From an optimization exercise on the open Yosys and OpenROAD flow, aimed at small area, a short achievable clock period and few clock cycles per item; shortcuts taken in it are not production practice.
At most, simulation tests tie the RTL to the original design; equivalence was not proved.
The series may have gaps, and a smaller design here may also do less where the tests do not look.
For runs 2, 4, 9 and 10, only the layout was checked, not whether the RTL still works.
Treat power and IR drop as tool artefacts here; the default activity estimate runs too high for this design.

**Run 1: cell density map**

(2 px per um) The die is cut into 19 by 19 equal tiles; dark purple is low, yellow is high, 0 to 100% covered.
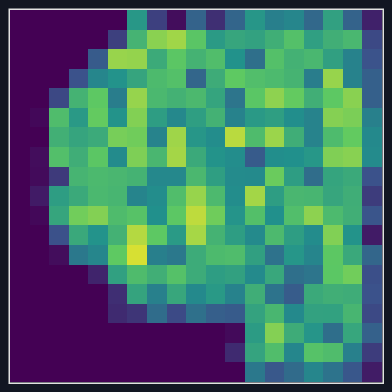
**Run 1: the clock tree on the layout**

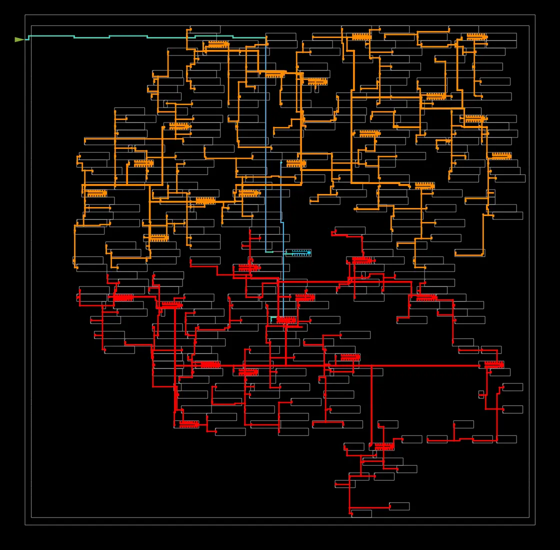
**Run 1: IR drop over the die**

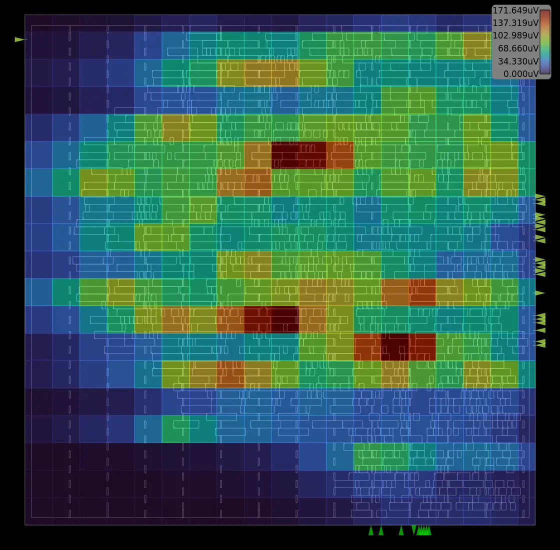
==> flow/run.sh <==
#!/bin/bash
# synth_recipe.tcl (not shown) runs the flow's synth.tcl, then flattens the netlist and writes it again
# the make line also repeats each setting of config.mk as NAME=value (left out here)
make -C /OpenROAD-flow-scripts/flow DESIGN_CONFIG=/design/flow/config.mk WORK_HOME=/design/flow/orfs CLKGATE_MAP_FILE= SYNTH_SCRIPT=/design/flow/synth_recipe.tcl finish
==> flow/config.mk <==
export PLATFORM = sky130hd
export DESIGN_NAME = sort_top
export DESIGN_NICKNAME = sort_top
export VERILOG_FILES = /design/flow/design.v
export SDC_FILE = /design/flow/constraint.sdc
export NUM_CORES = 4
export LEC_CHECK = 0
export CAP_MARGIN = 20
export CORE_MARGIN = 2
export CORE_UTILIZATION = 40
export PLACE_DENSITY = 0.6
export SLEW_MARGIN = 20
==> flow/constraint.sdc <==
create_clock -name core_clock -period 6.5 [get_ports {t_clk}]
set_input_delay 1.3000 -clock core_clock [delete_from_list [all_inputs] [get_ports {t_clk}]]
set_output_delay 1.3000 -clock core_clock [all_outputs]
set_load 0.01 [all_outputs]
==> flow/design.v <==
`timescale 1ns / 1ps
module dp_comp(a,b,lt,gt,eq);
parameter datawidth = 8;
input [datawidth-1:0] a,b;
output reg lt,gt,eq;
always @(a or b) begin
lt <= 0;
gt <= 0;
eq <= 0;
	if (a<b)
		lt <= 1;
	else if (a>b)
		gt <= 1;
	else
		eq <= 1; 
end
endmodule
`timescale 1ns / 1ps
module dp_inc(a,b);
parameter  datawidth = 8;
input [datawidth-1:0] a;
output reg [datawidth-1:0] b;
always@(a) begin
	b<=a+1;
end
endmodule
`timescale 1ns / 1ps
module dp_sub(a,b,c);
parameter datawidth = 8;
input [datawidth-1:0] a,b;
output reg [datawidth-1:0] c;
always@(a or b) begin
	c <= a-b;
end
endmodule
`timescale 1ns / 1ps
module dp_mux2x1(a,b,sel,c);
parameter datawidth = 8;
input [datawidth-1:0] a,b;
input sel;
output reg [datawidth-1:0] c;
always@(a or b or sel) begin
	if (sel == 1)
		c <= a;
	else
		c <= b;
end
endmodule
`timescale 1ns / 1ps
module dp_reg(a,b,clk,clr,ld);
parameter datawidth = 8;
input[datawidth-1:0] a;
input clr, ld, clk;
output reg [datawidth-1:0] b;
always@(posedge clk) begin
	if (clr == 1)
		b <= 0;
	else if (ld == 1)
		b <= a;
end
endmodule
`timescale 1ns / 1ps
module DataMemory(Address, WriteData, Clk, MemWrite, MemRead, ReadData); 
    input [4:0] Address;   
    input [7:0] WriteData;  
    input Clk;
    input MemWrite;         
    input MemRead;          
    output reg[7:0] ReadData; 
    reg [7:0] Memory[0:31];    
    always @(posedge Clk) begin      
        if (MemWrite==1)
            Memory[Address] <= WriteData;
    end
    always @(Address or MemRead) begin
        if (MemRead == 1)
            ReadData <= Memory[Address];    
    else
        ReadData <= 8'h00;
    end 
endmodule
`timescale 1ns / 1ps
module datapath(d_clk,d_c_clr,d_c_ld,d_d_ld,d_d_clr,d_t1_ld,d_t2_ld,d_sel_add,d_sel_data,d_c_lt_n_1, d_d_lt_n_1_c, d_t1_gt_t2,d_n,d_wdata,d_address, d_rdata,d_i_clr, d_i_ld, d_done,d_i_lt_n_1);
input [7:0] d_rdata;
input [5:0] d_n;
input d_clk,d_c_clr,d_c_ld,d_d_ld,d_d_clr,d_t1_ld,d_t2_ld,d_sel_add,d_sel_data,d_i_clr,d_i_ld,d_done;
output d_t1_gt_t2,d_c_lt_n_1,d_d_lt_n_1_c,d_i_lt_n_1;
output [4:0] d_address;
output [7:0] d_wdata;
wire [5:0] d_c_input,d_c_val,d_d_input,d_d_val,d_n_1,d_n_1_c,d_i_input,d_i_val,d_add_d;
wire [7:0] d_temp1,d_temp2;
dp_reg #(.datawidth (6)) c_reg (d_c_input, d_c_val,d_clk,d_c_clr,d_c_ld);
dp_inc #(.datawidth (6)) c_inc (d_c_val, d_c_input);
dp_sub #(.datawidth (6)) c_sub (d_n,1,d_n_1);
dp_comp #(.datawidth (6)) c_lt(d_c_val,d_n_1,d_c_lt_n_1,,);
dp_reg #(.datawidth (6)) d_reg (d_d_input, d_d_val,d_clk,d_d_clr,d_d_ld);
dp_inc #(.datawidth (6)) d_inc (d_d_val, d_d_input);
dp_sub #(.datawidth (6)) d_sub (d_n_1,d_c_val,d_n_1_c);
dp_comp #(.datawidth (6)) d_lt(d_d_val,d_n_1_c,d_d_lt_n_1_c,,);
dp_mux2x1 #(.datawidth (6)) mux2x1_1 (d_d_input, d_d_val, d_sel_add,d_add_d);
dp_reg #(.datawidth (6)) i_reg (d_i_input, d_i_val,d_clk,d_i_clr,d_i_ld);
dp_inc #(.datawidth (6)) i_inc (d_i_val, d_i_input);
dp_comp #(.datawidth (6)) i_lt(d_i_val,d_n_1,d_i_lt_n_1,,);
dp_mux2x1 #(.datawidth (5)) mux2x1_2 (d_i_val, d_add_d, d_done,d_address);
dp_reg #(.datawidth (8)) temp1_reg (d_rdata, d_temp1,d_clk,0,d_t1_ld);
dp_reg #(.datawidth (8)) temp2_reg (d_rdata, d_temp2,d_clk,0,d_t2_ld);
dp_comp #(.datawidth (8)) t1t2_gt(d_temp1,d_temp2,,d_t1_gt_t2,);
dp_mux2x1 #(.datawidth (8)) mux2x1_3 (d_temp2,d_temp1,d_sel_data,d_wdata);
endmodule
`timescale 1ns / 1ps
module controller(c_clk,c_rst,c_go,c_c_ld,c_c_clr,c_d_ld,c_d_clr,c_t1_ld,c_t2_ld,c_sel_add,c_sel_data,c_c_lt_n_1,c_d_lt_n_1_c,c_t1_gt_t2, c_re, c_we,c_i_clr,c_i_ld,c_done,c_i_lt_n_1,c_idle);
input c_clk,c_rst,c_go,c_c_lt_n_1,c_d_lt_n_1_c,c_t1_gt_t2,c_i_lt_n_1;
output reg c_c_ld,c_c_clr,c_d_ld,c_d_clr,c_t1_ld,c_t2_ld,c_sel_add,c_sel_data,c_re,c_we,c_i_clr,c_i_ld,c_done;
output c_idle;
reg [3:0] state, nstate;
parameter [3:0] s_wait = 0, init_c = 1, check_c = 2, init_d = 3, check_d = 4, read_t1 = 5, read_t2 = 6, check_t1_t2 = 7, write_t1 = 8, write_t2 = 9, inc_d = 10, inc_c = 11, check_i = 12, read_sorted = 13, inc_i = 14;
always@(state, c_go, c_c_lt_n_1, c_d_lt_n_1_c, c_t1_gt_t2, c_i_lt_n_1) begin
c_c_ld <= 0;
c_c_clr <= 0;
c_d_ld <= 0;
c_d_clr <= 0;
c_t1_ld <= 0;
c_t2_ld <= 0;
c_sel_add <= 0;
c_sel_data <= 0;
c_we <= 0;
c_i_clr <= 0;
c_i_ld <= 0;
c_re <= 0;
c_done <= 0;
case(state)
	s_wait: begin
	   c_done <= 0;
	   c_re <= 0;
	   if (c_go == 0 )
			nstate <= s_wait;
	   else
			nstate <= init_c;
	end
	init_c: begin
	   c_c_clr <= 1;
	   c_c_ld <= 0;
	   c_d_clr <= 0;
	   c_d_ld <= 0;
	   c_i_clr <= 1;
       c_i_ld <= 0;
       c_re <= 0;
	   nstate <= check_c;	
	end
	check_c: begin
	   c_c_clr <= 0;
	   c_c_ld <= 0;
	   if (c_c_lt_n_1 == 1)
		  nstate <= init_d;
	   else 
		  nstate <= check_i;
	end
	init_d: begin
	   c_d_clr <= 1;
	   nstate <= check_d;
	end
    check_d: begin
	   c_d_clr <= 0;
	   c_d_ld <= 0;
	   if (c_d_lt_n_1_c == 1)
		  nstate <= read_t1;
	   else 
		  nstate <= inc_c;
	end
	read_t1: begin
	   c_t1_ld <= 1;
	   c_sel_add <= 0;
	   c_done <= 0;
	   c_re <= 1;
	   nstate <= read_t2;
	end
	read_t2: begin
	   c_t1_ld <= 0;
	   c_t2_ld <= 1;
	   c_sel_add <= 1;
	   c_done <= 0;
	   c_re <= 1;
	   nstate <= check_t1_t2;
	end
	check_t1_t2: begin
	   c_t2_ld <= 0;
	   c_re <= 0;
	   if (c_t1_gt_t2 == 1)
	       nstate <= write_t1;
		else
		   nstate <= inc_d;
	end
	write_t1: begin
	   c_we <= 1;
	   c_sel_add <= 1;
	   c_sel_data <= 0;
	   c_done <= 0;
	   nstate <= write_t2;
	end
	write_t2: begin
	   c_we <= 1;
	   c_sel_add <= 0;
	   c_sel_data <= 1;
	   c_done <= 0;
	   nstate <= inc_d;
	end
	inc_d: begin
	   c_d_ld <= 1;
	   c_we <= 0;
	   c_re <= 0;
	   nstate <= check_d;
	end
	inc_c: begin
	   c_c_ld <= 1;
	   nstate <= check_c;
	end
	check_i: begin
	   c_i_clr <= 0;
       c_i_ld <= 0;
       c_done <= 1;    
       nstate <= read_sorted;
    end
    read_sorted: begin
        c_re <= 1;
        c_done <= 1;
        if (c_i_lt_n_1 == 1)
           nstate <= inc_i;
        else
           nstate <= s_wait;
     end
     inc_i: begin
        c_done <= 1;
        c_i_ld <= 1;
        nstate <= check_i;
     end 
	default: begin
		nstate <= s_wait;
	end
	endcase
end
assign c_idle = (state == s_wait);
always@(posedge c_clk) begin
	if (c_rst==1) begin
		state <= s_wait;
	end
	else begin
	   state <= nstate;
	end
end
endmodule
`timescale 1ns / 1ps
module sort_top ( t_go, t_rst, t_clk, t_n, t_wr_en, t_wr_addr, t_wr_data, t_sorted_data, t_done);
input t_go, t_rst, t_clk;
input [5:0] t_n;
input t_wr_en;
input [4:0] t_wr_addr;
input [7:0] t_wr_data;
output [7:0] t_sorted_data;
output t_done;
wire t_c_ld,t_c_clr,t_d_ld,t_d_clr,t_t1_ld,t_t1_clr,t_t2_ld,t_t2_clr,t_sel_add,t_sel_data,t_c_lt_n_1,t_d_lt_n_1_c,t_t1_gt_t2,t_re,t_we,t_i_clr,t_i_ld,t_i_lt_n_1;
wire [4:0] t_address;
wire [7:0] t_wdata;
wire t_done_phase, t_idle;
wire [4:0] m_address;
wire [7:0] m_wdata;
wire m_we;
assign m_address = t_idle ? t_wr_addr : t_address;
assign m_wdata = t_idle ? t_wr_data : t_wdata;
assign m_we = t_idle ? t_wr_en : t_we;
assign t_done = t_done_phase & t_re;
controller sort_controller (t_clk,t_rst,t_go,t_c_ld,t_c_clr,t_d_ld,t_d_clr,t_t1_ld,t_t2_ld,t_sel_add,t_sel_data,t_c_lt_n_1,t_d_lt_n_1_c,t_t1_gt_t2,t_re,t_we,t_i_clr,t_i_ld,t_done_phase,t_i_lt_n_1,t_idle);
datapath sort_datapath(t_clk,t_c_clr,t_c_ld,t_d_ld,t_d_clr,t_t1_ld,t_t2_ld,t_sel_add,t_sel_data,t_c_lt_n_1,t_d_lt_n_1_c,t_t1_gt_t2,t_n,t_wdata,t_address,t_sorted_data,t_i_clr,t_i_ld,t_done_phase,t_i_lt_n_1);
DataMemory sort_datamemory(m_address,m_wdata,t_clk,m_we,t_re,t_sorted_data); 
endmodule
==> qor.yml, run 1 <==
via_count: 8944
ys_ff_latch: 294
max_freq_ghz: 0.161
drtAntennaViolNets: 0
ios: 32
grt_max_degree: 51
post-route-period-util_pct: 95.5
top_usage_layer: "met2"
cts_tree: "yes"
synthTopCellsByArea: "edfxtp_1 (62%), nand2_1 (6.8%), nand3_1 (3.8%), mux2i_1 (3.6%), dfxtp_1 (3.3%)"
dp_slack_ns: 0.640
syn-cell-area_um2: 13300
r2r_cells: 7
cts_resized: 0
numPortBuffers: 31
synthToLayoutAreaGrowth_pct: 14.2
synthCells: 1125
antenna_found_initial: 0
maxSlewViolCount: 0
drt_iter0_drc: 891
wl_mm: 33.0
setup-tns-final_ns: 0
r2r-start: "sort_controller.state[0]$_SDFF_PP0_"
die_x_um: 186
finalClockSkew_ns: 0.0212
max_slew_margin_pct: 35.2
cts_setup_buffers: 0
setup_viol: 0
die_height_um: 186
vias_per_cell: 5.49
die-area_um2: 34700
syn_nets: 1177
placementRows: 66
synth_ff_type: "edfxtp_1"
grt_setup_unrepaired: "no"
ys_types: 65
cp.required_ns: 5.20
worstSetupPathType: "flop to output pin"
grt_use_met3_pct: 3.58
final-hold-violation-count: 0
end_kind: "output pin"
grt_first_pass_wirelength_mm: 50.2
first_pass_iters: 5
ys_warn_count: 16
min_period_ns: 6.21
cts_max_path_buffers: 3
startpoint_type: "flop"
syn_avg_cell_area_um2: 11.8
place.gp.congestion: 0.907
clock_latency_ns: 0.58
path_clk_slew_ns: 0.06
place_hpwl_mm: 21.7
grtUsageMet1_pct: 27.4
finalNetCount: 1216
synth_top_area_share_pct: 61.5
grt_util_met2_pct: 30.2
hold_buffers: 0
synth-edff-count: 272
worst_slew_pin_slew_ns: 0.968
hold_depth: 2
grt_use_total_pct: 19.1
first_global_vias: 8445
min_to: "sort_datapath.i_reg.b[5]$_SDFFE_PP0P_"
async_flop_share_pct: 0
r2r-end: "sort_datamemory.Memory[25][1]$_DFFE_PP_"
drc: 0
post_drt_wl_per_cell_um: 20.2
synth_area_leader_cell: "edfxtp_1"
ys_seq_area_share_pct: 64.8
fin_ws_ns: 0.294
drive_above_1_share_pct: 8.67
grt-ovfl-total: 0
hold_path.class: "flop to flop"
hp-start: "sort_datapath.i_reg.b[5]$_SDFFE_PP0P_"
rrSetupSlack_ns: 2.45
n_antenna_cell: 0
crit_fanout: 35
startpoint: "sort_controller.state[1]$_SDFF_PP0_"
status: "finished clean"
crit_arrival_ns: 4.91
drv_cap: 0
Testbench counts for the RTL of run 1, summed over its fixed seeds: cycles 153,520, items 1,645.
About 'cell density map':
fullest tile	94%
densest ninth of the die	center
mean over tiles	42%
Core Util, Final: 46.5%
Initial Util: 40.7%
core area: 32,600 um2

About 'the clock tree on the layout':
H-tree levels: 1
clk sinks: 294
Root Buffer Master: clkbuf_16
Num CTS Buffers: 31
count of flip-flops and latches: 294

About 'IR drop over the die':

-- run 1: final cells by class --
type                       instances  area, um2
sequential                       294       8610
multi-input combinational        746       4340
timing repair buffer              65        611
inverter                          26       97.6
clock buffer                      38        802
tap                              442        553
fill                            2934      17500
clock inverter                    19        154
-- run 1: per-stage QoR --
stage	utilization (%)	cell area, um2	std cells	hold WS, ns
2_1_floorplan	-	13300	1125	0.485
6_report	46.5	15200	1630	0.553
3_3_place_gp	43.5	14200	1572	0.525
5_1_grt	46.5	15200	1630	0.591
3_5_place_dp	43.5	14200	1572	0.534
4_1_cts	46.4	15100	1629	0.549
-- run 1: worst max-delay path, cell delays in order, from the launching register on --
cell and delay, ns:
dfxtp_1 0.55, buf_4 0.30, nor4_4 0.66, nand2_1 0.23, o21a_2 0.45, buf_4 0.33, nand3_1 0.08, a21oi_1 0.10
or4_1 0.49, nor4_2 0.46, clkdlybuf4s50_1 0.65
-- run 1: routing by layer --
layer | share of wire (%) | up-vias
li1 | - | 4185
met2 | 45 | 339
met3 | 7.7 | 52
met1 | 45 | 4368
met5 | 0 | -
met4 | 1.9 | 0
-- run 1: registers in the layout, summed over array words and instances (netlist names) --
register and flops:
sort_datamemory.Memory 256, sort_datapath.temp1_reg.b 8, sort_datapath.temp2_reg.b 8, sort_datapath.c_reg.b 6
sort_datapath.d_reg.b 6, sort_datapath.i_reg.b 6, sort_controller.state 4
-- run 1: Yosys cell counts (2+ instances only) --
cell,count
nand4_1,4
a211oi_1,7
inv_1,25
a22oi_1,3
buf_1,4
a22o_1,2
a21oi_1,60
o211ai_1,2
nand2b_1,9
nor2b_1,13
buf_2,35
mux2i_1,48
o21ai_1,3
clkbuf_1,15
and3_1,13
xnor2_1,8
o21ai_0,33
ha_1,28
nand2_1,239
or3_1,2
nand3_1,102
xor2_1,12
buf_4,4
nor4_1,4
o22ai_1,8
dfxtp_1,22
o21a_1,14
and4bb_2,3
a31o_2,2
a31oi_1,5
edfxtp_1,272
and4_1,2
nor2_1,65
o31ai_1,6
a21o_1,4
a311oi_1,2
o31a_1,5
or2_2,4
nor3_1,6
a2111oi_0,3
nor3b_1,3
-- run 1: logic make-up (layout without fill, tap and decap cells) --
logic type,count (synthesis),count (layout),share of synthesized area (%)
compound gates,170,170,8.22
xor+xnor,20,20,1.32
fa+ha+maj,29,29,2.79
buf+inv,85,148,2.90
flops,294,294,64.8
mux,49,49,3.70
simple gates,478,478,16.2
-- run 1: cell usage in the layout (no fill, tap or decap), types with 25 or more instances in the layout --
cell             Yosys  final
edfxtp_1           272    272
nand2_1            239    239
nand3_1            102    102
nor2_1              65     65
a21oi_1             60     59
mux2i_1             48     48
clkbuf_16            0     31
clkdlybuf4s50_1      0     31
buf_4                4     31
ha_1                28     28
o21ai_0             33     25
inv_1               25     25
-- run 1: how the worst max path moves through the flow --
stage,endpoint,cells past startpoint,slack (ns)
floorplan,t_sorted_data[2],9,2.32
global placement,t_sorted_data[3],8,0.70
detailed placement,t_sorted_data[6],7,0.64
CTS,t_sorted_data[6],8,0.15
global route,t_sorted_data[7],10,0.002
finish,t_sorted_data[7],10,0.29
**Run 1: register map, names as in the netlist**

(3 px per um) Other sequential cells in the stronger gray, the rest of the logic in the fainter gray.
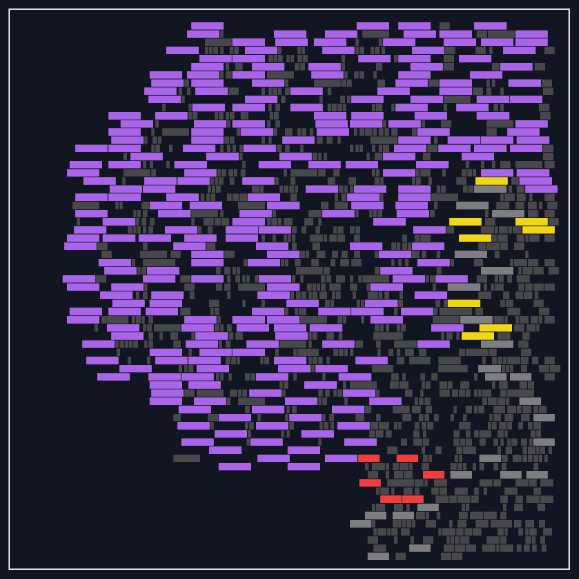

## Run 2: what changed since run 1
==> flow/design.v (replaced) <==
`timescale 1ns / 1ps
module sort_top ( t_go, t_rst, t_clk, t_n, t_wr_en, t_wr_addr, t_wr_data, t_sorted_data, t_done);
input t_go, t_rst, t_clk;
input [5:0] t_n;
input t_wr_en;
input [4:0] t_wr_addr;
input [7:0] t_wr_data;
output [7:0] t_sorted_data;
output t_done;
localparam N = 32;
reg       wv;
reg [4:0] wa;
reg [7:0] wd;
reg       busy;
reg [5:0] nreg;
reg [5:0] rem;
reg [7:0] v  [0:N-1];
reg [4:0] a  [0:N-1];
reg       vl [0:N-1];
wire ins_mode = wv & ~busy;
function gt8(input [7:0] x, input [7:0] y);
  reg [7:0] g, l;
  reg [3:0] g1, l1;
  reg [1:0] g2, l2;
  integer i;
  begin
    g = x & ~y;
    l = ~x & y;
    for (i = 0; i < 4; i = i + 1) begin
      g1[i] = g[2*i+1] | (~l[2*i+1] & g[2*i]);
      l1[i] = l[2*i+1] | (~g[2*i+1] & l[2*i]);
    end
    for (i = 0; i < 2; i = i + 1) begin
      g2[i] = g1[2*i+1] | (~l1[2*i+1] & g1[2*i]);
      l2[i] = l1[2*i+1] | (~g1[2*i+1] & l1[2*i]);
    end
    gt8 = g2[1] | (~l2[1] & g2[0]);
  end
endfunction
wire [N:0]   h;    
wire [N-1:0] m;    
wire [N-1:0] d;    
wire [N-1:0] ins;  
genvar k;
generate
  for (k = 0; k < N; k = k + 1) begin : g_cmp
    assign h[k] = ~vl[k] | gt8(v[k], wd);
    assign m[k] = vl[k] & (a[k] == wa);
    assign ins[k] = d[k] ? h[k+1] : h[k];
  end
endgenerate
assign h[N] = 1'b1;
wire [N-1:0] p0 = m;
wire [N-1:0] p1, p2, p3, p4, p5;
generate
  for (k = 0; k < N; k = k + 1) begin : g_pre
    assign p1[k] = (k >= 1)  ? (p0[k] | p0[(k >= 1)  ? k-1  : 0]) : p0[k];
    assign p2[k] = (k >= 2)  ? (p1[k] | p1[(k >= 2)  ? k-2  : 0]) : p1[k];
    assign p3[k] = (k >= 4)  ? (p2[k] | p2[(k >= 4)  ? k-4  : 0]) : p2[k];
    assign p4[k] = (k >= 8)  ? (p3[k] | p3[(k >= 8)  ? k-8  : 0]) : p3[k];
    assign p5[k] = (k >= 16) ? (p4[k] | p4[(k >= 16) ? k-16 : 0]) : p4[k];
  end
endgenerate
assign d = p5;
generate
  for (k = 0; k < N; k = k + 1) begin : g_cell
    wire insp = (k == 0) ? 1'b0 : ins[k-1];
    wire dp   = (k == 0) ? 1'b0 : d[k-1];
    wire s_right = busy | (ins_mode & ~ins[k] & d[k]);
    wire s_left  = ins_mode & ins[k] & insp & ~dp;
    wire s_w     = ins_mode & ins[k] & ~insp;
    wire [7:0] vr = (k == N-1) ? 8'd0 : v[(k == N-1) ? k : k+1];
    wire [4:0] ar = (k == N-1) ? 5'd0 : a[(k == N-1) ? k : k+1];
    wire       lr = (k == N-1) ? 1'b0 : vl[(k == N-1) ? k : k+1];
    wire [7:0] vlf = (k == 0) ? 8'd0 : v[(k == 0) ? k : k-1];
    wire [4:0] alf = (k == 0) ? 5'd0 : a[(k == 0) ? k : k-1];
    wire       llf = (k == 0) ? 1'b0 : vl[(k == 0) ? k : k-1];
    wire s_hold = ~(s_right | s_w | s_left);
    always @(posedge t_clk) begin
      v[k] <= ({8{s_right}} & vr) | ({8{s_w}} & wd) | ({8{s_left}} & vlf) | ({8{s_hold}} & v[k]);
      a[k] <= ({5{s_right}} & ar) | ({5{s_w}} & wa) | ({5{s_left}} & alf) | ({5{s_hold}} & a[k]);
      vl[k] <= ~t_rst & ((s_right & lr) | s_w | (s_left & llf) | (s_hold & vl[k]));
    end
  end
endgenerate
wire good = vl[0] & ({1'b0, a[0]} < nreg);
assign t_done = busy & good;
assign t_sorted_data = v[0];
always @(posedge t_clk) begin
  wa <= t_wr_addr;
  wd <= t_wr_data;
  nreg <= t_n;
  if (t_rst) begin
    wv <= 1'b0;
    busy <= 1'b0;
  end else begin
    wv <= t_wr_en & ~busy;
    if (!busy) begin
      if (t_go) busy <= 1'b1;
      rem <= t_n;
    end else if (good) begin
      rem <= rem - 6'd1;
      if (rem == 6'd1) busy <= 1'b0;
    end
  end
end
endmodule
**Run 2: register map, names as in the netlist**

(2 px per um) Other sequential cells in the stronger gray, the rest of the logic in the fainter gray.
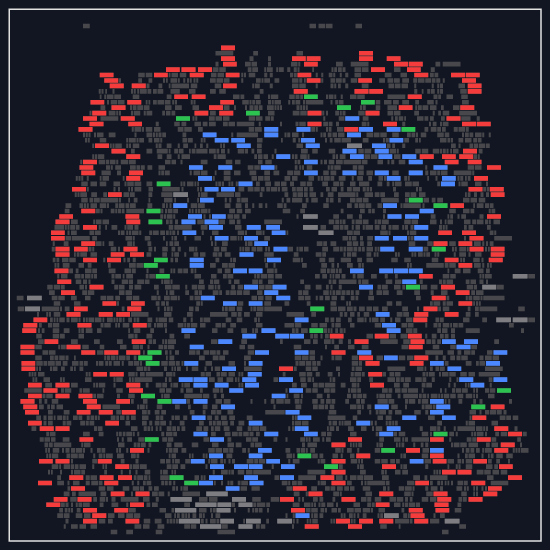
color	signal	flops
green	`vl`	32
blue	`a`	160
red	`v`	256
not colored	27

**Run 2: cell density map**

(1.5 px per um) The die is cut into 27 by 27 equal tiles; dark purple is low, yellow is high, 0 to 100% covered.
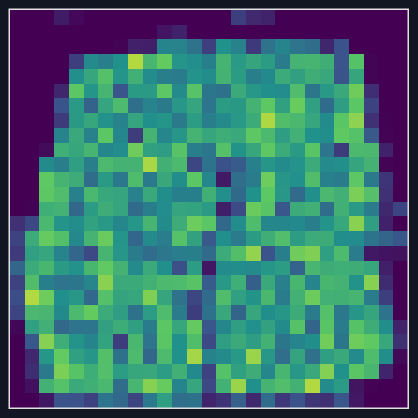
fullest tile	88%
nearly empty tiles	17%
mean over tiles	42%
emptiest ninth of the die	north-west
tiles over 75% full	5.5%

**Run 2: clock wires, drivers and flops**

(2 px per um)
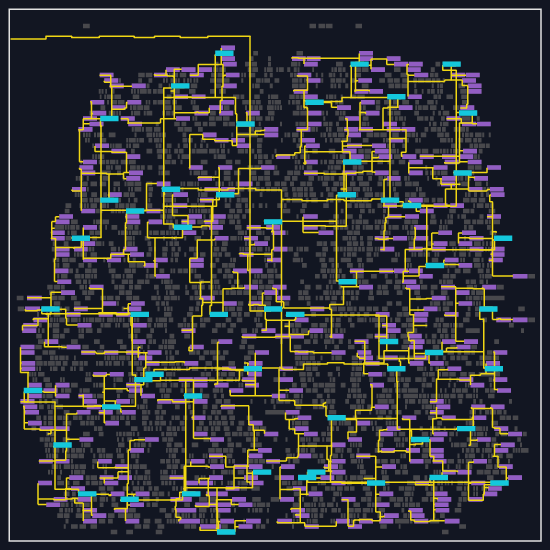
[yellow] clock wires | length: 6,860 um
[purple] flip-flops | count: 475
[cyan] cells driving clock nets | count: 54
flops lie	spread over the die
routed clock nets	55

==> qor.yml, run 2 <==
finalNetCount: 3201
synth_top_family_by_area: "compound AO/OA/AOI/OAI gates"
initial_utilization_pct: 40.5
drive_above_1_share_pct: 8.77
post_drt_wl_per_cell_um: 28.6
crit_fanout: 31
clockRootBuffer: "clkbuf_16"
grt_setup_unrepaired: "no"
cp_slowest_cell: "dfxtp_2"
drt_iter0_drc: 5607
synth_top_area_share_pct: 34.4
synth_compound_area_share_pct: 32.0
cts_buffers: 54
synth_most_common_cell: "dfxtp_1"
hold_path.class: "flop to flop"
cts_max_path_buffers: 3
placementRows: 95
status: "finished clean"
synthAdderAreaFrac_pct: 2.99
regMostFlops: "v"
path_clk_slew_ns: 0.06
grt_max_degree: 51
crit_chain: "xor2_1 > nor4_1 > a32o_1 > or4_1 > nor3_1 > a21oi_1 > or2_2 > o2bb2ai_1 > a21boi_1 > a221o_1"
die_x_um: 265
via_count: 28500
first_global_vias: 26600
ios: 32
clock_latency_ns: 0.63
crit_arrival_ns: 6.05
cp.required_ns: 7.01
max_slew_margin_pct: 14.7
crit_end: "v[24][3]$_DFF_P_"
synth-xor-area-share_pct: 5.27
layout_commonest_cell: "dfxtp_1"
max_freq_ghz: 0.181
path_delay_family: "compound AO/OA/AOI/OAI gates"
layout_common_cells: "dfxtp_1 (455), nand2_1 (439), a222oi_1 (222)"
worst_slew_pin_slew_ns: 1.28
cts_num_sinks: 475
worstSetupPathType: "flop to flop"
die-area_um2: 70300
fin_ws_ns: 0.961
synthToLayoutAreaGrowth_pct: 11.3
drv_cap: 0
crit_buf_inv: 0
numPortBuffers: 31
place.gp.congestion: 0.980
post-route-period-util_pct: 85.2
antenna_found_initial: 3
ys_warn_count: 4
ys_ff_latch: 475
r2r_cells: 10
syn-cell-area_um2: 27300
dp_slack_ns: 1.18
cts_setup_buffers: 0
place_hpwl_mm: 79.4
grt_first_pass_wirelength_mm: 173
cts_tree: "yes"
wl_mm: 117
syn_nets: 3276
yosys-top-cells-count: "dfxtp_1 (469), nand2_1 (441), a222oi_1 (222)"
first_pass_iters: 14
slowest_delay_ns: 0.96
final-hold-violation-count: 0
largestRegisters: "v: 256 flops, a: 160 flops, vl: 32 flops"
r2r-end: "v[24][3]$_DFF_P_"
syn_avg_cell_area_um2: 8.40
rrSetupSlack_ns: 0.96
post-route-util_pct: 45.1
cts_resized: 0
r2r-start: "wa[3]$_DFF_P_"
==> run 2: cell count changes after synthesis, moves of 115 or more <==
cell	delta
dfxtp_1	+447
edfxtp_1	-266
a222oi_1	+222
nand2_1	+202
clkbuf_1	+197
o21ai_0	+183
a221o_1	+158
inv_1	+144
xor2_1	+115
==> run 2: metrics by stage <==
stage | instance area (um2) | cells | hold slack (ns)
after floorplan | 27300 | 3247 | 0.436
after global placement | 28500 | 3985 | 0.457
after detailed placement | 28500 | 3986 | 0.460
final | 30300 | 4089 | 0.465
after CTS | 30300 | 4085 | 0.470
after global routing | 30300 | 4088 | 0.500
==> run 2: worst reg2reg max path, cell delays in order (launching register included) <==
cell and delay, ns:
dfxtp_2 0.96, xor2_1 0.23, nor4_1 0.09, a32o_1 0.34, or4_1 0.82, nor3_1 0.66, a21oi_1 0.25, or2_2 0.35
o2bb2ai_1 0.79, a21boi_1 0.53, a221o_1 0.42
==> run 2: how the worst min path moves through the flow <==
stage                         start              end  cells past startpoint
finish              v[2][4]$_DFF_P_  v[2][4]$_DFF_P_                      2
global placement    v[2][4]$_DFF_P_  v[2][4]$_DFF_P_                      2
detailed placement  v[2][4]$_DFF_P_  v[2][4]$_DFF_P_                      2
CTS                 v[2][4]$_DFF_P_  v[2][4]$_DFF_P_                      2
floorplan           v[2][1]$_DFF_P_  v[2][1]$_DFF_P_                      2
global route        v[2][4]$_DFF_P_  v[2][4]$_DFF_P_                      2
==> run 2: cells by family (layout without fill, tap and decap cells) <==
| group | after synthesis | after routing |
|---|---|---|
| adder cells (fa/ha/maj) | 80 | 80 |
| XOR/XNOR | 164 | 164 |
| buffers and inverters | 433 | 401 |
| AND/OR/NAND/NOR | 978 | 978 |
| flip-flops | 475 | 475 |
| AO/OA/AOI/OAI | 1095 | 1095 |
| other | 0 | 1 |
| multiplexers | 22 | 22 |
==> run 2: cell type report <==
cell class	count	area, um2
diodes	1	2.50
fillers	6451	36900
clock buffers	77	1560
multi-input cells	2339	16200
well taps	873	1090
clock inverters	22	195
inverters	171	642
flip-flops and latches	475	9590
repair buffers	131	1100
==> run 2: metal layers <==
metal  track usage, %  routed length (um)  share of wire [%]  up-vias
li1                 -                   -                  -    12400
met3             6.97               14500                 12      354
met2             47.6               49300                 42     1960
met4             16.3                6270                5.4        2
met5                0                  13              0.011        -
met1             43.8               46700                 40    13800
**Run 2: zoomed window**

Window x 113 to 153, y 166 to 206 um. Cells in gray, sequential cells in the stronger gray; small squares are vias.
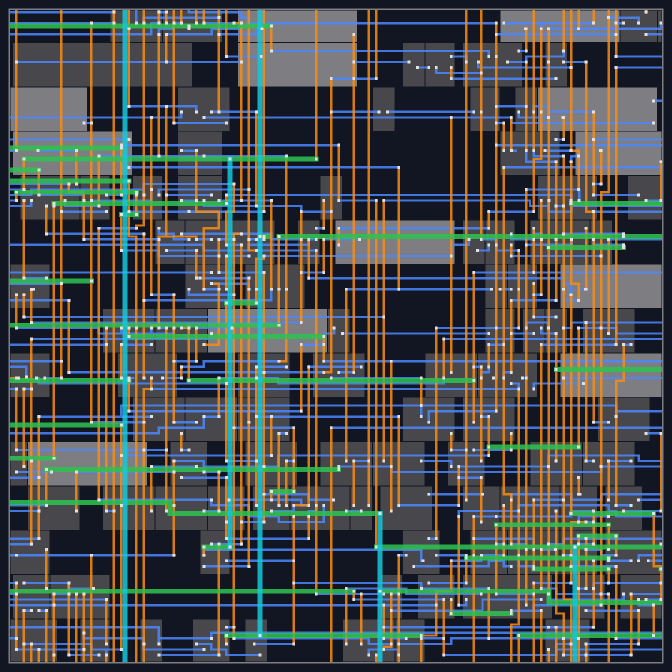

## Run 3: what changed since run 2
--- a/flow/design.v
+++ b/flow/design.v
@@ -18,25 +18,6 @@
 reg [4:0] a  [0:N-1];
 reg       vl [0:N-1];
 wire ins_mode = wv & ~busy;
-function gt8(input [7:0] x, input [7:0] y);
-  reg [7:0] g, l;
-  reg [3:0] g1, l1;
-  reg [1:0] g2, l2;
-  integer i;
-  begin
-    g = x & ~y;
-    l = ~x & y;
-    for (i = 0; i < 4; i = i + 1) begin
-      g1[i] = g[2*i+1] | (~l[2*i+1] & g[2*i]);
-      l1[i] = l[2*i+1] | (~g[2*i+1] & l[2*i]);
-    end
-    for (i = 0; i < 2; i = i + 1) begin
-      g2[i] = g1[2*i+1] | (~l1[2*i+1] & g1[2*i]);
-      l2[i] = l1[2*i+1] | (~g1[2*i+1] & l1[2*i]);
-    end
-    gt8 = g2[1] | (~l2[1] & g2[0]);
-  end
-endfunction
 wire [N:0]   h;    
 wire [N-1:0] m;    
 wire [N-1:0] d;    
@@ -44,7 +25,7 @@
 genvar k;
 generate
   for (k = 0; k < N; k = k + 1) begin : g_cmp
-    assign h[k] = ~vl[k] | gt8(v[k], wd);
+    assign h[k] = ~vl[k] | (v[k] > wd);
     assign m[k] = vl[k] & (a[k] == wa);
     assign ins[k] = d[k] ? h[k+1] : h[k];
   end
@@ -75,11 +56,22 @@
     wire [7:0] vlf = (k == 0) ? 8'd0 : v[(k == 0) ? k : k-1];
     wire [4:0] alf = (k == 0) ? 5'd0 : a[(k == 0) ? k : k-1];
     wire       llf = (k == 0) ? 1'b0 : vl[(k == 0) ? k : k-1];
-    wire s_hold = ~(s_right | s_w | s_left);
     always @(posedge t_clk) begin
-      v[k] <= ({8{s_right}} & vr) | ({8{s_w}} & wd) | ({8{s_left}} & vlf) | ({8{s_hold}} & v[k]);
-      a[k] <= ({5{s_right}} & ar) | ({5{s_w}} & wa) | ({5{s_left}} & alf) | ({5{s_hold}} & a[k]);
-      vl[k] <= ~t_rst & ((s_right & lr) | s_w | (s_left & llf) | (s_hold & vl[k]));
+      if (s_right) begin
+        v[k] <= vr; a[k] <= ar;
+      end else if (s_w) begin
+        v[k] <= wd; a[k] <= wa;
+      end else if (s_left) begin
+        v[k] <= vlf; a[k] <= alf;
+      end
+      if (t_rst)
+        vl[k] <= 1'b0;
+      else if (s_right)
+        vl[k] <= lr;
+      else if (s_w)
+        vl[k] <= 1'b1;
+      else if (s_left)
+        vl[k] <= llf;
     end
   end
 endgenerate
**Run 3: zoomed window**

Window x 126 to 166, y 184 to 224 um. Cells in gray, sequential cells in the stronger gray; small squares are vias.
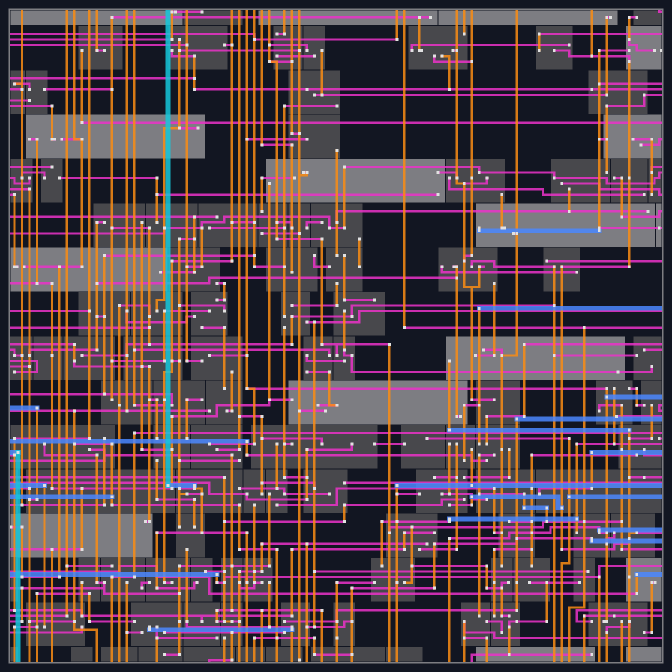
color	layer
magenta	met1
blue	met3
cyan	met4
orange	met2
sequential cells in the window	7
netlist names of flops here include	`a` (7)
cells with their middle in the window	92
most frequent	nor2_1 (10), xor2_1 (9)

**Run 3: clock wires, drivers and flops**

(2 px per um)
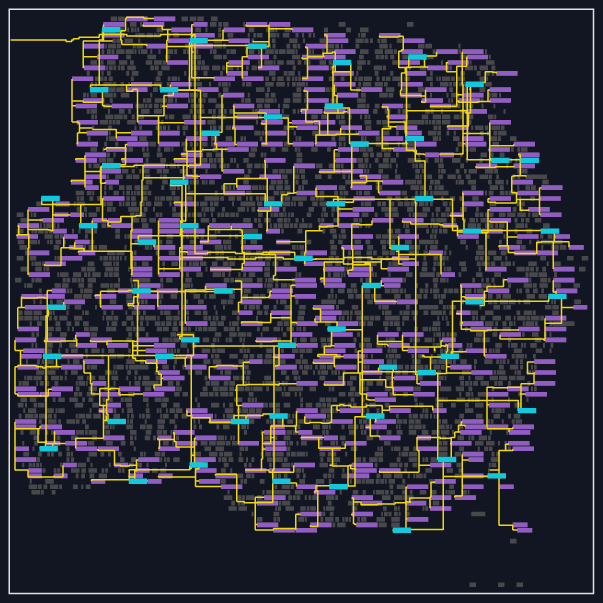
[purple] flip-flops | count: 475
[yellow] clock wires | length: 7,560 um
[cyan] cells driving clock nets | count: 56
flops lie	spread over the die
clock latency (worst-skew pair): 0.64 ns
clock skew: 0.0264 ns

==> qor.yml, run 3 <==
cp_slowest_cell: "dfxtp_4"
max_freq_ghz: 0.199
ys_seq_area_share_pct: 41.2
place_hpwl_mm: 71.6
setup-tns-final_ns: 0
drtAntennaViolNets: 0
ys_types: 99
synth_top_area_share_pct: 37.2
fin_area_um2: 36500
grt-ovfl-total: 0
status: "finished clean"
hold_buffers: 0
cts_tree: "yes"
largest_reg_flops: 256
wl_mm: 102
syn_nets: 3570
grt_first_pass_wirelength_mm: 156
ys_warn_count: 4
layout_commonest_cell: "edfxtp_1"
grt_max_degree: 65
worst_slew_pin_slew_ns: 1.08
n_antenna_cell: 0
hold_path.class: "flop to flop"
synthCells: 3285
crit_chain: "xor2_1 > nor4_1 > a32oi_1 > and3_2 > nand4_4 > nor3_2 > mux2i_1 > nand3_1 > nand3_1 > o221ai_1"
syn_avg_cell_area_um2: 10.1
ys_ff_latch: 475
crit_top_cell: "nand3_1"
die_x_um: 291
first_global_vias: 25300
clockRootBuffer: "clkbuf_16"
final-hold-violation-count: 0
synthSimpleGateAreaFrac_pct: 13.9
finalNetCount: 3545
drv_cap: 0
synth-edff-count: 409
r2r_cells: 10
cp.required_ns: 6.84
muxShareOfSynthArea_pct: 9.17
hold_depth: 2
synthTopCellsByArea: "edfxtp_1 (37%), ha_1 (9.9%), mux2i_1 (8.7%), a21oi_1 (4.6%), dfxtp_1 (4.0%)"
hold_slack_ns: 0.499
crit_arrival_ns: 5.36
vias_per_cell: 6.03
largestRegisters: "v: 256 flops, a: 160 flops, vl: 32 flops"
synth-xor-area-share_pct: 4.35
cts_max_path_buffers: 3
via_count: 26400
synthAdderAreaFrac_pct: 9.92
drt_iter0_drc: 2416
numPortBuffers: 31
antenna_found_initial: 0
placementRows: 105
min_period_ns: 5.02
cts_resized: 0
place.gp.congestion: 0.862
synthToLayoutAreaGrowth_pct: 10.5
synth_ff_type: "edfxtp_1"
slowest_delay_ns: 0.99
maxSlewViolCount: 0
layout_common_cells: "edfxtp_1 (409), nor2_1 (306), a21oi_1 (299)"
yosys-top-cells-count: "edfxtp_1 (409), nor2_1 (308), a21oi_1 (307)"
first_pass_iters: 6
ios: 32
startpoint_type: "flop"
synth_most_common_cell: "edfxtp_1"
cts_setup_buffers: 0
post_dp_cell_area_um2: 34600
synth_compound_area_share_pct: 16.9
setup_viol: 0
drc: 0
syn-cell-area_um2: 33000
grt_use_total_pct: 23.5
grt_setup_unrepaired: "no"
end_kind: "flop"
synth_top_family_by_area: "compound AO/OA/AOI/OAI gates"
max_slew_margin_pct: 28.1
die-area_um2: 84900
core_um2: 82000
drive_above_1_share_pct: 8.92
post_drt_wl_per_cell_um: 23.2
die_height_um: 291
crit_fanout: 64
async_flop_share_pct: 0
regMostFlops: "v"
initial_utilization_pct: 40.3
path_clk_slew_ns: 0.06
post-route-period-util_pct: 77.2
synth_area_leader_cell: "edfxtp_1"
worstSetupPathType: "flop to flop"
Testbench counts for the RTL of run 3, summed over its fixed seeds: cycles 3,354, items 1,645.
**Run 3: the clock tree on the layout**

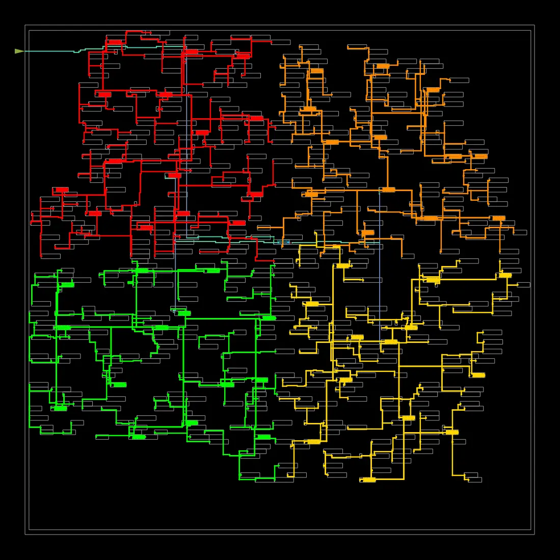
Num CTS Buffers: 56
H-tree levels: 2
clk sinks: 475
count of flip-flops and latches: 475

-- run 3: cell count changes after synthesis, sizes merged, moves of 110 or more --
cell	previous run	this run
a221o	158	48
a21oi	72	314
a222oi	222	0
mux2i	13	287
dfxtp	469	66
nor2	118	311
ha	6	262
nand2	441	148
edfxtp	6	409
-- run 3: final cells by class --
type	instances	area [um2]
fillers	7903	45500
repair buffers	125	1040
multi-input cells	2475	18200
clock inverters	30	248
well taps	1070	1340
clock buffers	75	1600
inverters	127	477
flip-flops and latches	475	13600
-- run 3: path summary, 6_finish.rpt --
check	startpoint	to	slack (ns)
hold / removal	v[31][6]$_SDFFE_PP0P_	v[31][6]$_SDFFE_PP0P_	0.50
setup / recovery	wa[3]$_DFF_P_	v[22][0]$_DFFE_PP_	1.48
hold reg to reg	v[31][6]$_SDFFE_PP0P_	v[31][6]$_SDFFE_PP0P_	0.50
setup reg to reg	wa[3]$_DFF_P_	v[22][0]$_DFFE_PP_	1.48
-- run 3: routing by layer --
metal,global-route usage [%],routed length (um),part of all wire [%],vias to the layer above
met4,6.21,2650,2.6,0
met1,33.6,47100,46,13000
met3,2.69,5780,5.7,163
met5,0,0,0,-
met2,37.6,46200,45,818
li1,-,-,-,12400
-- run 3: per-stage QoR --
step	utilization (%)	std cells	setup slack [ns]
after detailed placement	42.2	4270	1.58
after CTS	44.4	4375	1.54
final	44.5	4377	1.48
after global routing	44.5	4377	1.11
after floorplan	-	3285	1.53
after global placement	42.1	4268	1.51
-- run 3: cells by family after synthesis --
kind of cell,Yosys count
flip-flops,475
multiplexers,301
buffers and inverters,335
AO/OA/AOI/OAI,841
AND/OR/NAND/NOR,907
adder cells (fa/ha/maj),262
XOR/XNOR,164
-- run 3: critical path: cells and delay by family, from the launching register on --
kind | cells | cell delay [ns]
and+or+nand+nor | 6 | 2.56
DFF | 1 | 0.99
AOI/OAI and AO/OA | 2 | 0.63
muxes | 1 | 0.29
xor gates and xnor gates | 1 | 0.20
**Run 3: register map, names as in the netlist**

(2 px per um) Other sequential cells in the stronger gray, the rest of the logic in the fainter gray.
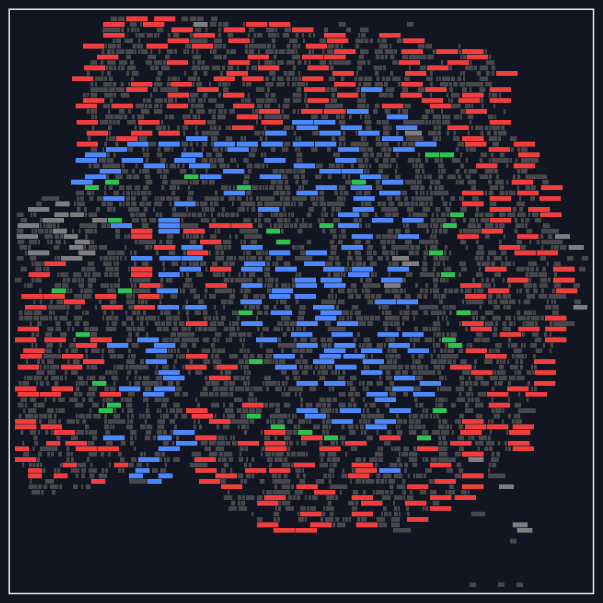

## Run 4: what changed since run 3
==> flow/design.v (replaced) <==
`timescale 1ns / 1ps
module sort_top ( t_go, t_rst, t_clk, t_n, t_wr_en, t_wr_addr, t_wr_data, t_sorted_data, t_done);
input t_go, t_rst, t_clk;
input [5:0] t_n;
input t_wr_en;
input [4:0] t_wr_addr;
input [7:0] t_wr_data;
output [7:0] t_sorted_data;
output t_done;
localparam N = 32;
reg [7:0] v [0:N-1];
reg       sorting;       
reg       outp;          
reg       phase;         
reg [5:0] cnt;           
wire idle = ~sorting & ~outp;
wire go = idle & t_go;
wire round = go | sorting;
wire rphase = sorting & phase;     
function gt8(input [7:0] x, input [7:0] y);
  reg [7:0] g, l;
  reg [3:0] g1, l1;
  reg [1:0] g2, l2;
  integer i;
  begin
    g = x & ~y;
    l = ~x & y;
    for (i = 0; i < 4; i = i + 1) begin
      g1[i] = g[2*i+1] | (~l[2*i+1] & g[2*i]);
      l1[i] = l[2*i+1] | (~g[2*i+1] & l[2*i]);
    end
    for (i = 0; i < 2; i = i + 1) begin
      g2[i] = g1[2*i+1] | (~l1[2*i+1] & g1[2*i]);
      l2[i] = l1[2*i+1] | (~g1[2*i+1] & l1[2*i]);
    end
    gt8 = g2[1] | (~l2[1] & g2[0]);
  end
endfunction
wire [N-2:0] sw;
genvar k;
generate
  for (k = 0; k < N-1; k = k + 1) begin : g_pair
    wire in_n = (t_n > k + 1);
    wire par = (k % 2 == 1);
    assign sw[k] = round & (rphase == par) & in_n & gt8(v[k], v[k+1]);
  end
endgenerate
generate
  for (k = 0; k < N; k = k + 1) begin : g_cell
    wire s_wr    = idle & t_wr_en & (t_wr_addr == k);
    wire s_right = outp | ((k < N-1) ? sw[(k < N-1) ? k : 0] : 1'b0);
    wire s_left  = (k > 0) ? sw[(k > 0) ? k-1 : 0] : 1'b0;
    wire s_hold  = ~(s_wr | s_right | s_left);
    wire [7:0] vr = (k < N-1) ? v[(k < N-1) ? k+1 : k] : 8'd0;
    wire [7:0] vf = (k > 0) ? v[(k > 0) ? k-1 : k] : 8'd0;
    always @(posedge t_clk)
      v[k] <= ({8{s_wr}} & t_wr_data) | ({8{s_right}} & vr) | ({8{s_left}} & vf) | ({8{s_hold}} & v[k]);
  end
endgenerate
assign t_sorted_data = v[0];
assign t_done = outp;
always @(posedge t_clk) begin
  if (t_rst) begin
    sorting <= 1'b0;
    outp <= 1'b0;
  end else if (go) begin
    phase <= 1'b1;
    if (t_n == 6'd1) begin
      outp <= 1'b1;
      cnt <= t_n;
    end else begin
      sorting <= 1'b1;
      cnt <= t_n - 6'd1;
    end
  end else if (sorting) begin
    phase <= ~phase;
    if (cnt == 6'd1) begin
      sorting <= 1'b0;
      outp <= 1'b1;
      cnt <= t_n;
    end else begin
      cnt <= cnt - 6'd1;
    end
  end else if (outp) begin
    if (cnt == 6'd1) outp <= 1'b0;
    cnt <= cnt - 6'd1;
  end
end
endmodule
--- a/flow/config.mk
+++ b/flow/config.mk
@@ -8,5 +8,6 @@
 export CAP_MARGIN = 20
 export CORE_MARGIN = 2
 export CORE_UTILIZATION = 40
-export PLACE_DENSITY = 0.6
+export PLACE_DENSITY = 0.5
+export SETUP_SLACK_MARGIN = 4.0
 export SLEW_MARGIN = 20
**Run 4: register map, names as in the netlist**

(2 px per um) Other sequential cells in the stronger gray, the rest of the logic in the fainter gray.
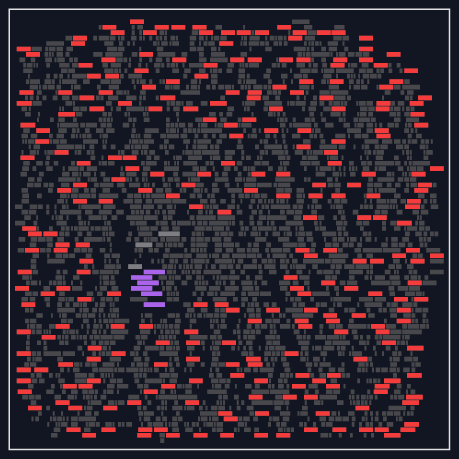
color	signal	flops
purple	`cnt`	6
red	`v`	256

**Run 4: zoomed window**

Window x 90 to 130, y 134 to 174 um. Cells in gray, sequential cells in the stronger gray; small squares are vias.
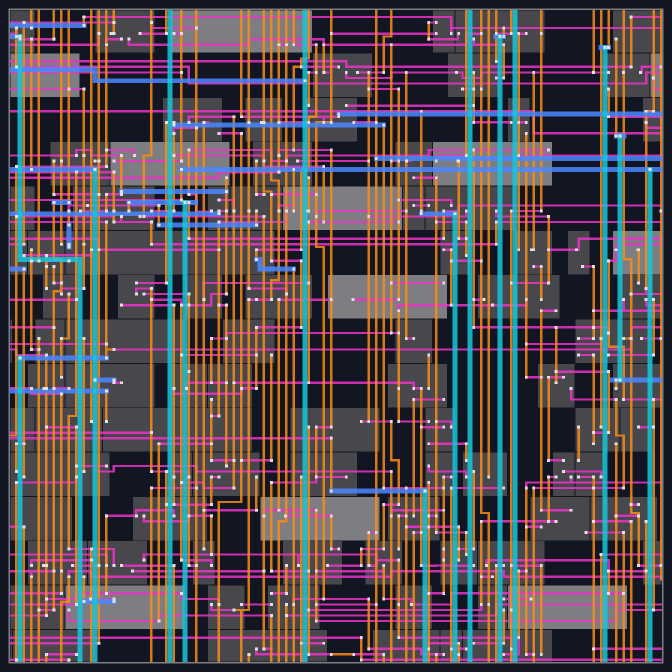
color	layer
blue	met3
orange	met2
cyan	met4
magenta	met1
most frequent	nand2b_1 (8), a221o_1 (7), dfxtp_1 (7)
netlist names of flops here include	`v` (9)
sequential cells in the window	9
cells with their middle in the window	92

==> qor.yml, run 4 <==
setup_viol: 0
hold_path.class: "flop to flop"
placementRows: 78
core_um2: 45600
cts_buffers: 36
grt-ovfl-total: 0
largestRegisters: "v: 256 flops, cnt: 6 flops"
antenna_found_initial: 0
synth_area_leader_cell: "dfxtp_1"
cts_max_path_buffers: 3
cts_tree: "yes"
drt_iter0_drc: 2213
wl_mm: 79.8
final.fill_count: 4221
grt_use_total_pct: 32.3
setup-tns-final_ns: 0
async_flop_share_pct: 0
final-hold-violation-count: 0
grt_first_pass_wirelength_mm: 121
startpoint_type: "primary input"
ys_ff_latch: 265
clock_latency_ns: 0.55
max_freq_ghz: 0.357
first_global_vias: 19500
initial_utilization_pct: 40.7
htreeDepth: 2
drtAntennaViolNets: 0
regMostFlops: "v"
numPortBuffers: 31
synthToLayoutAreaGrowth_pct: 34.1
crit_fanout: 6
yosys-top-cells-count: "dfxtp_1 (258), nand2_1 (196), inv_1 (159)"
syn_nets: 2362
vias_per_cell: 6.64
cts_num_sinks: 265
synth_ff_type: "dfxtp_1"
layout_commonest_cell: "dfxtp_1"
clockRootBuffer: "clkbuf_16"
ys_types: 86
drc: 0
worstSetupPathType: "primary input to flop"
fin_cells: 3123
cp.required_ns: 6.93
synth_top_area_share_pct: 27.8
place.gp.congestion: 0.868
ys_seq_area_share_pct: 29.0
hold_slack_ns: 0.522
ys_warn_count: 2
grt_max_degree: 50
path_clk_slew_ns: 0.06
maxSlewViolCount: 0
post_drt_wl_per_cell_um: 25.5
min_period_ns: 2.80
largest_reg_flops: 256
synthCells: 2334
synth_most_common_cell: "dfxtp_1"
layout_common_cells: "dfxtp_1 (235), nand2_1 (160), inv_1 (155)"
worst_slew_pin_slew_ns: 0.902
syn-cell-area_um2: 18600
syn_avg_cell_area_um2: 7.95
dp_cells: 2827
die_height_um: 219
finalClockSkew_ns: 0.0102
crit_arrival_ns: 3.23
finalNetCount: 2524
drive_above_1_share_pct: 26.4
via_count: 20800
status: "finished clean"
die_x_um: 219
synth-edff-count: 7
first_pass_iters: 8
post-route-period-util_pct: 43.1
max_slew_margin_pct: 39.9
ios: 32
synthTopCellsByArea: "dfxtp_1 (28%), a221o_1 (8.0%), maj3_1 (5.2%), nand2_1 (4.0%), o21ai_0 (3.5%)"
end_kind: "flop"
die-area_um2: 48100
grt_setup_unrepaired: "yes"
drv_cap: 0
place_hpwl_mm: 51.4
**Run 4: IR drop over the die**

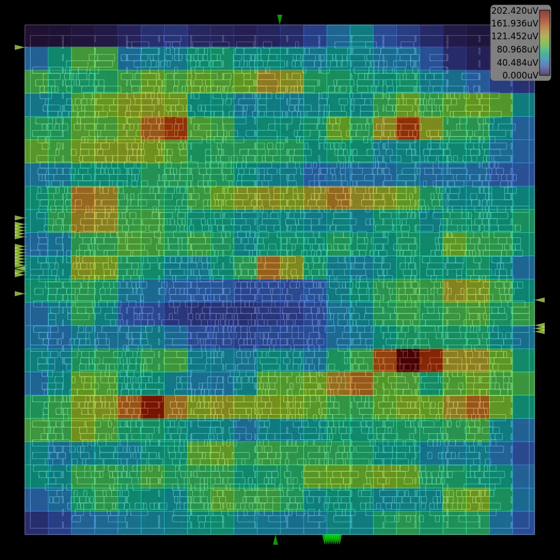

-- run 4: kinds of logic after synthesis --
family | share of synthesized area, %
compound gates | 38.1
buf+inv | 6.86
fa+ha+maj | 5.88
simple gates | 20.0
flops | 29.0
xor+xnor | 0.189
-- run 4: worst max-delay path, cell delays in order --
cell	delay [ns]
buf_8	0.08
or3b_4	0.43
buf_12	0.15
nand2_8	0.09
o21ai_4	0.12
nor3b_4	0.35
nor2_1	0.09
nor4b_4	0.14
buf_4	0.17
a221o_1	0.29
-- run 4: final cells by class --
| type | instances | area [um2] | share of cell area [%] |
|---|---|---|---|
| inverters | 159 | 617 | 2.48 |
| diodes | 1 | 2.50 | 0.0101 |
| repair buffers | 271 | 2730 | 10.9 |
| flip-flops and latches | 265 | 5420 | 21.8 |
| well taps | 600 | 751 | 3.02 |
| multi-input cells | 1763 | 14100 | 56.8 |
| clock buffers | 49 | 1030 | 4.14 |
| clock inverters | 15 | 199 | 0.799 |
-- run 4: timing repair --
item,CTS,global route
setup endpoints to repair,273,262
gates cloned,21,5
hold buffers,0,0
endpoints found under the hold margin,0,0
setup buffers,154,51
gates resized for setup,344,153
pin swaps,112,75
-- run 4: final timing paths --
path / depth (start not counted) / startpoint / slack, ns / to
min: 2 / v[0][0]$_DFF_P_ / 0.52 / v[1][0]$_DFF_P_
min reg2reg: 2 / v[0][0]$_DFF_P_ / 0.52 / v[1][0]$_DFF_P_
max reg2reg: 9 / v[5][4]$_DFF_P_ / 3.84 / v[4][7]$_DFF_P_
max: 10 / t_go / 3.70 / v[27][1]$_DFF_P_
-- run 4: routing by layer --
metal  vias up  share of wire, %  track usage (%)
met5         -                 0                0
met4         0               3.7             12.3
met3       153               6.7             5.18
met2       810                46             50.7
met1     10300                44             44.2
li1       9446                 -                -
-- run 4: through the flow --
stage / utilization (%) / setup slack [ns] / instance area (um2)
after global placement: 43.7 / 2.00 / 19900
after detailed placement: 43.7 / 1.90 / 19900
final: 54.6 / 3.70 / 24900
after CTS: 51.9 / 3.74 / 23700
after floorplan: - / 3.25 / 19600
after global routing: 54.6 / 3.67 / 24900
**Run 4: the clock tree on the layout**

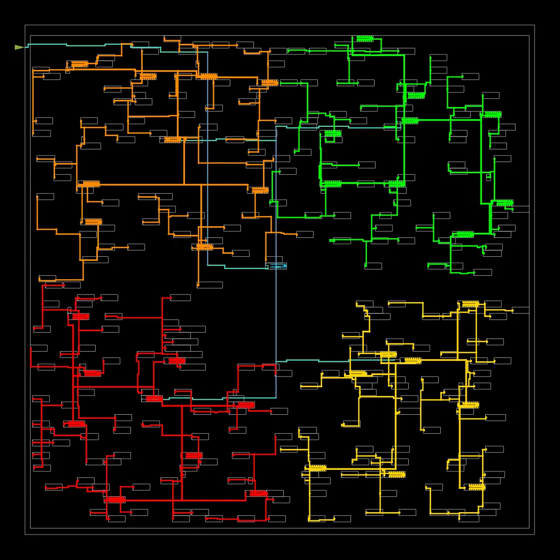

## Run 5: what changed since run 4
--- a/flow/design.v
+++ b/flow/design.v
@@ -9,12 +9,16 @@
 output t_done;
 localparam N = 32;
 reg [7:0] v [0:N-1];
+reg       go_q, wv_q;
+reg [5:0] n_q;
+reg [4:0] wa_q;
+reg [7:0] wd_q;
 reg       sorting;       
 reg       outp;          
 reg       phase;         
 reg [5:0] cnt;           
 wire idle = ~sorting & ~outp;
-wire go = idle & t_go;
+wire go = idle & go_q;
 wire round = go | sorting;
 wire rphase = sorting & phase;     
 function gt8(input [7:0] x, input [7:0] y);
@@ -40,44 +44,56 @@
 genvar k;
 generate
   for (k = 0; k < N-1; k = k + 1) begin : g_pair
-    wire in_n = (t_n > k + 1);
+    wire in_n = (n_q > k + 1);
     wire par = (k % 2 == 1);
     assign sw[k] = round & (rphase == par) & in_n & gt8(v[k], v[k+1]);
   end
 endgenerate
 generate
   for (k = 0; k < N; k = k + 1) begin : g_cell
-    wire s_wr    = idle & t_wr_en & (t_wr_addr == k);
+    wire s_wr    = idle & wv_q & (wa_q == k);
     wire s_right = outp | ((k < N-1) ? sw[(k < N-1) ? k : 0] : 1'b0);
     wire s_left  = (k > 0) ? sw[(k > 0) ? k-1 : 0] : 1'b0;
     wire s_hold  = ~(s_wr | s_right | s_left);
     wire [7:0] vr = (k < N-1) ? v[(k < N-1) ? k+1 : k] : 8'd0;
     wire [7:0] vf = (k > 0) ? v[(k > 0) ? k-1 : k] : 8'd0;
     always @(posedge t_clk)
-      v[k] <= ({8{s_wr}} & t_wr_data) | ({8{s_right}} & vr) | ({8{s_left}} & vf) | ({8{s_hold}} & v[k]);
+      v[k] <= ({8{s_wr}} & wd_q) | ({8{s_right}} & vr) | ({8{s_left}} & vf) | ({8{s_hold}} & v[k]);
   end
 endgenerate
 assign t_sorted_data = v[0];
 assign t_done = outp;
+always @(posedge t_clk) begin
+  n_q <= t_n;
+  wa_q <= t_wr_addr;
+  wd_q <= t_wr_data;
+  if (t_rst) begin
+    go_q <= 1'b0;
+    wv_q <= 1'b0;
+  end else begin
+    go_q <= t_go;
+    wv_q <= t_wr_en;
+  end
+end
 always @(posedge t_clk) begin
   if (t_rst) begin
     sorting <= 1'b0;
     outp <= 1'b0;
   end else if (go) begin
     phase <= 1'b1;
-    if (t_n == 6'd1) begin
+    if (n_q == 6'd1) begin
       outp <= 1'b1;
-      cnt <= t_n;
+      cnt <= n_q;
     end else begin
       sorting <= 1'b1;
-      cnt <= t_n - 6'd1;
+      cnt <= n_q - 6'd1;
     end
   end else if (sorting) begin
     phase <= ~phase;
     if (cnt == 6'd1) begin
       sorting <= 1'b0;
       outp <= 1'b1;
-      cnt <= t_n;
+      cnt <= n_q;
     end else begin
       cnt <= cnt - 6'd1;
     end
**Run 5: the clock tree on the layout**

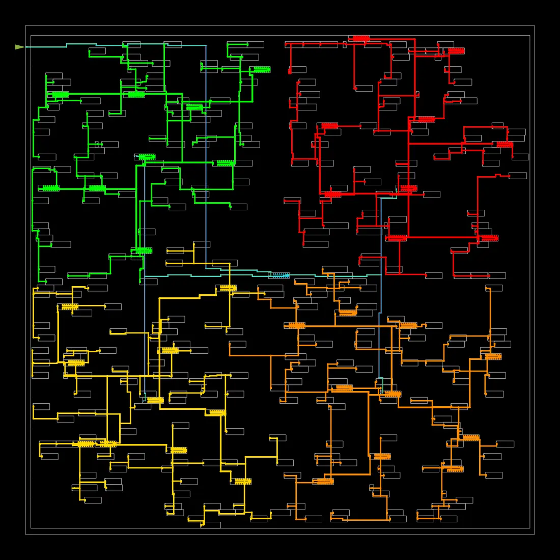
Num CTS Buffers: 39
count of flip-flops and latches: 286

**Run 5: cell density map**

(1.5 px per um) The die is cut into 22 by 22 equal tiles; dark purple is low, yellow is high, 0 to 100% covered.
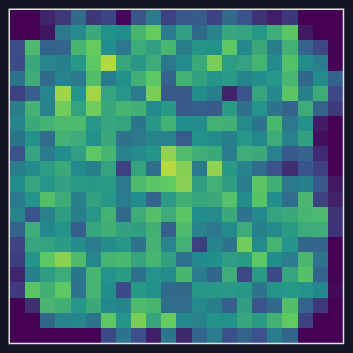
nearly empty tiles	6.8%
densest ninth of the die	center
fullest tile	89%
tiles over 75% full	4.1%
mean over tiles	45%

==> qor.yml, run 5 <==
syn-cell-area_um2: 19000
drtAntennaViolNets: 0
numPortBuffers: 31
grt-ovfl-total: 0
grtUsageMet1_pct: 43.5
maxSlewViolCount: 0
async_flop_share_pct: 0
top_usage_layer: "met1"
drc: 0
synth-edff-count: 7
post_drt_wl_per_cell_um: 25.2
antenna_found_initial: 0
max_slew_margin_pct: 46.2
initial_utilization_pct: 40.6
ys_types: 91
status: "finished clean"
min_period_ns: 2.48
synthSimpleGateAreaFrac_pct: 20.5
r2r-end: "v[29][7]$_DFF_P_"
die_height_um: 222
grt_setup_unrepaired: "yes"
r2r-start: "n_q[3]$_DFF_P_"
core_um2: 46800
muxShareOfSynthArea_pct: 0
grt_first_pass_wirelength_mm: 115
drv_cap: 0
via_count: 20000
placementRows: 79
min_to: "v[26][1]$_DFF_P_"
synthTopCellsByArea: "dfxtp_1 (29%), a221o_1 (6.5%), a32o_1 (4.8%), nand2_1 (4.8%), maj3_1 (4.7%)"
path_clk_slew_ns: 0.06
synthToLayoutAreaGrowth_pct: 20.8
syn_avg_cell_area_um2: 8.07
die_x_um: 222
final.fill_count: 4448
synth-xor-area-share_pct: 0.184
setup_viol: 0
grt_util_met2_pct: 41.9
ys_seq_area_share_pct: 30.5
place_hpwl_mm: 48.7
ios: 32
clock_latency_ns: 0.56
hold_path.class: "flop to flop"
layout_common_cells: "nand2_1 (235), dfxtp_1 (213), inv_1 (144)"
grt_use_total_pct: 29.3
path_delay_family: "flip-flops"
layout_commonest_cell: "nand2_1"
fin_ws_ns: 4.02
place.gp.congestion: 0.854
startpoint_type: "flop"
finalClockSkew_ns: 0.0146
synthAdderAreaFrac_pct: 5.97
die-area_um2: 49200
hold_depth: 2
ys_ff_latch: 286
drive_above_1_share_pct: 18.9
worstSetupPathType: "flop to output pin"
syn_nets: 2380
synth_ff_type: "dfxtp_1"
worst_slew_pin_slew_ns: 0.805
yosys-top-cells-count: "dfxtp_1 (279), nand2_1 (241), inv_1 (149)"
first_global_vias: 18300
first_pass_iters: 5
htreeDepth: 2
grt_max_degree: 69
vias_per_cell: 6.65
cts_max_path_buffers: 3
synth_most_common_cell: "dfxtp_1"
cts_num_sinks: 286
cp_slowest_cell: "dfxtp_2"
synth_area_leader_cell: "dfxtp_1"
crit_arrival_ns: 1.18
rrSetupSlack_ns: 4.03
hold_slack_ns: 0.485
finalNetCount: 2403
synth_top_area_share_pct: 29.4
largest_reg_flops: 256
wl_mm: 75.9
largestRegisters: "v: 256 flops, wd_q: 8 flops"
crit_fanout: 5
final-hold-violation-count: 0
setup-tns-final_ns: 0
synth_compound_area_share_pct: 35.9
crit_buf_inv: 1
ys_warn_count: 2
clockRootBuffer: "clkbuf_16"
drt_iter0_drc: 2182
max_freq_ghz: 0.403
post-route-period-util_pct: 38.1
end_kind: "output pin"
grt_use_met3_pct: 5.99
synthCells: 2352
hp-start: "v[26][1]$_DFF_P_"
r2r_cells: 8
slowest_delay_ns: 0.37
n_antenna_cell: 0
regMostFlops: "v"
cts_tree: "yes"
cp.required_ns: 5.20
crit_chain: "clkdlybuf4s15_1"
synth_top_family_by_area: "compound AO/OA/AOI/OAI gates"
dp_slack_ns: 3.05
Testbench counts for the RTL of run 5, summed over its fixed seeds: cycles 4,999, items 1,645.
**Run 5: zoomed window**

Window x 91 to 131, y 135 to 175 um. Cells in gray, sequential cells in the stronger gray; small squares are vias.
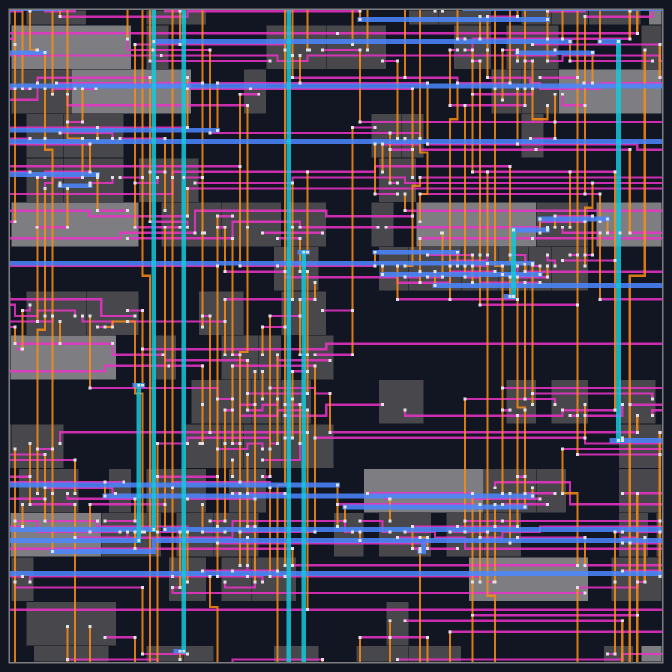
color	layer
magenta	met1
orange	met2
cyan	met4
blue	met3
netlist names of flops here include	`v` (10)
sequential cells in the window	10
most frequent	dfxtp_1 (9), nand4_1 (8)
cells with their middle in the window	83

run 5: changes by cell type after synthesis, moves of 14 or more:
cell	change
nand2_1	+45
o2bb2ai_1	-14
a32o_1	+74
a22oi_1	-18
dfxtp_1	+21
a221o_1	-25
and3_1	+30
o21ai_0	-33
nand3_1	+24
a311o_1	-21
nor2_1	-42
nand2b_1	-28
a222oi_1	-18
o21ai_1	+16
run 5: cells by family (layout without fill, tap and decap cells):
group / count (synthesis) / in the layout
compound gates: 846 / 850
xor+xnor: 4 / 4
fa+ha+maj: 110 / 110
buf+inv: 334 / 382
flops: 286 / 286
simple gates: 772 / 773
run 5: stage by stage:
stage	util [%]	area [um2]	std cells
2_1_floorplan	-	19000	2352
3_5_place_dp	42.0	19600	2841
5_1_grt	49.1	22900	3012
3_3_place_gp	42.0	19600	2841
6_report	49.1	22900	3012
4_1_cts	47.2	22100	2962
run 5: layer usage:
| layer | wire, um | vias up |
|---|---|---|
| li1 | - | 9170 |
| met1 | 35400 | 9799 |
| met2 | 31500 | 926 |
| met3 | 6710 | 120 |
| met4 | 2380 | 0 |
| met5 | 0 | - |
run 5: worst max path at each step:
stage / from / end / slack (ns) / depth (start not counted)
CTS: v[14][5]$_DFF_P_ / v[14][0]$_DFF_P_ / 3.96 / 7
finish: v[0][2]$_DFF_P_ / t_sorted_data[2] / 4.02 / 1
global route: n_q[3]$_DFF_P_ / v[29][2]$_DFF_P_ / 3.88 / 8
floorplan: n_q[0]$_DFF_P_ / v[9][7]$_DFF_P_ / 4.01 / 11
detailed placement: outp$_SDFFE_PP0P_ / v[26][2]$_DFF_P_ / 3.05 / 8
global placement: outp$_SDFFE_PP0P_ / v[26][6]$_DFF_P_ / 3.02 / 8
run 5: layout make-up:
cell class / count / area (um2) / share of cell area (%)
well taps: 607 / 759 / 3.31
flip-flops and latches: 286 / 5940 / 25.9
clock buffers: 61 / 1260 / 5.50
multi-input cells: 1737 / 12800 / 55.8
inverters: 149 / 566 / 2.47
clock inverters: 10 / 153 / 0.666
repair buffers: 162 / 1460 / 6.37
run 5: what timing repair did:
action                     in CTS  in global routing
hold buffers                    0                  0
resized for setup             184                135
pin swaps                      23                 57
gates cloned                    3                  8
setup endpoints to repair     278                225
setup buffers                  47                 42
**Run 5: clock wires, drivers and flops**

(2 px per um)
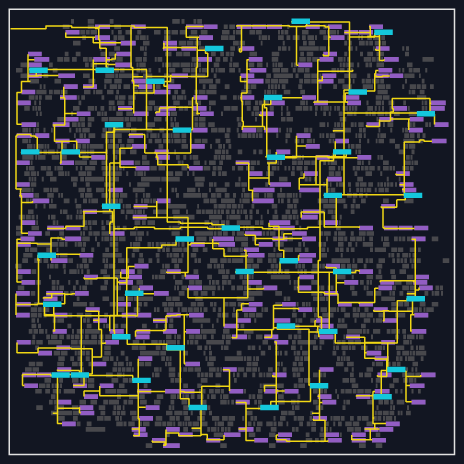

## Run 6: what changed since run 5
--- a/flow/config.mk
+++ b/flow/config.mk
@@ -9,5 +9,5 @@
 export CORE_MARGIN = 2
 export CORE_UTILIZATION = 40
 export PLACE_DENSITY = 0.5
-export SETUP_SLACK_MARGIN = 4.0
+export SETUP_SLACK_MARGIN = 2.5
 export SLEW_MARGIN = 20
**Run 6: clock wires, drivers and flops**

(2 px per um)
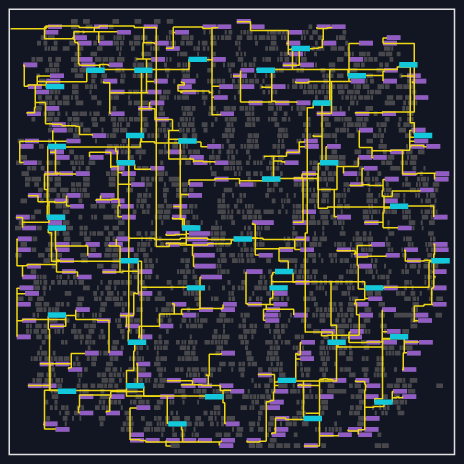
[yellow] clock wires | length: 4,740 um
[cyan] cells driving clock nets | count: 38
[purple] flip-flops | count: 286
routed clock nets	39
flops lie	spread over the die

**Run 6: the clock tree on the layout**

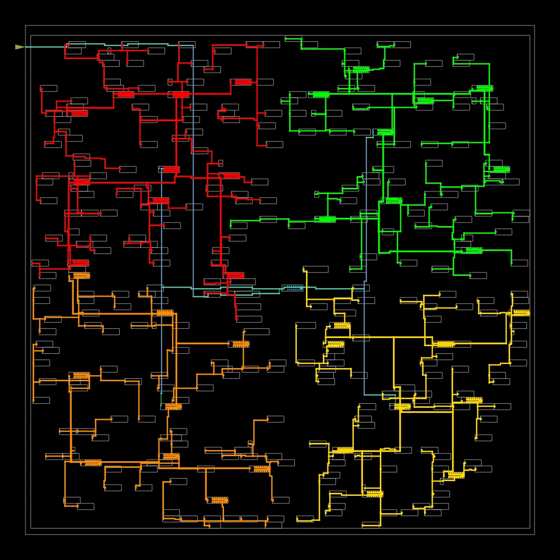
clk sinks: 286
Num CTS Buffers: 38

**Run 6: register map, names as in the netlist**

(2 px per um) Other sequential cells in the stronger gray, the rest of the logic in the fainter gray.
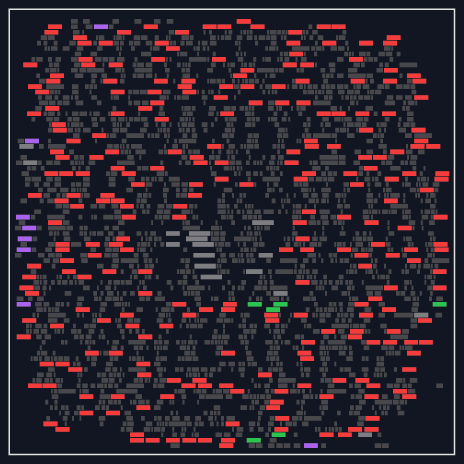
color	signal	flops
purple	`wd_q`	8
red	`v`	256
green	`n_q`	6
not colored	16
Core Util, Final: 44.7%
sequential cell area share: 27.7%
Register Area: 5800 um2

==> qor.yml, run 6 <==
core_um2: 46800
synthTopCellsByArea: "dfxtp_1 (29%), a221o_1 (6.5%), a32o_1 (4.8%), nand2_1 (4.8%), maj3_1 (4.7%)"
grt_first_pass_wirelength_mm: 105
ys_seq_area_share_pct: 30.5
finalNetCount: 2304
syn_avg_cell_area_um2: 8.07
grt-ovfl-total: 0
final-hold-violation-count: 0
die-area_um2: 49200
numPortBuffers: 31
n_antenna_cell: 0
hold_buffers: 0
path_clk_slew_ns: 0.06
worstSetupPathType: "flop to output pin"
wl_mm: 67.2
cts_resized: 1
initial_utilization_pct: 40.6
cts_tree: "yes"
placementRows: 79
finalClockSkew_ns: 0.0130
cts_setup_buffers: 0
first_global_vias: 17800
clock_latency_ns: 0.56
vias_per_cell: 6.55
ys_warn_count: 2
synth_top_area_share_pct: 29.4
ys_ff_latch: 286
fin_area_um2: 20900
cp_slowest_cell: "dfxtp_4"
layout_common_cells: "dfxtp_1 (278), nand2_1 (241), inv_1 (148)"
setup_viol: 0
max_freq_ghz: 0.261
die_x_um: 222
status: "finished clean"
crit_chain: "buf_6 > clkdlybuf4s50_1"
layout_commonest_cell: "dfxtp_1"
setup-tns-final_ns: 0
drv_cap: 0
synth_ff_type: "dfxtp_1"
maxSlewViolCount: 0
ys_types: 91
yosys-top-cells-count: "dfxtp_1 (279), nand2_1 (241), inv_1 (149)"
grt_use_total_pct: 26.5
synth_area_leader_cell: "dfxtp_1"
worst_slew_pin_slew_ns: 1.13
die_height_um: 222
syn-cell-area_um2: 19000
end_kind: "output pin"
cp.required_ns: 5.20
hold_path.class: "flop to flop"
crit_arrival_ns: 2.53
grt_setup_unrepaired: "no"
syn_nets: 2380
min_period_ns: 3.83
synthCells: 2352
grt_max_degree: 61
place.gp.congestion: 0.843
slowest_delay_ns: 0.80
synth-edff-count: 7
largestRegisters: "v: 256 flops, wd_q: 8 flops"
drive_above_1_share_pct: 7.34
startpoint_type: "flop"
place_hpwl_mm: 45.3
final.fill_count: 4694
drtAntennaViolNets: 0
async_flop_share_pct: 0
multi_input_area_um2: 11900
regMostFlops: "v"
synth_most_common_cell: "dfxtp_1"
ios: 32
antenna_found_initial: 0
clockRootBuffer: "clkbuf_16"
drc: 0
via_count: 19100
drt_iter0_drc: 1525
crit_fanout: 60
max_slew_margin_pct: 24.4
synthToLayoutAreaGrowth_pct: 10.0
post_drt_wl_per_cell_um: 23.1
post_dp_cell_area_um2: 19600
cts_max_path_buffers: 3
largest_reg_flops: 256
htreeDepth: 2
post-route-period-util_pct: 58.9
first_pass_iters: 5
run 6: cell counts after synthesis:
Identical to the previous run, type by type.
run 6: path summary, 6_finish.rpt:
kind / start / to / slack, ns / cells after the start
max reg2reg: outp$_SDFFE_PP0P_ / v[28][7]$_DFF_P_ / 2.90 / 8
min: v[5][1]$_DFF_P_ / v[5][1]$_DFF_P_ / 0.48 / 2
min reg2reg: v[5][1]$_DFF_P_ / v[5][1]$_DFF_P_ / 0.48 / 2
max: outp$_SDFFE_PP0P_ / t_done / 2.67 / 2
run 6: area by class of cell:
class | count | area share (%)
multi-input combinational | 1732 | 57.0
sequential | 286 | 27.7
clock buffer | 56 | 5.71
tap | 607 | 3.63
timing repair buffer | 69 | 2.84
inverter | 149 | 2.68
clock inverter | 11 | 0.383
run 6: kinds of logic (layout without fill, tap and decap cells):
group	Yosys count	in the layout	synth area share, %
xor gates and xnor gates	4	4	0.184
buffers and inverters	334	285	6.91
and+or+nand+nor	772	772	20.5
DFF	286	286	30.5
adders and majority gates	110	110	5.97
AOI/OAI and AO/OA	846	846	35.9
run 6: routing by layer:
metal	track usage (%)	wire length [um]
met1	38.5	31900
met2	41.1	29700
met3	3.14	4020
met4	7.56	1550
met5	0	0
run 6: worst max-delay path, delay by kind of cell (launching register included):
family	cells	cell delay, ns
buffers and inverters	2	1.13
flip-flops	1	0.80
run 6: through the flow:
stage | instances | setup slack (ns) | hold WS [ns] | util (%)
final | 2910 | 2.67 | 0.481 | 44.7
after floorplan | 2352 | 3.86 | 0.443 | -
after CTS | 2908 | 2.66 | 0.482 | 44.7
after global routing | 2910 | 2.59 | 0.506 | 44.7
after detailed placement | 2841 | 2.83 | 0.475 | 41.9
after global placement | 2841 | 2.87 | 0.481 | 41.9
**Run 6: zoomed window**

Window x 91 to 131, y 135 to 175 um. Cells in gray, sequential cells in the stronger gray; small squares are vias.
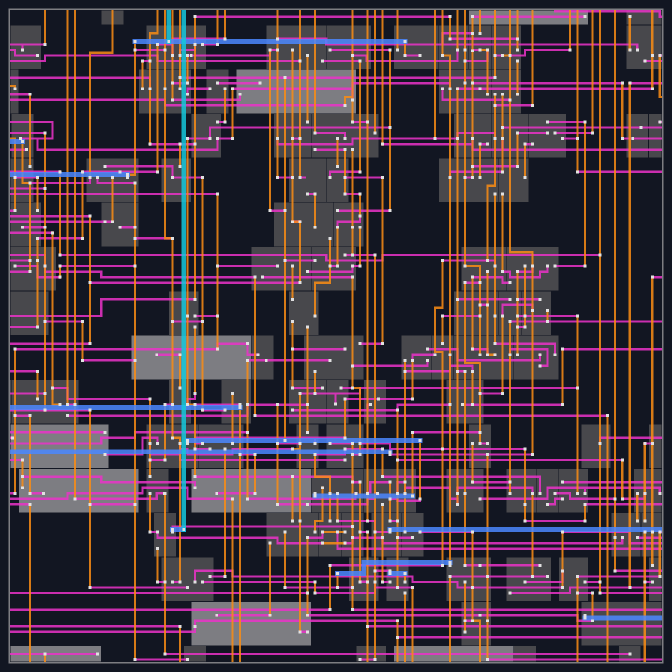

## Run 7: what changed since run 6
--- a/flow/config.mk
+++ b/flow/config.mk
@@ -9,5 +9,5 @@
 export CORE_MARGIN = 2
 export CORE_UTILIZATION = 40
 export PLACE_DENSITY = 0.5
-export SETUP_SLACK_MARGIN = 2.5
+export SETUP_SLACK_MARGIN = 4.4
 export SLEW_MARGIN = 20
**Run 7: zoomed window**

Window x 91 to 131, y 135 to 175 um. Cells in gray, sequential cells in the stronger gray; small squares are vias.
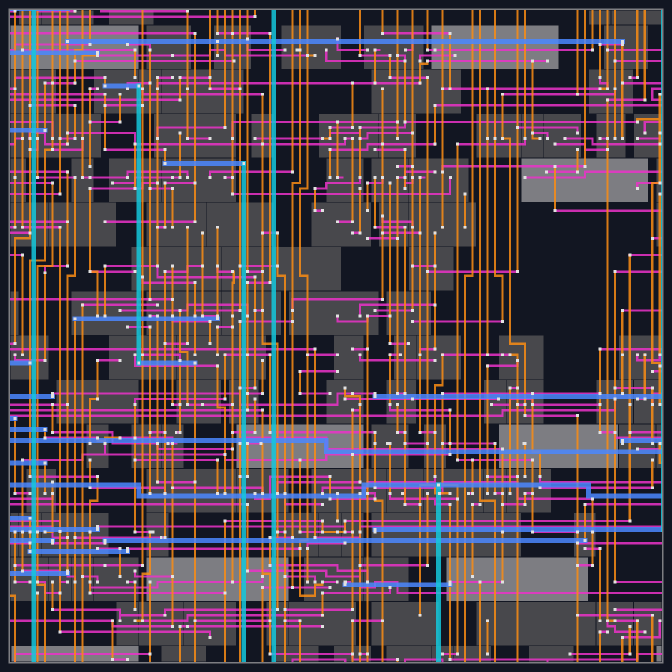
color	layer
blue	met3
magenta	met1
orange	met2
cyan	met4
most frequent	nand2_1 (12), buf_4 (11), a221o_1 (5)
cells with their middle in the window	103
sequential cells in the window	7
netlist names of flops here include	`v` (7)

**Run 7: clock wires, drivers and flops**

(2 px per um)
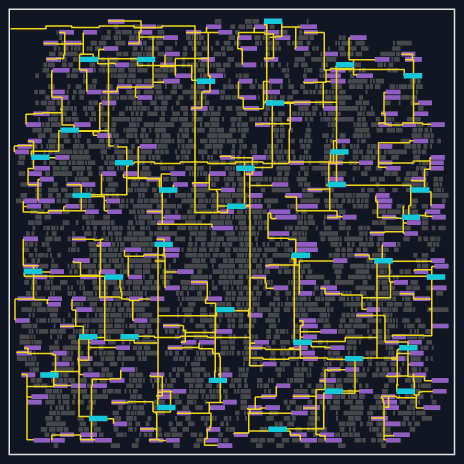
[cyan] cells driving clock nets | count: 37
[yellow] clock wires | length: 4,880 um
[purple] flip-flops | count: 286
routed clock nets	38
flops lie	spread over the die

**Run 7: IR drop over the die**

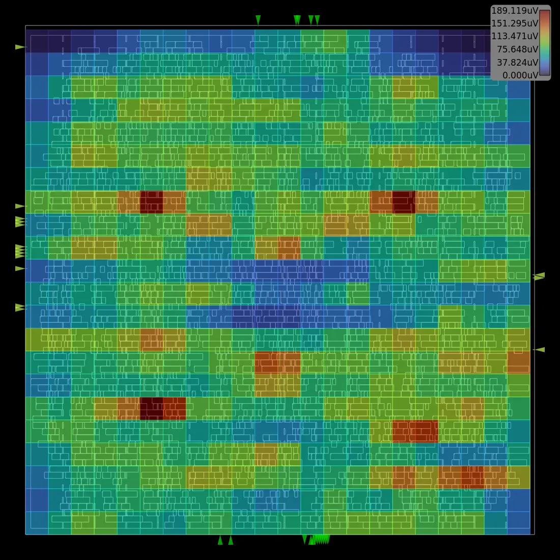

==> qor.yml, run 7 <==
drive_above_1_share_pct: 38.5
syn_nets: 2380
synth_ff_type: "dfxtp_1"
post_dp_cell_area_um2: 20200
htreeDepth: 2
placementRows: 79
yosys-top-cells-count: "dfxtp_1 (279), nand2_1 (241), inv_1 (149)"
max_freq_ghz: 0.385
dp_cells: 2831
ys_warn_count: 2
setup_viol: 0
place.gp.congestion: 0.872
synthToLayoutAreaGrowth_pct: 43.1
grt_use_total_pct: 31.1
status: "finished clean"
n_antenna_cell: 0
cts_max_path_buffers: 3
finalClockSkew_ns: 0.0236
slowest_delay_ns: 0.45
final.fill_count: 4140
worst_slew_pin_slew_ns: 0.621
max_slew_margin_pct: 58.3
die-area_um2: 49200
path_clk_slew_ns: 0.06
vias_per_cell: 6.65
fin_area_um2: 27200
crit_chain: "nor2b_4 > maj3_2 > maj3_2 > o211ai_1 > a221oi_4 > buf_12 > buf_4 > a32oi_1 > o221ai_1"
grt_setup_unrepaired: "yes"
min_period_ns: 2.60
path_delay_family: "compound AO/OA/AOI/OAI gates"
crit_arrival_ns: 3.02
initial_utilization_pct: 40.6
crit_buf_inv: 2
grt-ovfl-total: 0
cp_slowest_cell: "o211ai_1"
clock_latency_ns: 0.58
layout_common_cells: "nand2_1 (218), buf_4 (209), inv_1 (135)"
rrSetupSlack_ns: 3.90
ios: 32
drv_cap: 0
die_x_um: 222
synthTopCellsByArea: "dfxtp_1 (29%), a221o_1 (6.5%), a32o_1 (4.8%), nand2_1 (4.8%), maj3_1 (4.7%)"
largest_reg_flops: 256
end_kind: "flop"
fin_cells: 3213
hold_slack_ns: 0.473
synth_most_common_cell: "dfxtp_1"
finalNetCount: 2609
synth_top_area_share_pct: 29.4
ys_types: 91
setup-tns-final_ns: 0
largestRegisters: "v: 256 flops, wd_q: 8 flops"
drc: 0
ys_ff_latch: 286
drt_iter0_drc: 2298
die_height_um: 222
numPortBuffers: 31
antenna_found_initial: 0
async_flop_share_pct: 0
crit_top_cell: "maj3_2"
first_pass_iters: 5
place_hpwl_mm: 46.9
layout_commonest_cell: "nand2_1"
synth-edff-count: 7
ys_seq_area_share_pct: 30.5
clockRootBuffer: "clkbuf_16"
synthCells: 2352
via_count: 21400
worstSetupPathType: "flop to flop"
cts_num_sinks: 286
crit_fanout: 7
cp.required_ns: 6.92
regMostFlops: "v"
syn-cell-area_um2: 19000
grt_first_pass_wirelength_mm: 122
hold_path.class: "flop to flop"
drtAntennaViolNets: 0
post-route-period-util_pct: 39.9
post_drt_wl_per_cell_um: 25.4
startpoint_type: "flop"
syn_avg_cell_area_um2: 8.07
grt_max_degree: 59
maxSlewViolCount: 0
final-hold-violation-count: 0
cts_buffers: 37
cts_tree: "yes"
first_global_vias: 20100
synth_area_leader_cell: "dfxtp_1"
wl_mm: 81.5
core_um2: 46800
## run 7: changes by cell type in the layout (fill, tap and decap cells not counted), sizes merged, moves of 3 or more
cell           delta
clkdlybuf4s50     -9
o21a              +4
or3               +3
and2              +9
bufbuf            +3
clkinv            -8
buf             +289
## run 7: path summary, 6_finish.rpt
kind | startpoint | cells past startpoint | endpoint
worst min-delay path | v[10][5]$_DFF_P_ | 1 | v[10][5]$_DFF_P_
worst max register to register | v[1][0]$_DFF_P_ | 9 | v[2][4]$_DFF_P_
worst max-delay path | v[1][0]$_DFF_P_ | 9 | v[2][4]$_DFF_P_
worst min register to register | v[10][5]$_DFF_P_ | 1 | v[10][5]$_DFF_P_
## run 7: through the flow
step | util [%] | setup WS (ns)
after CTS | 54.0 | 3.87
after global placement | 43.3 | 3.06
after detailed placement | 43.3 | 2.99
final | 58.1 | 3.90
after floorplan | - | 4.14
after global routing | 58.1 | 3.86
## run 7: per-layer routing
layer	share of wire, %	wire, um	vias to the layer above	global-route usage (%)
met3	6.3	5170	166	3.80
met2	47	38200	865	50.7
met5	0	0	-	0
met1	44	35700	10700	42.9
met4	3.0	2470	0	9.24
li1	-	-	9642	-
## run 7: area by class of cell
cell class / count / area [um2] / share of cell area, %
well taps: 607 / 759 / 2.80
clock inverters: 5 / 78.8 / 0.290
multi-input cells: 1756 / 14900 / 54.8
repair buffers: 351 / 3570 / 13.1
clock buffers: 59 / 1130 / 4.16
inverters: 149 / 578 / 2.13
flip-flops and latches: 286 / 6160 / 22.7
## run 7: what timing repair did
item                       in CTS  in global routing
setup endpoints to repair     280                268
cloned                         27                  8
buffers inserted              197                 86
gates resized for setup       523                293
hold buffers                    0                  0
pin swaps                     202                166
## run 7: cell families after synthesis
kind of cell,share of synthesized area (%)
simple gates,20.5
flops,30.5
xor+xnor,0.184
compound gates,35.9
buf+inv,6.91
fa+ha+maj,5.97
**Run 7: cell density map**

(1.5 px per um) The die is cut into 22 by 22 equal tiles; dark purple is low, yellow is high, 0 to 100% covered.
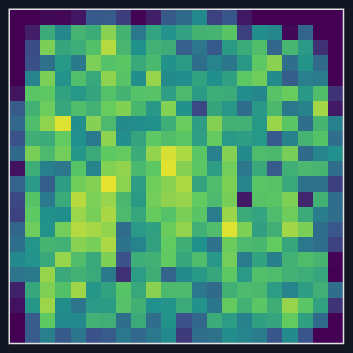

## Run 8: what changed since run 7
==> flow/flow/run.sh (new file) <==
#!/bin/bash
# The standard layout (standard.sh), except that abc maps the logic with an
# area-oriented script (flow/area.abc) in place of ORFS's speed script. The
# synthesis is otherwise synth_recipe.tcl unchanged, so the registers and their
# names are the standard synthesis's. Each tool's output goes to a log here.
set -euo pipefail
W=$PWD
{
  printf 'proc abc {args} {\n'
  printf '  set i [lsearch -exact $args -script]\n'
  printf '  if {$i >= 0} { lset args [expr {$i + 1}] %s }\n' "$W/flow/area.abc"
  printf '  yosys abc {*}$args\n'
  printf '}\n'
  cat "$W/synth_recipe.tcl"
} > "$W/area_synth.tcl"
sed "s#SYNTH_SCRIPT=[^ ]*synth_recipe.tcl#SYNTH_SCRIPT=$W/area_synth.tcl#" "$W/standard.sh" > "$W/area_standard.sh"
grep -q "SYNTH_SCRIPT=$W/area_synth.tcl" "$W/area_standard.sh"
bash "$W/area_standard.sh" > "$W/make.log" 2>&1
==> flow/flow/area.abc (new file) <==
strash
dch
map -a
topo
stime -c
==> flow/standard.sh (new file) <==
#!/bin/bash
# synth_recipe.tcl (not shown) runs the flow's synth.tcl, then flattens the netlist and writes it again
# the make line also repeats each setting of config.mk as NAME=value (left out here)
make -C /OpenROAD-flow-scripts/flow DESIGN_CONFIG=/design/flow/config.mk WORK_HOME=/design/flow/orfs CLKGATE_MAP_FILE= SYNTH_SCRIPT=/design/flow/synth_recipe.tcl "${@:-finish}"
--- a/flow/config.mk
+++ b/flow/config.mk
@@ -9,5 +9,5 @@
 export CORE_MARGIN = 2
 export CORE_UTILIZATION = 40
 export PLACE_DENSITY = 0.5
-export SETUP_SLACK_MARGIN = 4.4
+export SETUP_SLACK_MARGIN = 4.0
 export SLEW_MARGIN = 20
removed: flow/run.sh
**Run 8: cell density map**

(2 px per um) The die is cut into 20 by 20 equal tiles; dark purple is low, yellow is high, 0 to 100% covered.
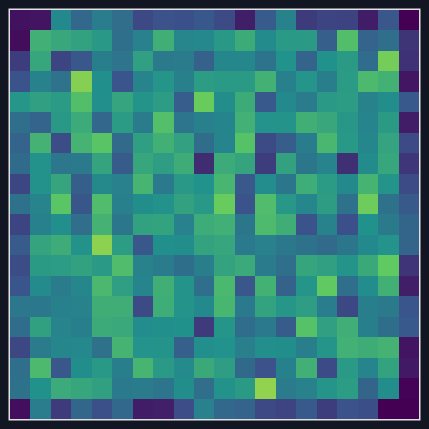
nearly empty tiles	1.0%
tiles over 75% full	2.2%
mean over tiles	44%
fullest tile	83%
Core Util, Final: 48.4%
Initial Util: 40.5%

**Run 8: IR drop over the die**

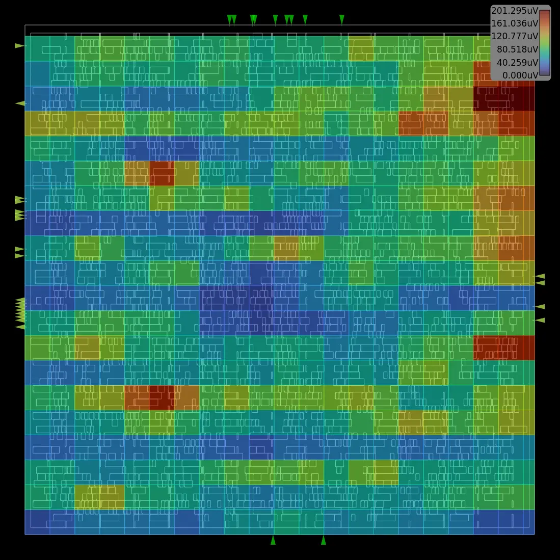

**Run 8: register map, names as in the netlist**

(3 px per um) Other sequential cells in the stronger gray, the rest of the logic in the fainter gray.
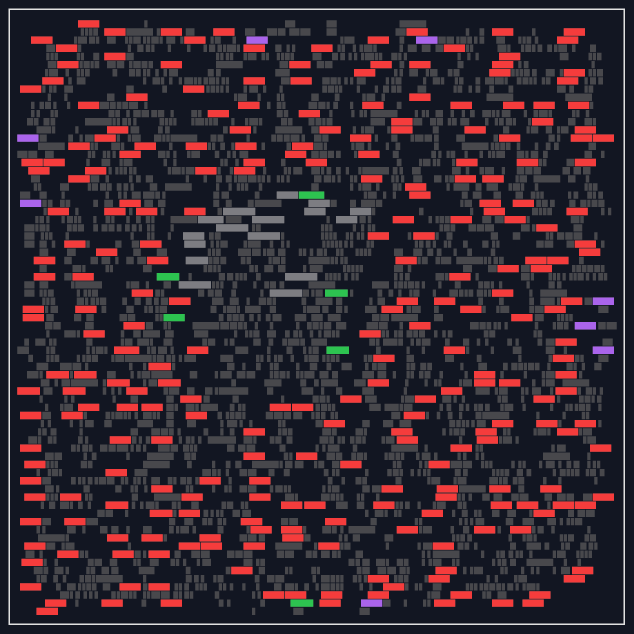
color	signal	flops	where
green	`n_q`	6	center
purple	`wd_q`	8	spread over the die
red	`v`	256	spread over the die
not colored	16

==> qor.yml, run 8 <==
drt_iter0_drc: 1348
crit_chain: "clkdlybuf4s15_1"
ys_warn_count: 2
drv_cap: 0
final-hold-violation-count: 0
clock_latency_ns: 0.56
finalClockSkew_ns: 0.0191
synth_ff_type: "dfxtp_1"
core_um2: 39700
worstSetupPathType: "flop to output pin"
numPortBuffers: 31
largestRegisters: "v: 256 flops, wd_q: 8 flops"
yosys-top-cells-count: "nand2_1 (461), clkinv_1 (375), nor2_1 (317)"
finalNetCount: 2476
drc: 0
ios: 32
synthTopCellsByArea: "dfxtp_1 (35%), nand2_1 (11%), o221ai_1 (9.5%), clkinv_1 (8.8%), nor2_1 (7.4%)"
setup_viol: 0
regMostFlops: "v"
via_count: 17900
maxSlewViolCount: 0
worst_slew_pin_slew_ns: 0.671
grt_setup_unrepaired: "yes"
max_slew_margin_pct: 55.3
n_antenna_cell: 0
end_kind: "output pin"
ys_ff_latch: 286
min_period_ns: 2.48
hold_slack_ns: 0.492
rrSetupSlack_ns: 4.10
vias_per_cell: 5.95
placementRows: 73
largest_reg_flops: 256
die_x_um: 205
grt_use_total_pct: 28.2
syn_nets: 2357
grt-ovfl-total: 0
wl_mm: 59.0
place.gp.congestion: 0.928
place_hpwl_mm: 42.5
syn-cell-area_um2: 16100
grt_first_pass_wirelength_mm: 94.2
post_drt_wl_per_cell_um: 19.7
cp.required_ns: 5.20
crit_fanout: 4
antenna_found_initial: 1
synthCells: 2329
hold_buffers: 0
path_delay_family: "flip-flops"
die_height_um: 205
dp_cells: 2894
top_usage_layer: "met2"
status: "finished clean"
synth_most_common_cell: "nand2_1"
drive_above_1_share_pct: 11.5
async_flop_share_pct: 0
layout_common_cells: "nand2_1 (426), clkinv_1 (340), nor2_1 (269)"
crit_arrival_ns: 1.18
hold_path.class: "flop to flop"
synth-edff-count: 7
fin_cells: 2999
drtAntennaViolNets: 0
ys_types: 27
path_clk_slew_ns: 0.05
cts_num_sinks: 286
synth_top_area_share_pct: 34.7
startpoint_type: "flop"
cp_slowest_cell: "dfxtp_2"
die-area_um2: 41800
max_freq_ghz: 0.404
crit_buf_inv: 1
dp_slack_ns: 2.80
slowest_delay_ns: 0.37
first_global_vias: 17100
setup-tns-final_ns: 0
synth_area_leader_cell: "dfxtp_1"
post-route-period-util_pct: 38.1
grt_max_degree: 32
first_pass_iters: 5
fin_ws_ns: 4.02
grtUsageMet1_pct: 38.6
cts_buffers: 37
cts_max_path_buffers: 3
syn_avg_cell_area_um2: 6.91
## run 8: kinds of logic (layout without fill, tap and decap cells)
| group | count (synthesis) | after routing | synth area share, % |
|---|---|---|---|
| compound gates | 822 | 822 | 34.5 |
| simple gates | 837 | 838 | 20.1 |
| flops | 286 | 286 | 36.0 |
| fa+ha+maj | 5 | 5 | 0.389 |
| buf+inv | 375 | 519 | 8.75 |
| xor+xnor | 4 | 4 | 0.218 |
## run 8: path summary, 6_finish.rpt
check,startpoint,end,depth (start not counted)
worst max-delay path,v[0][0]$_DFF_P_,t_sorted_data[0],1
worst min-delay path,v[0][4]$_DFF_P_,v[0][4]$_DFF_P_,2
worst max register to register,outp$_SDFFE_PP0P_,v[5][5]$_DFF_P_,6
worst min register to register,v[0][4]$_DFF_P_,v[0][4]$_DFF_P_,2
## run 8: layout make-up
cell class	instances	area, um2
clock buffers	57	1140
clock inverters	8	46.3
fillers	4115	20500
inverters	375	1450
multi-input cells	1669	9430
flip-flops and latches	286	5820
well taps	525	657
repair buffers	79	694
## run 8: per-layer routing
layer | vias up | wire length, um
met3 | 105 | 3380
li1 | 8731 | -
met2 | 494 | 26500
met4 | 2 | 1520
met1 | 8526 | 27500
met5 | - | 12
## run 8: tightest hold or removal path: stages, from the launching register on
cell and delay (ns):
dfxtp_2 0.35, nand2_1 0.06, o221ai_1 0.05
## run 8: metrics by stage
step,util [%],area (um2)
after global routing,48.4,19200
after detailed placement,43.2,17100
after floorplan,-,16100
after global placement,43.2,17100
after CTS,47.6,18900
final,48.4,19200
## run 8: timing repair
item                                    4_1_cts  5_1_grt
pin swaps                                    14        9
gates cloned                                  0        1
endpoints found under the setup margin      265      260
gates resized for setup                     151       84
setup buffers                                24       15
**Run 8: zoomed window**

Window x 82 to 122, y 123 to 163 um. Cells in gray, sequential cells in the stronger gray; small squares are vias.
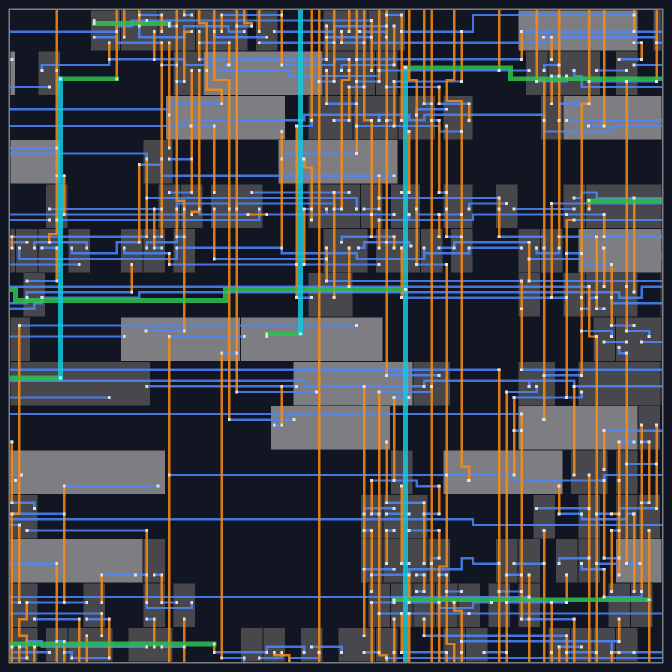

## Run 9: what changed since run 8
==> flow/design.v (replaced) <==
`timescale 1ns / 1ps
module sort_top ( t_go, t_rst, t_clk, t_n, t_wr_en, t_wr_addr, t_wr_data, t_sorted_data, t_done);
input t_go, t_rst, t_clk;
input [5:0] t_n;
input t_wr_en;
input [4:0] t_wr_addr;
input [7:0] t_wr_data;
output [7:0] t_sorted_data;
output t_done;
localparam N = 32;
reg [7:0] v [0:N-1];
reg       act_e;         
reg       act_o;         
reg       outp;          
reg [5:0] cnt;           
reg [5:0] n_q;           
reg       calm;          
wire idle = ~act_e & ~act_o & ~outp;
function gt8(input [7:0] x, input [7:0] y);
  reg [7:0] g, l;
  reg [3:0] g1, l1;
  reg [1:0] g2, l2;
  integer i;
  begin
    g = x & ~y;
    l = ~x & y;
    for (i = 0; i < 4; i = i + 1) begin
      g1[i] = g[2*i+1] | (~l[2*i+1] & g[2*i]);
      l1[i] = l[2*i+1] | (~g[2*i+1] & l[2*i]);
    end
    for (i = 0; i < 2; i = i + 1) begin
      g2[i] = g1[2*i+1] | (~l1[2*i+1] & g1[2*i]);
      l2[i] = l1[2*i+1] | (~g1[2*i+1] & l1[2*i]);
    end
    gt8 = g2[1] | (~l2[1] & g2[0]);
  end
endfunction
wire [N-2:0] sw;
genvar k;
generate
  for (k = 0; k < N-1; k = k + 1) begin : g_pair
    wire act = (k % 2 == 1) ? act_o : act_e;
    assign sw[k] = act & (n_q > k + 1) & gt8(v[k], v[k+1]);
  end
endgenerate
generate
  for (k = 0; k < N; k = k + 1) begin : g_cell
    wire s_wr    = t_wr_en & (t_wr_addr == k);
    wire s_right = outp | ((k < N-1) ? sw[(k < N-1) ? k : 0] : 1'b0);
    wire s_left  = (k > 0) ? sw[(k > 0) ? k-1 : 0] : 1'b0;
    wire s_hold  = ~(s_wr | s_right | s_left);
    wire [7:0] vr = (k < N-1) ? v[(k < N-1) ? k+1 : k] : 8'd0;
    wire [7:0] vf = (k > 0) ? v[(k > 0) ? k-1 : k] : 8'd0;
    always @(posedge t_clk)
      v[k] <= ({8{s_wr}} & t_wr_data) | ({8{s_right}} & vr) | ({8{s_left}} & vf) | ({8{s_hold}} & v[k]);
  end
endgenerate
assign t_sorted_data = v[0];
assign t_done = outp;
always @(posedge t_clk) begin
  n_q <= t_n;
  if (t_rst) begin
    act_e <= 1'b0;
    act_o <= 1'b0;
    outp <= 1'b0;
  end else if (idle) begin
    act_e <= t_go;
    cnt <= t_n;
    calm <= 1'b0;
  end else if (act_e | act_o) begin
    calm <= ~(|sw);
    if (cnt == 6'd1 || (calm && !(|sw))) begin
      act_e <= 1'b0;
      act_o <= 1'b0;
      outp <= 1'b1;
      cnt <= n_q;
    end else begin
      act_e <= act_o;
      act_o <= act_e;
      cnt <= cnt - 6'd1;
    end
  end else begin
    if (cnt == 6'd1) outp <= 1'b0;
    cnt <= cnt - 6'd1;
  end
end
endmodule
**Run 9: zoomed window**

Window x 81 to 121, y 121 to 161 um. Cells in gray, sequential cells in the stronger gray; small squares are vias.
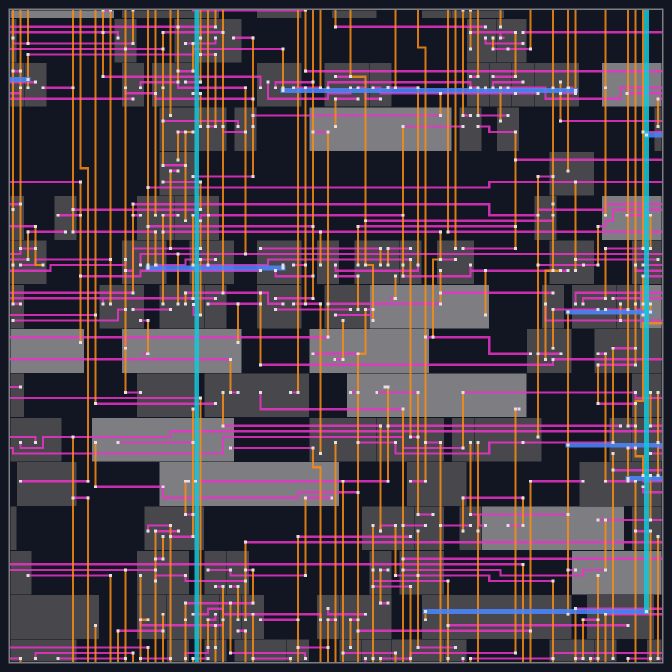
color	layer
magenta	met1
cyan	met4
orange	met2
blue	met3
sequential cells in the window	12
cells with their middle in the window	103
netlist names of flops here include	`v` (7), `cnt` (2), `n_q` (2)
most frequent	clkinv_1 (13), nand2_1 (12), a22oi_1 (10)

**Run 9: clock wires, drivers and flops**

(3 px per um)
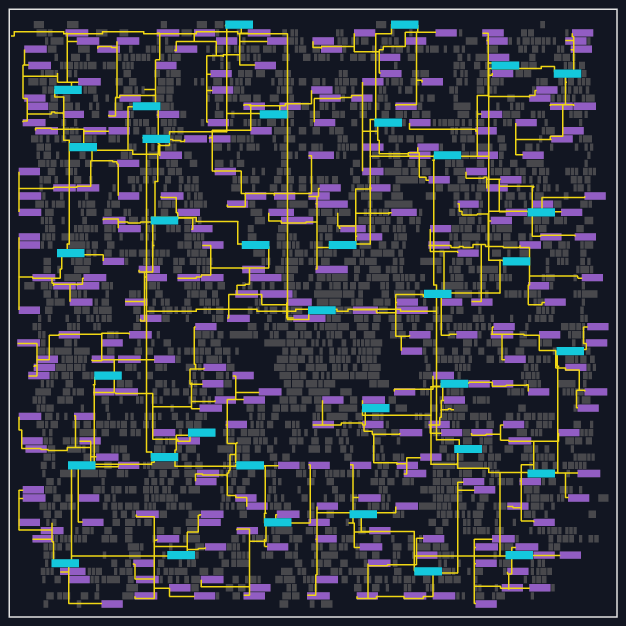
[cyan] cells driving clock nets | count: 35
[purple] flip-flops | count: 272
[yellow] clock wires | length: 4,490 um
flops lie	spread over the die
routed clock nets	36

==> qor.yml, run 9 <==
path_clk_slew_ns: 0.06
first_pass_iters: 6
regMostFlops: "v"
cts_tree: "yes"
drtAntennaViolNets: 0
grt_use_total_pct: 27.9
crit_arrival_ns: 3.35
drc: 0
hold_path.class: "flop to flop"
core_um2: 38600
ios: 32
status: "finished clean"
synthCells: 2251
synth_area_leader_cell: "dfxtp_1"
cts_buffers: 35
synthTopCellsByArea: "dfxtp_1 (34%), nand2_1 (13%), a22oi_1 (9.0%), clkinv_1 (8.4%), o211ai_1 (6.1%)"
vias_per_cell: 5.92
place.gp.congestion: 0.865
drv_cap: 0
finalNetCount: 2445
syn-cell-area_um2: 15700
final-hold-violation-count: 0
worstSetupPathType: "flop to flop"
finalClockSkew_ns: 0.0160
synthToLayoutAreaGrowth_pct: 27.1
place_hpwl_mm: 41.5
layout_commonest_cell: "nand2_1"
clock_latency_ns: 0.55
clockRootBuffer: "clkbuf_16"
cts_max_path_buffers: 3
worst_slew_pin_slew_ns: 0.961
post-route-period-util_pct: 46.9
die_x_um: 202
ys_warn_count: 2
syn_nets: 2276
max_freq_ghz: 0.328
via_count: 17500
ys_seq_area_share_pct: 35.1
final.fill_count: 3868
yosys-top-cells-count: "nand2_1 (531), clkinv_1 (351), dfxtp_1 (265)"
grt-ovfl-total: 0
grt_max_degree: 32
n_antenna_cell: 0
synth_ff_type: "dfxtp_1"
placementRows: 72
end_kind: "flop"
wl_mm: 57.8
setup_viol: 0
async_flop_share_pct: 0
grt_first_pass_wirelength_mm: 92.2
die-area_um2: 40800
drt_iter0_drc: 1127
post_drt_wl_per_cell_um: 19.5
syn_avg_cell_area_um2: 6.97
die_height_um: 202
first_global_vias: 16600
startpoint_type: "flop"
maxSlewViolCount: 0
crit_fanout: 6
antenna_found_initial: 0
grt_setup_unrepaired: "yes"
initial_utilization_pct: 40.6
largestRegisters: "v: 256 flops, cnt: 6 flops, n_q: 6 flops"
synth-edff-count: 7
ys_ff_latch: 272
synth_most_common_cell: "nand2_1"
largest_reg_flops: 256
layout_common_cells: "nand2_1 (504), clkinv_1 (235), a22oi_1 (188)"
htreeDepth: 2
cp.required_ns: 6.80
setup-tns-final_ns: 0
max_slew_margin_pct: 35.9
min_period_ns: 3.05
ys_types: 29
drive_above_1_share_pct: 23.3
synth_top_area_share_pct: 33.8
cts_num_sinks: 272
numPortBuffers: 31
**Run 9: cell density map**

(2 px per um) The die is cut into 20 by 20 equal tiles; dark purple is low, yellow is high, 0 to 100% covered.
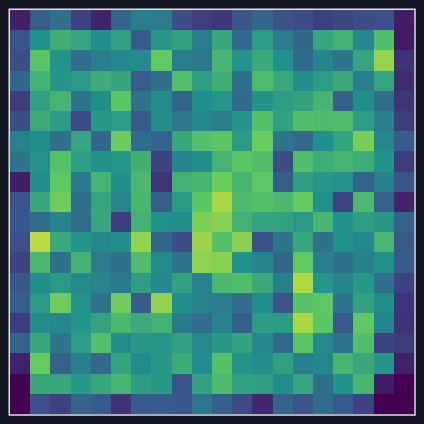
tiles over 75% full	6.0%
mean over tiles	47%
densest ninth of the die	center

## run 9: cell types whose count changed after synthesis, moves of 23 or more
cell	previous run	this run
clkinv_1	375	351
o211ai_1	29	128
a22oi_1	96	189
a21oi_1	189	78
nand2_1	461	531
o221ai_1	175	75
nor2_1	317	205
nor3_1	13	36
## run 9: final timing paths
| check | depth (start not counted) | end | slack (ns) | from |
|---|---|---|---|---|
| setup / recovery | 13 | cnt[5]$_DFFE_PN_ | 3.45 | n_q[5]$_DFF_P_ |
| hold / removal | 2 | v[4][4]$_DFF_P_ | 0.46 | v[4][4]$_DFF_P_ |
| setup reg to reg | 13 | cnt[5]$_DFFE_PN_ | 3.45 | n_q[5]$_DFF_P_ |
| hold reg to reg | 2 | v[4][4]$_DFF_P_ | 0.46 | v[4][4]$_DFF_P_ |
## run 9: routing by layer
| layer | GRT usage [%] | wire length, um |
|---|---|---|
| met1 | 38.5 | 27100 |
| met2 | 46.0 | 27000 |
| met3 | 2.81 | 2430 |
| met4 | 8.45 | 1290 |
| met5 | 0 | 0 |
## run 9: critical path, stage by stage, from the launching register on
cell	delay, ns
dfxtp_4	0.38
nor2_4	0.15
clkinv_4	0.10
buf_4	0.15
o311ai_4	0.33
nand4_1	0.20
nor4_4	0.40
nand4_1	0.20
o21ai_2	0.22
clkinv_2	0.10
nor2_4	0.22
clkinv_4	0.13
o21ai_2	0.14
o21ai_1	0.07
## run 9: cell type report
cell class	instances	area (um2)	share of cell area (%)
Clock inverter	3	15.0	0.0752
Inverter	351	1450	7.25
Clock buffer	59	1070	5.35
Tap cell	518	648	3.25
Timing Repair Buffer	129	1100	5.52
Timing Repair inverter	1	8.76	0.0439
Sequential cell	272	5640	28.3
Multi-Input combinational cell	1630	10000	50.2
## run 9: timing repair
item                                    CTS  global route
cloned                                    3             0
endpoints found under the setup margin  275           259
setup buffers                            62            30
pin swaps                                42            43
hold buffers                              0             0
gates resized for setup                 241           216
## run 9: metrics by stage
step                hold WS [ns]  setup WS, ns  instance area, um2  cells  util, %
finish                     0.463          3.45               20000   2963     51.6
global route               0.481          3.30               20000   2963     51.6
CTS                        0.468          3.53               19300   2933     49.9
detailed placement         0.457          2.42               17000   2806     44.0
global placement           0.445          2.41               17000   2806     44.0
floorplan                  0.437          3.87               16000   2251        -
## run 9: logic make-up after synthesis
logic type | count (synthesis) | share of synthesized area (%)
compound gates | 790 | 35.3
fa+ha+maj | 2 | 0.159
xor+xnor | 4 | 0.223
simple gates | 832 | 20.7
buf+inv | 351 | 8.39
flops | 272 | 35.1
**Run 9: register map, names as in the netlist**

(3 px per um) Other sequential cells in the stronger gray, the rest of the logic in the fainter gray.
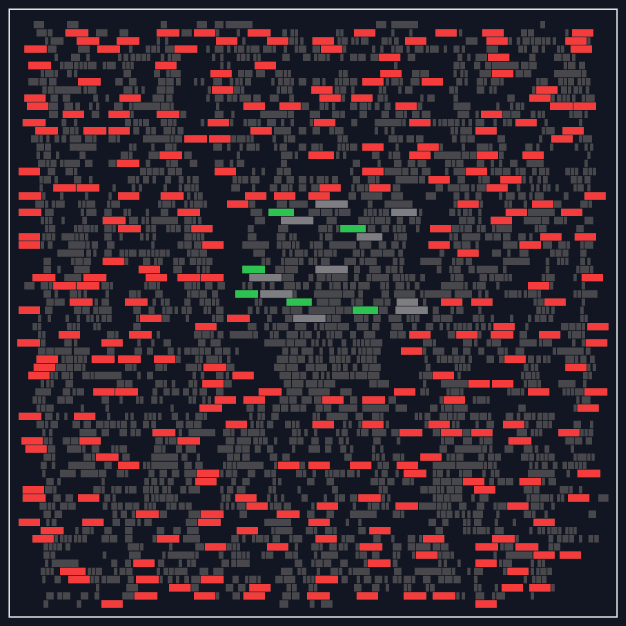

## Run 10: what changed since run 9
--- a/flow/design.v
+++ b/flow/design.v
@@ -14,7 +14,8 @@
 reg       outp;          
 reg [5:0] cnt;           
 reg [5:0] n_q;           
-reg       calm;          
+reg       calm1;         
+reg       calm2;         
 wire idle = ~act_e & ~act_o & ~outp;
 function gt8(input [7:0] x, input [7:0] y);
   reg [7:0] g, l;
@@ -66,10 +67,12 @@
   end else if (idle) begin
     act_e <= t_go;
     cnt <= t_n;
-    calm <= 1'b0;
+    calm1 <= 1'b0;
+    calm2 <= 1'b0;
   end else if (act_e | act_o) begin
-    calm <= ~(|sw);
-    if (cnt == 6'd1 || (calm && !(|sw))) begin
+    calm1 <= ~(|sw);
+    calm2 <= calm1;
+    if (cnt == 6'd1 || (calm1 && calm2)) begin
       act_e <= 1'b0;
       act_o <= 1'b0;
       outp <= 1'b1;
**Run 10: register map, names as in the netlist**

(3 px per um) Other sequential cells in the stronger gray, the rest of the logic in the fainter gray.
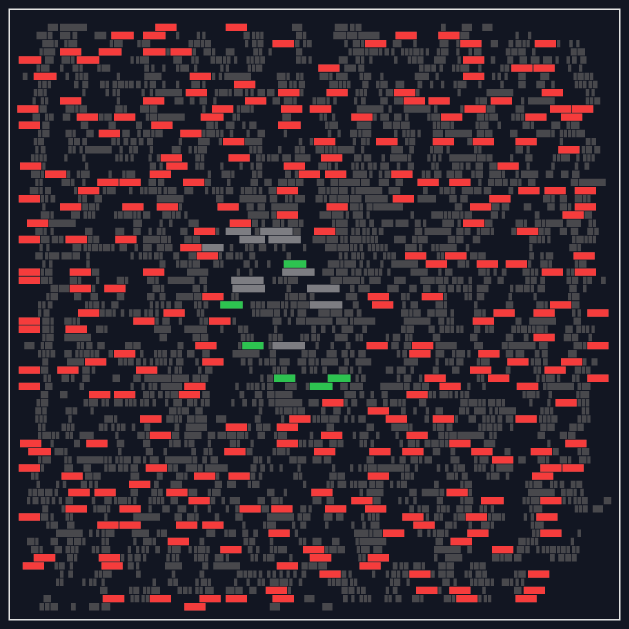
color	signal	flops	where
red	`v`	256	spread over the die
green	`n_q`	6	center

**Run 10: the clock tree on the layout**

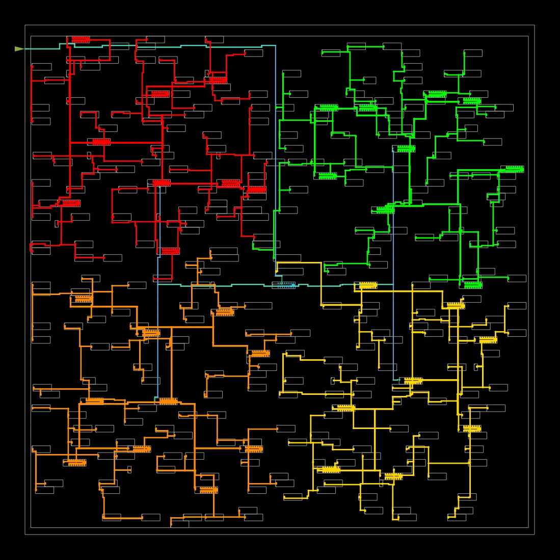
count of flip-flops and latches: 273
Num CTS Buffers: 37
clk sinks: 273

**Run 10: clock wires, drivers and flops**

(3 px per um)
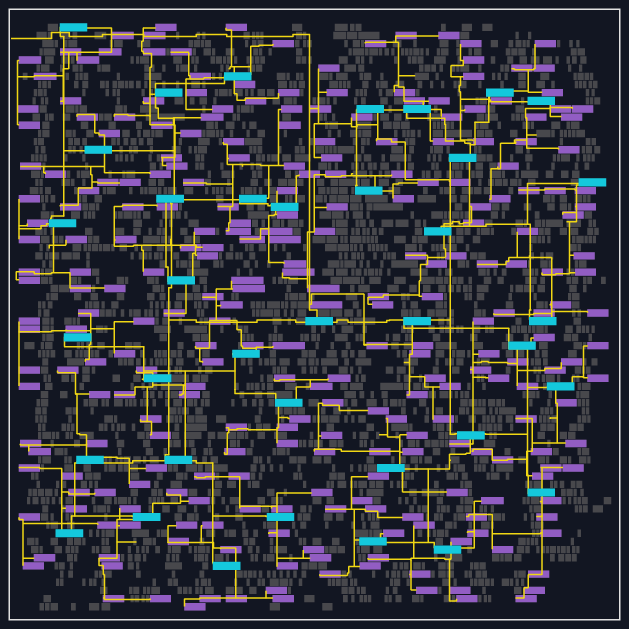
[purple] flip-flops | count: 273
[cyan] cells driving clock nets | count: 37
[yellow] clock wires | length: 4,570 um
flops lie	spread over the die

==> qor.yml, run 10 <==
ys_ff_latch: 273
synth_area_leader_cell: "dfxtp_1"
die-area_um2: 41200
seqCellArea_um2: 5570
clock_latency_ns: 0.55
hold_path.class: "flop to flop"
multi_input_area_um2: 9810
yosys-top-cells-count: "nand2_1 (598), clkinv_1 (365), dfxtp_1 (265)"
grt_max_degree: 32
first_global_vias: 17000
die_height_um: 203
numPortBuffers: 31
first_pass_iters: 5
largestRegisters: "v: 256 flops, cnt: 6 flops, n_q: 6 flops"
post-route-period-util_pct: 38.0
hold_buffers: 0
rrSetupSlack_ns: 4.04
htreeDepth: 2
final.fill_count: 3903
grt-ovfl-total: 0
status: "finished clean"
die_x_um: 203
antenna_found_initial: 0
drc: 0
maxSlewViolCount: 0
drtAntennaViolNets: 0
worst_slew_pin_slew_ns: 0.982
cts_tree: "yes"
layout_commonest_cell: "nand2_1"
slowest_delay_ns: 0.38
synth_most_common_cell: "nand2_1"
crit_fanout: 4
ios: 32
min_period_ns: 2.47
ys_types: 27
final-hold-violation-count: 0
max_slew_margin_pct: 34.6
post_drt_wl_per_cell_um: 19.5
async_flop_share_pct: 0
ys_seq_area_share_pct: 35.0
max_freq_ghz: 0.405
synthTopCellsByArea: "dfxtp_1 (33%), nand2_1 (14%), clkinv_1 (8.6%), a22oi_1 (8.0%), o211ai_1 (5.2%)"
path_clk_slew_ns: 0.06
grt_setup_unrepaired: "yes"
largest_reg_flops: 256
finalNetCount: 2483
synth_top_area_share_pct: 33.5
drive_above_1_share_pct: 14.4
place.gp.congestion: 0.848
place_hpwl_mm: 42.2
ys_warn_count: 2
crit_chain: "clkdlybuf4s15_1"
syn_avg_cell_area_um2: 6.85
layout_common_cells: "nand2_1 (578), clkinv_1 (305), dfxtp_1 (248)"
crit_arrival_ns: 1.17
grt_first_pass_wirelength_mm: 93.3
initial_utilization_pct: 40.8
synth-edff-count: 8
n_antenna_cell: 0
end_kind: "output pin"
vias_per_cell: 5.93
via_count: 17800
cts_max_path_buffers: 3
placementRows: 72
synthToLayoutAreaGrowth_pct: 24.1
grt_use_total_pct: 28.1
drv_cap: 0
syn_nets: 2336
cp_slowest_cell: "dfxtp_2"
syn-cell-area_um2: 15800
worstSetupPathType: "flop to output pin"
synth_ff_type: "dfxtp_1"
crit_buf_inv: 1
cp.required_ns: 5.20
setup_viol: 0
drt_iter0_drc: 1344
startpoint_type: "flop"
wl_mm: 58.5
regMostFlops: "v"
synthCells: 2311
finalClockSkew_ns: 0.0133
path_delay_family: "flip-flops"
setup-tns-final_ns: 0
core_um2: 38800
clockRootBuffer: "clkbuf_16"
run 10: cell count changes in the layout (fill, tap and decap cells not counted), moves of 31 or more:
cell and change:
clkinv_1 +70, dfxtp_1 +70, dfxtp_2 -64, inv_2 -34, nand2_1 +74, nor2_1 +31
o2111ai_1 +31
run 10: what timing repair did:
| item | in CTS | in global routing |
|---|---|---|
| pin swaps | 32 | 32 |
| buffers inserted | 45 | 24 |
| endpoints found under the setup margin | 266 | 258 |
| resized for setup | 202 | 103 |
| gates cloned | 0 | 1 |
run 10: cell type report:
cell class	instances	area share [%]
repair buffers	108	5.05
flip-flops and latches	273	28.3
well taps	518	3.30
multi-input cells	1673	49.9
clock buffers	60	5.82
clock inverters	4	0.121
inverters	365	7.48
run 10: worst paths after layout:
path / startpoint / end / cells past startpoint
setup reg to reg: n_q[5]$_DFF_P_ / calm1$_SDFFCE_PP0P_ / 9
hold / removal: v[28][2]$_DFF_P_ / v[28][2]$_DFF_P_ / 2
setup / recovery: v[0][0]$_DFF_P_ / t_sorted_data[0] / 1
hold reg to reg: v[28][2]$_DFF_P_ / v[28][2]$_DFF_P_ / 2
run 10: routing by layer:
metal  share of wire, %  GRT usage, %  wire [um]  vias to the layer above
li1                   -             -          -                     8694
met1                 46          37.8      27000                     8522
met2                 46          45.5      26700                      445
met3                4.9          4.14       2860                      123
met4                3.2          10.9       1870                        0
met5                  0             0          0                        -
run 10: cells by family after synthesis:
logic type                 synth area share (%)
DFF                                        35.0
xor gates and xnor gates                  0.221
adders and majority gates                 0.158
AOI/OAI and AO/OA                          33.7
buffers and inverters                      8.65
and+or+nand+nor                            22.3
run 10: per-stage QoR:
step           utilization, %  std cells  cell area [um2]  setup slack, ns  hold slack, ns
2_1_floorplan               -       2311            15900             3.95           0.446
3_3_place_gp             43.6       2867            16900             2.81           0.456
3_5_place_dp             43.6       2867            16900             2.82           0.462
4_1_cts                  49.4       2976            19200             3.96           0.477
5_1_grt                  50.6       3001            19700             3.88           0.513
6_report                 50.6       3001            19700             4.03           0.483

-- re-timing with driven ports --
Ports are ideal in the flow. The routed layouts listed here were re-timed in OpenROAD. Step 1: set_driving_cell puts a clkbuf_16 on t_clk and a buf_2 on each other input, an assumption about the parent block. Step 2 times the ports against the registers' clock, not the clock port: input delays grow and output delays shrink by t, the midpoint of the rising clock arrivals with the driver on. a / b / c = no drivers / after step 1 / after step 2; a / b = the first two.
run | shift t [ns] | setup WS [ns] | worst hold slack (ns) | clock arrival spread, ns | worst register clock-pin slew, ns
run 1 | 0.617 | 0.294 / 0.243 / 0.590 | 0.553 / 0.553 / 0.553 | 0.021 / 0.021 | 0.06 / 0.06
run 2 | 0.681 | 0.961 / 0.961 / 0.961 | 0.465 / 0.465 / 0.465 | 0.030 / 0.030 | 0.07 / 0.07
run 3 | 0.692 | 1.481 / 1.481 / 1.481 | 0.499 / 0.499 / 0.499 | 0.027 / 0.027 | 0.07 / 0.07
run 4 | 0.607 | 3.700 / 3.682 / 3.076 | 0.522 / 0.522 / 0.522 | 0.012 / 0.013 | 0.06 / 0.06
run 5 | 0.609 | 4.021 / 3.964 / 3.677 | 0.485 / 0.485 / 0.485 | 0.015 / 0.016 | 0.06 / 0.06
run 6 | 0.617 | 2.673 / 2.614 / 2.904 | 0.481 / 0.481 / 0.481 | 0.014 / 0.014 | 0.06 / 0.06
run 7 | 0.622 | 3.904 / 3.904 / 3.828 | 0.473 / 0.473 / 0.473 | 0.024 / 0.024 | 0.06 / 0.06
run 8 | 0.605 | 4.024 / 3.970 / 3.646 | 0.492 / 0.492 / 0.492 | 0.019 / 0.019 | 0.06 / 0.06
run 9 | 0.599 | 3.453 / 3.453 / 3.453 | 0.463 / 0.463 / 0.463 | 0.018 / 0.018 | 0.06 / 0.06
run 10 | 0.599 | 4.030 / 3.971 / 3.532 | 0.483 / 0.483 / 0.483 | 0.015 / 0.016 | 0.06 / 0.06
After both steps every run listed still meets setup and hold. For run 4, which loses most, drivers alone change the setup slack by -0.018 ns; drivers and shift together by -0.624 ns.
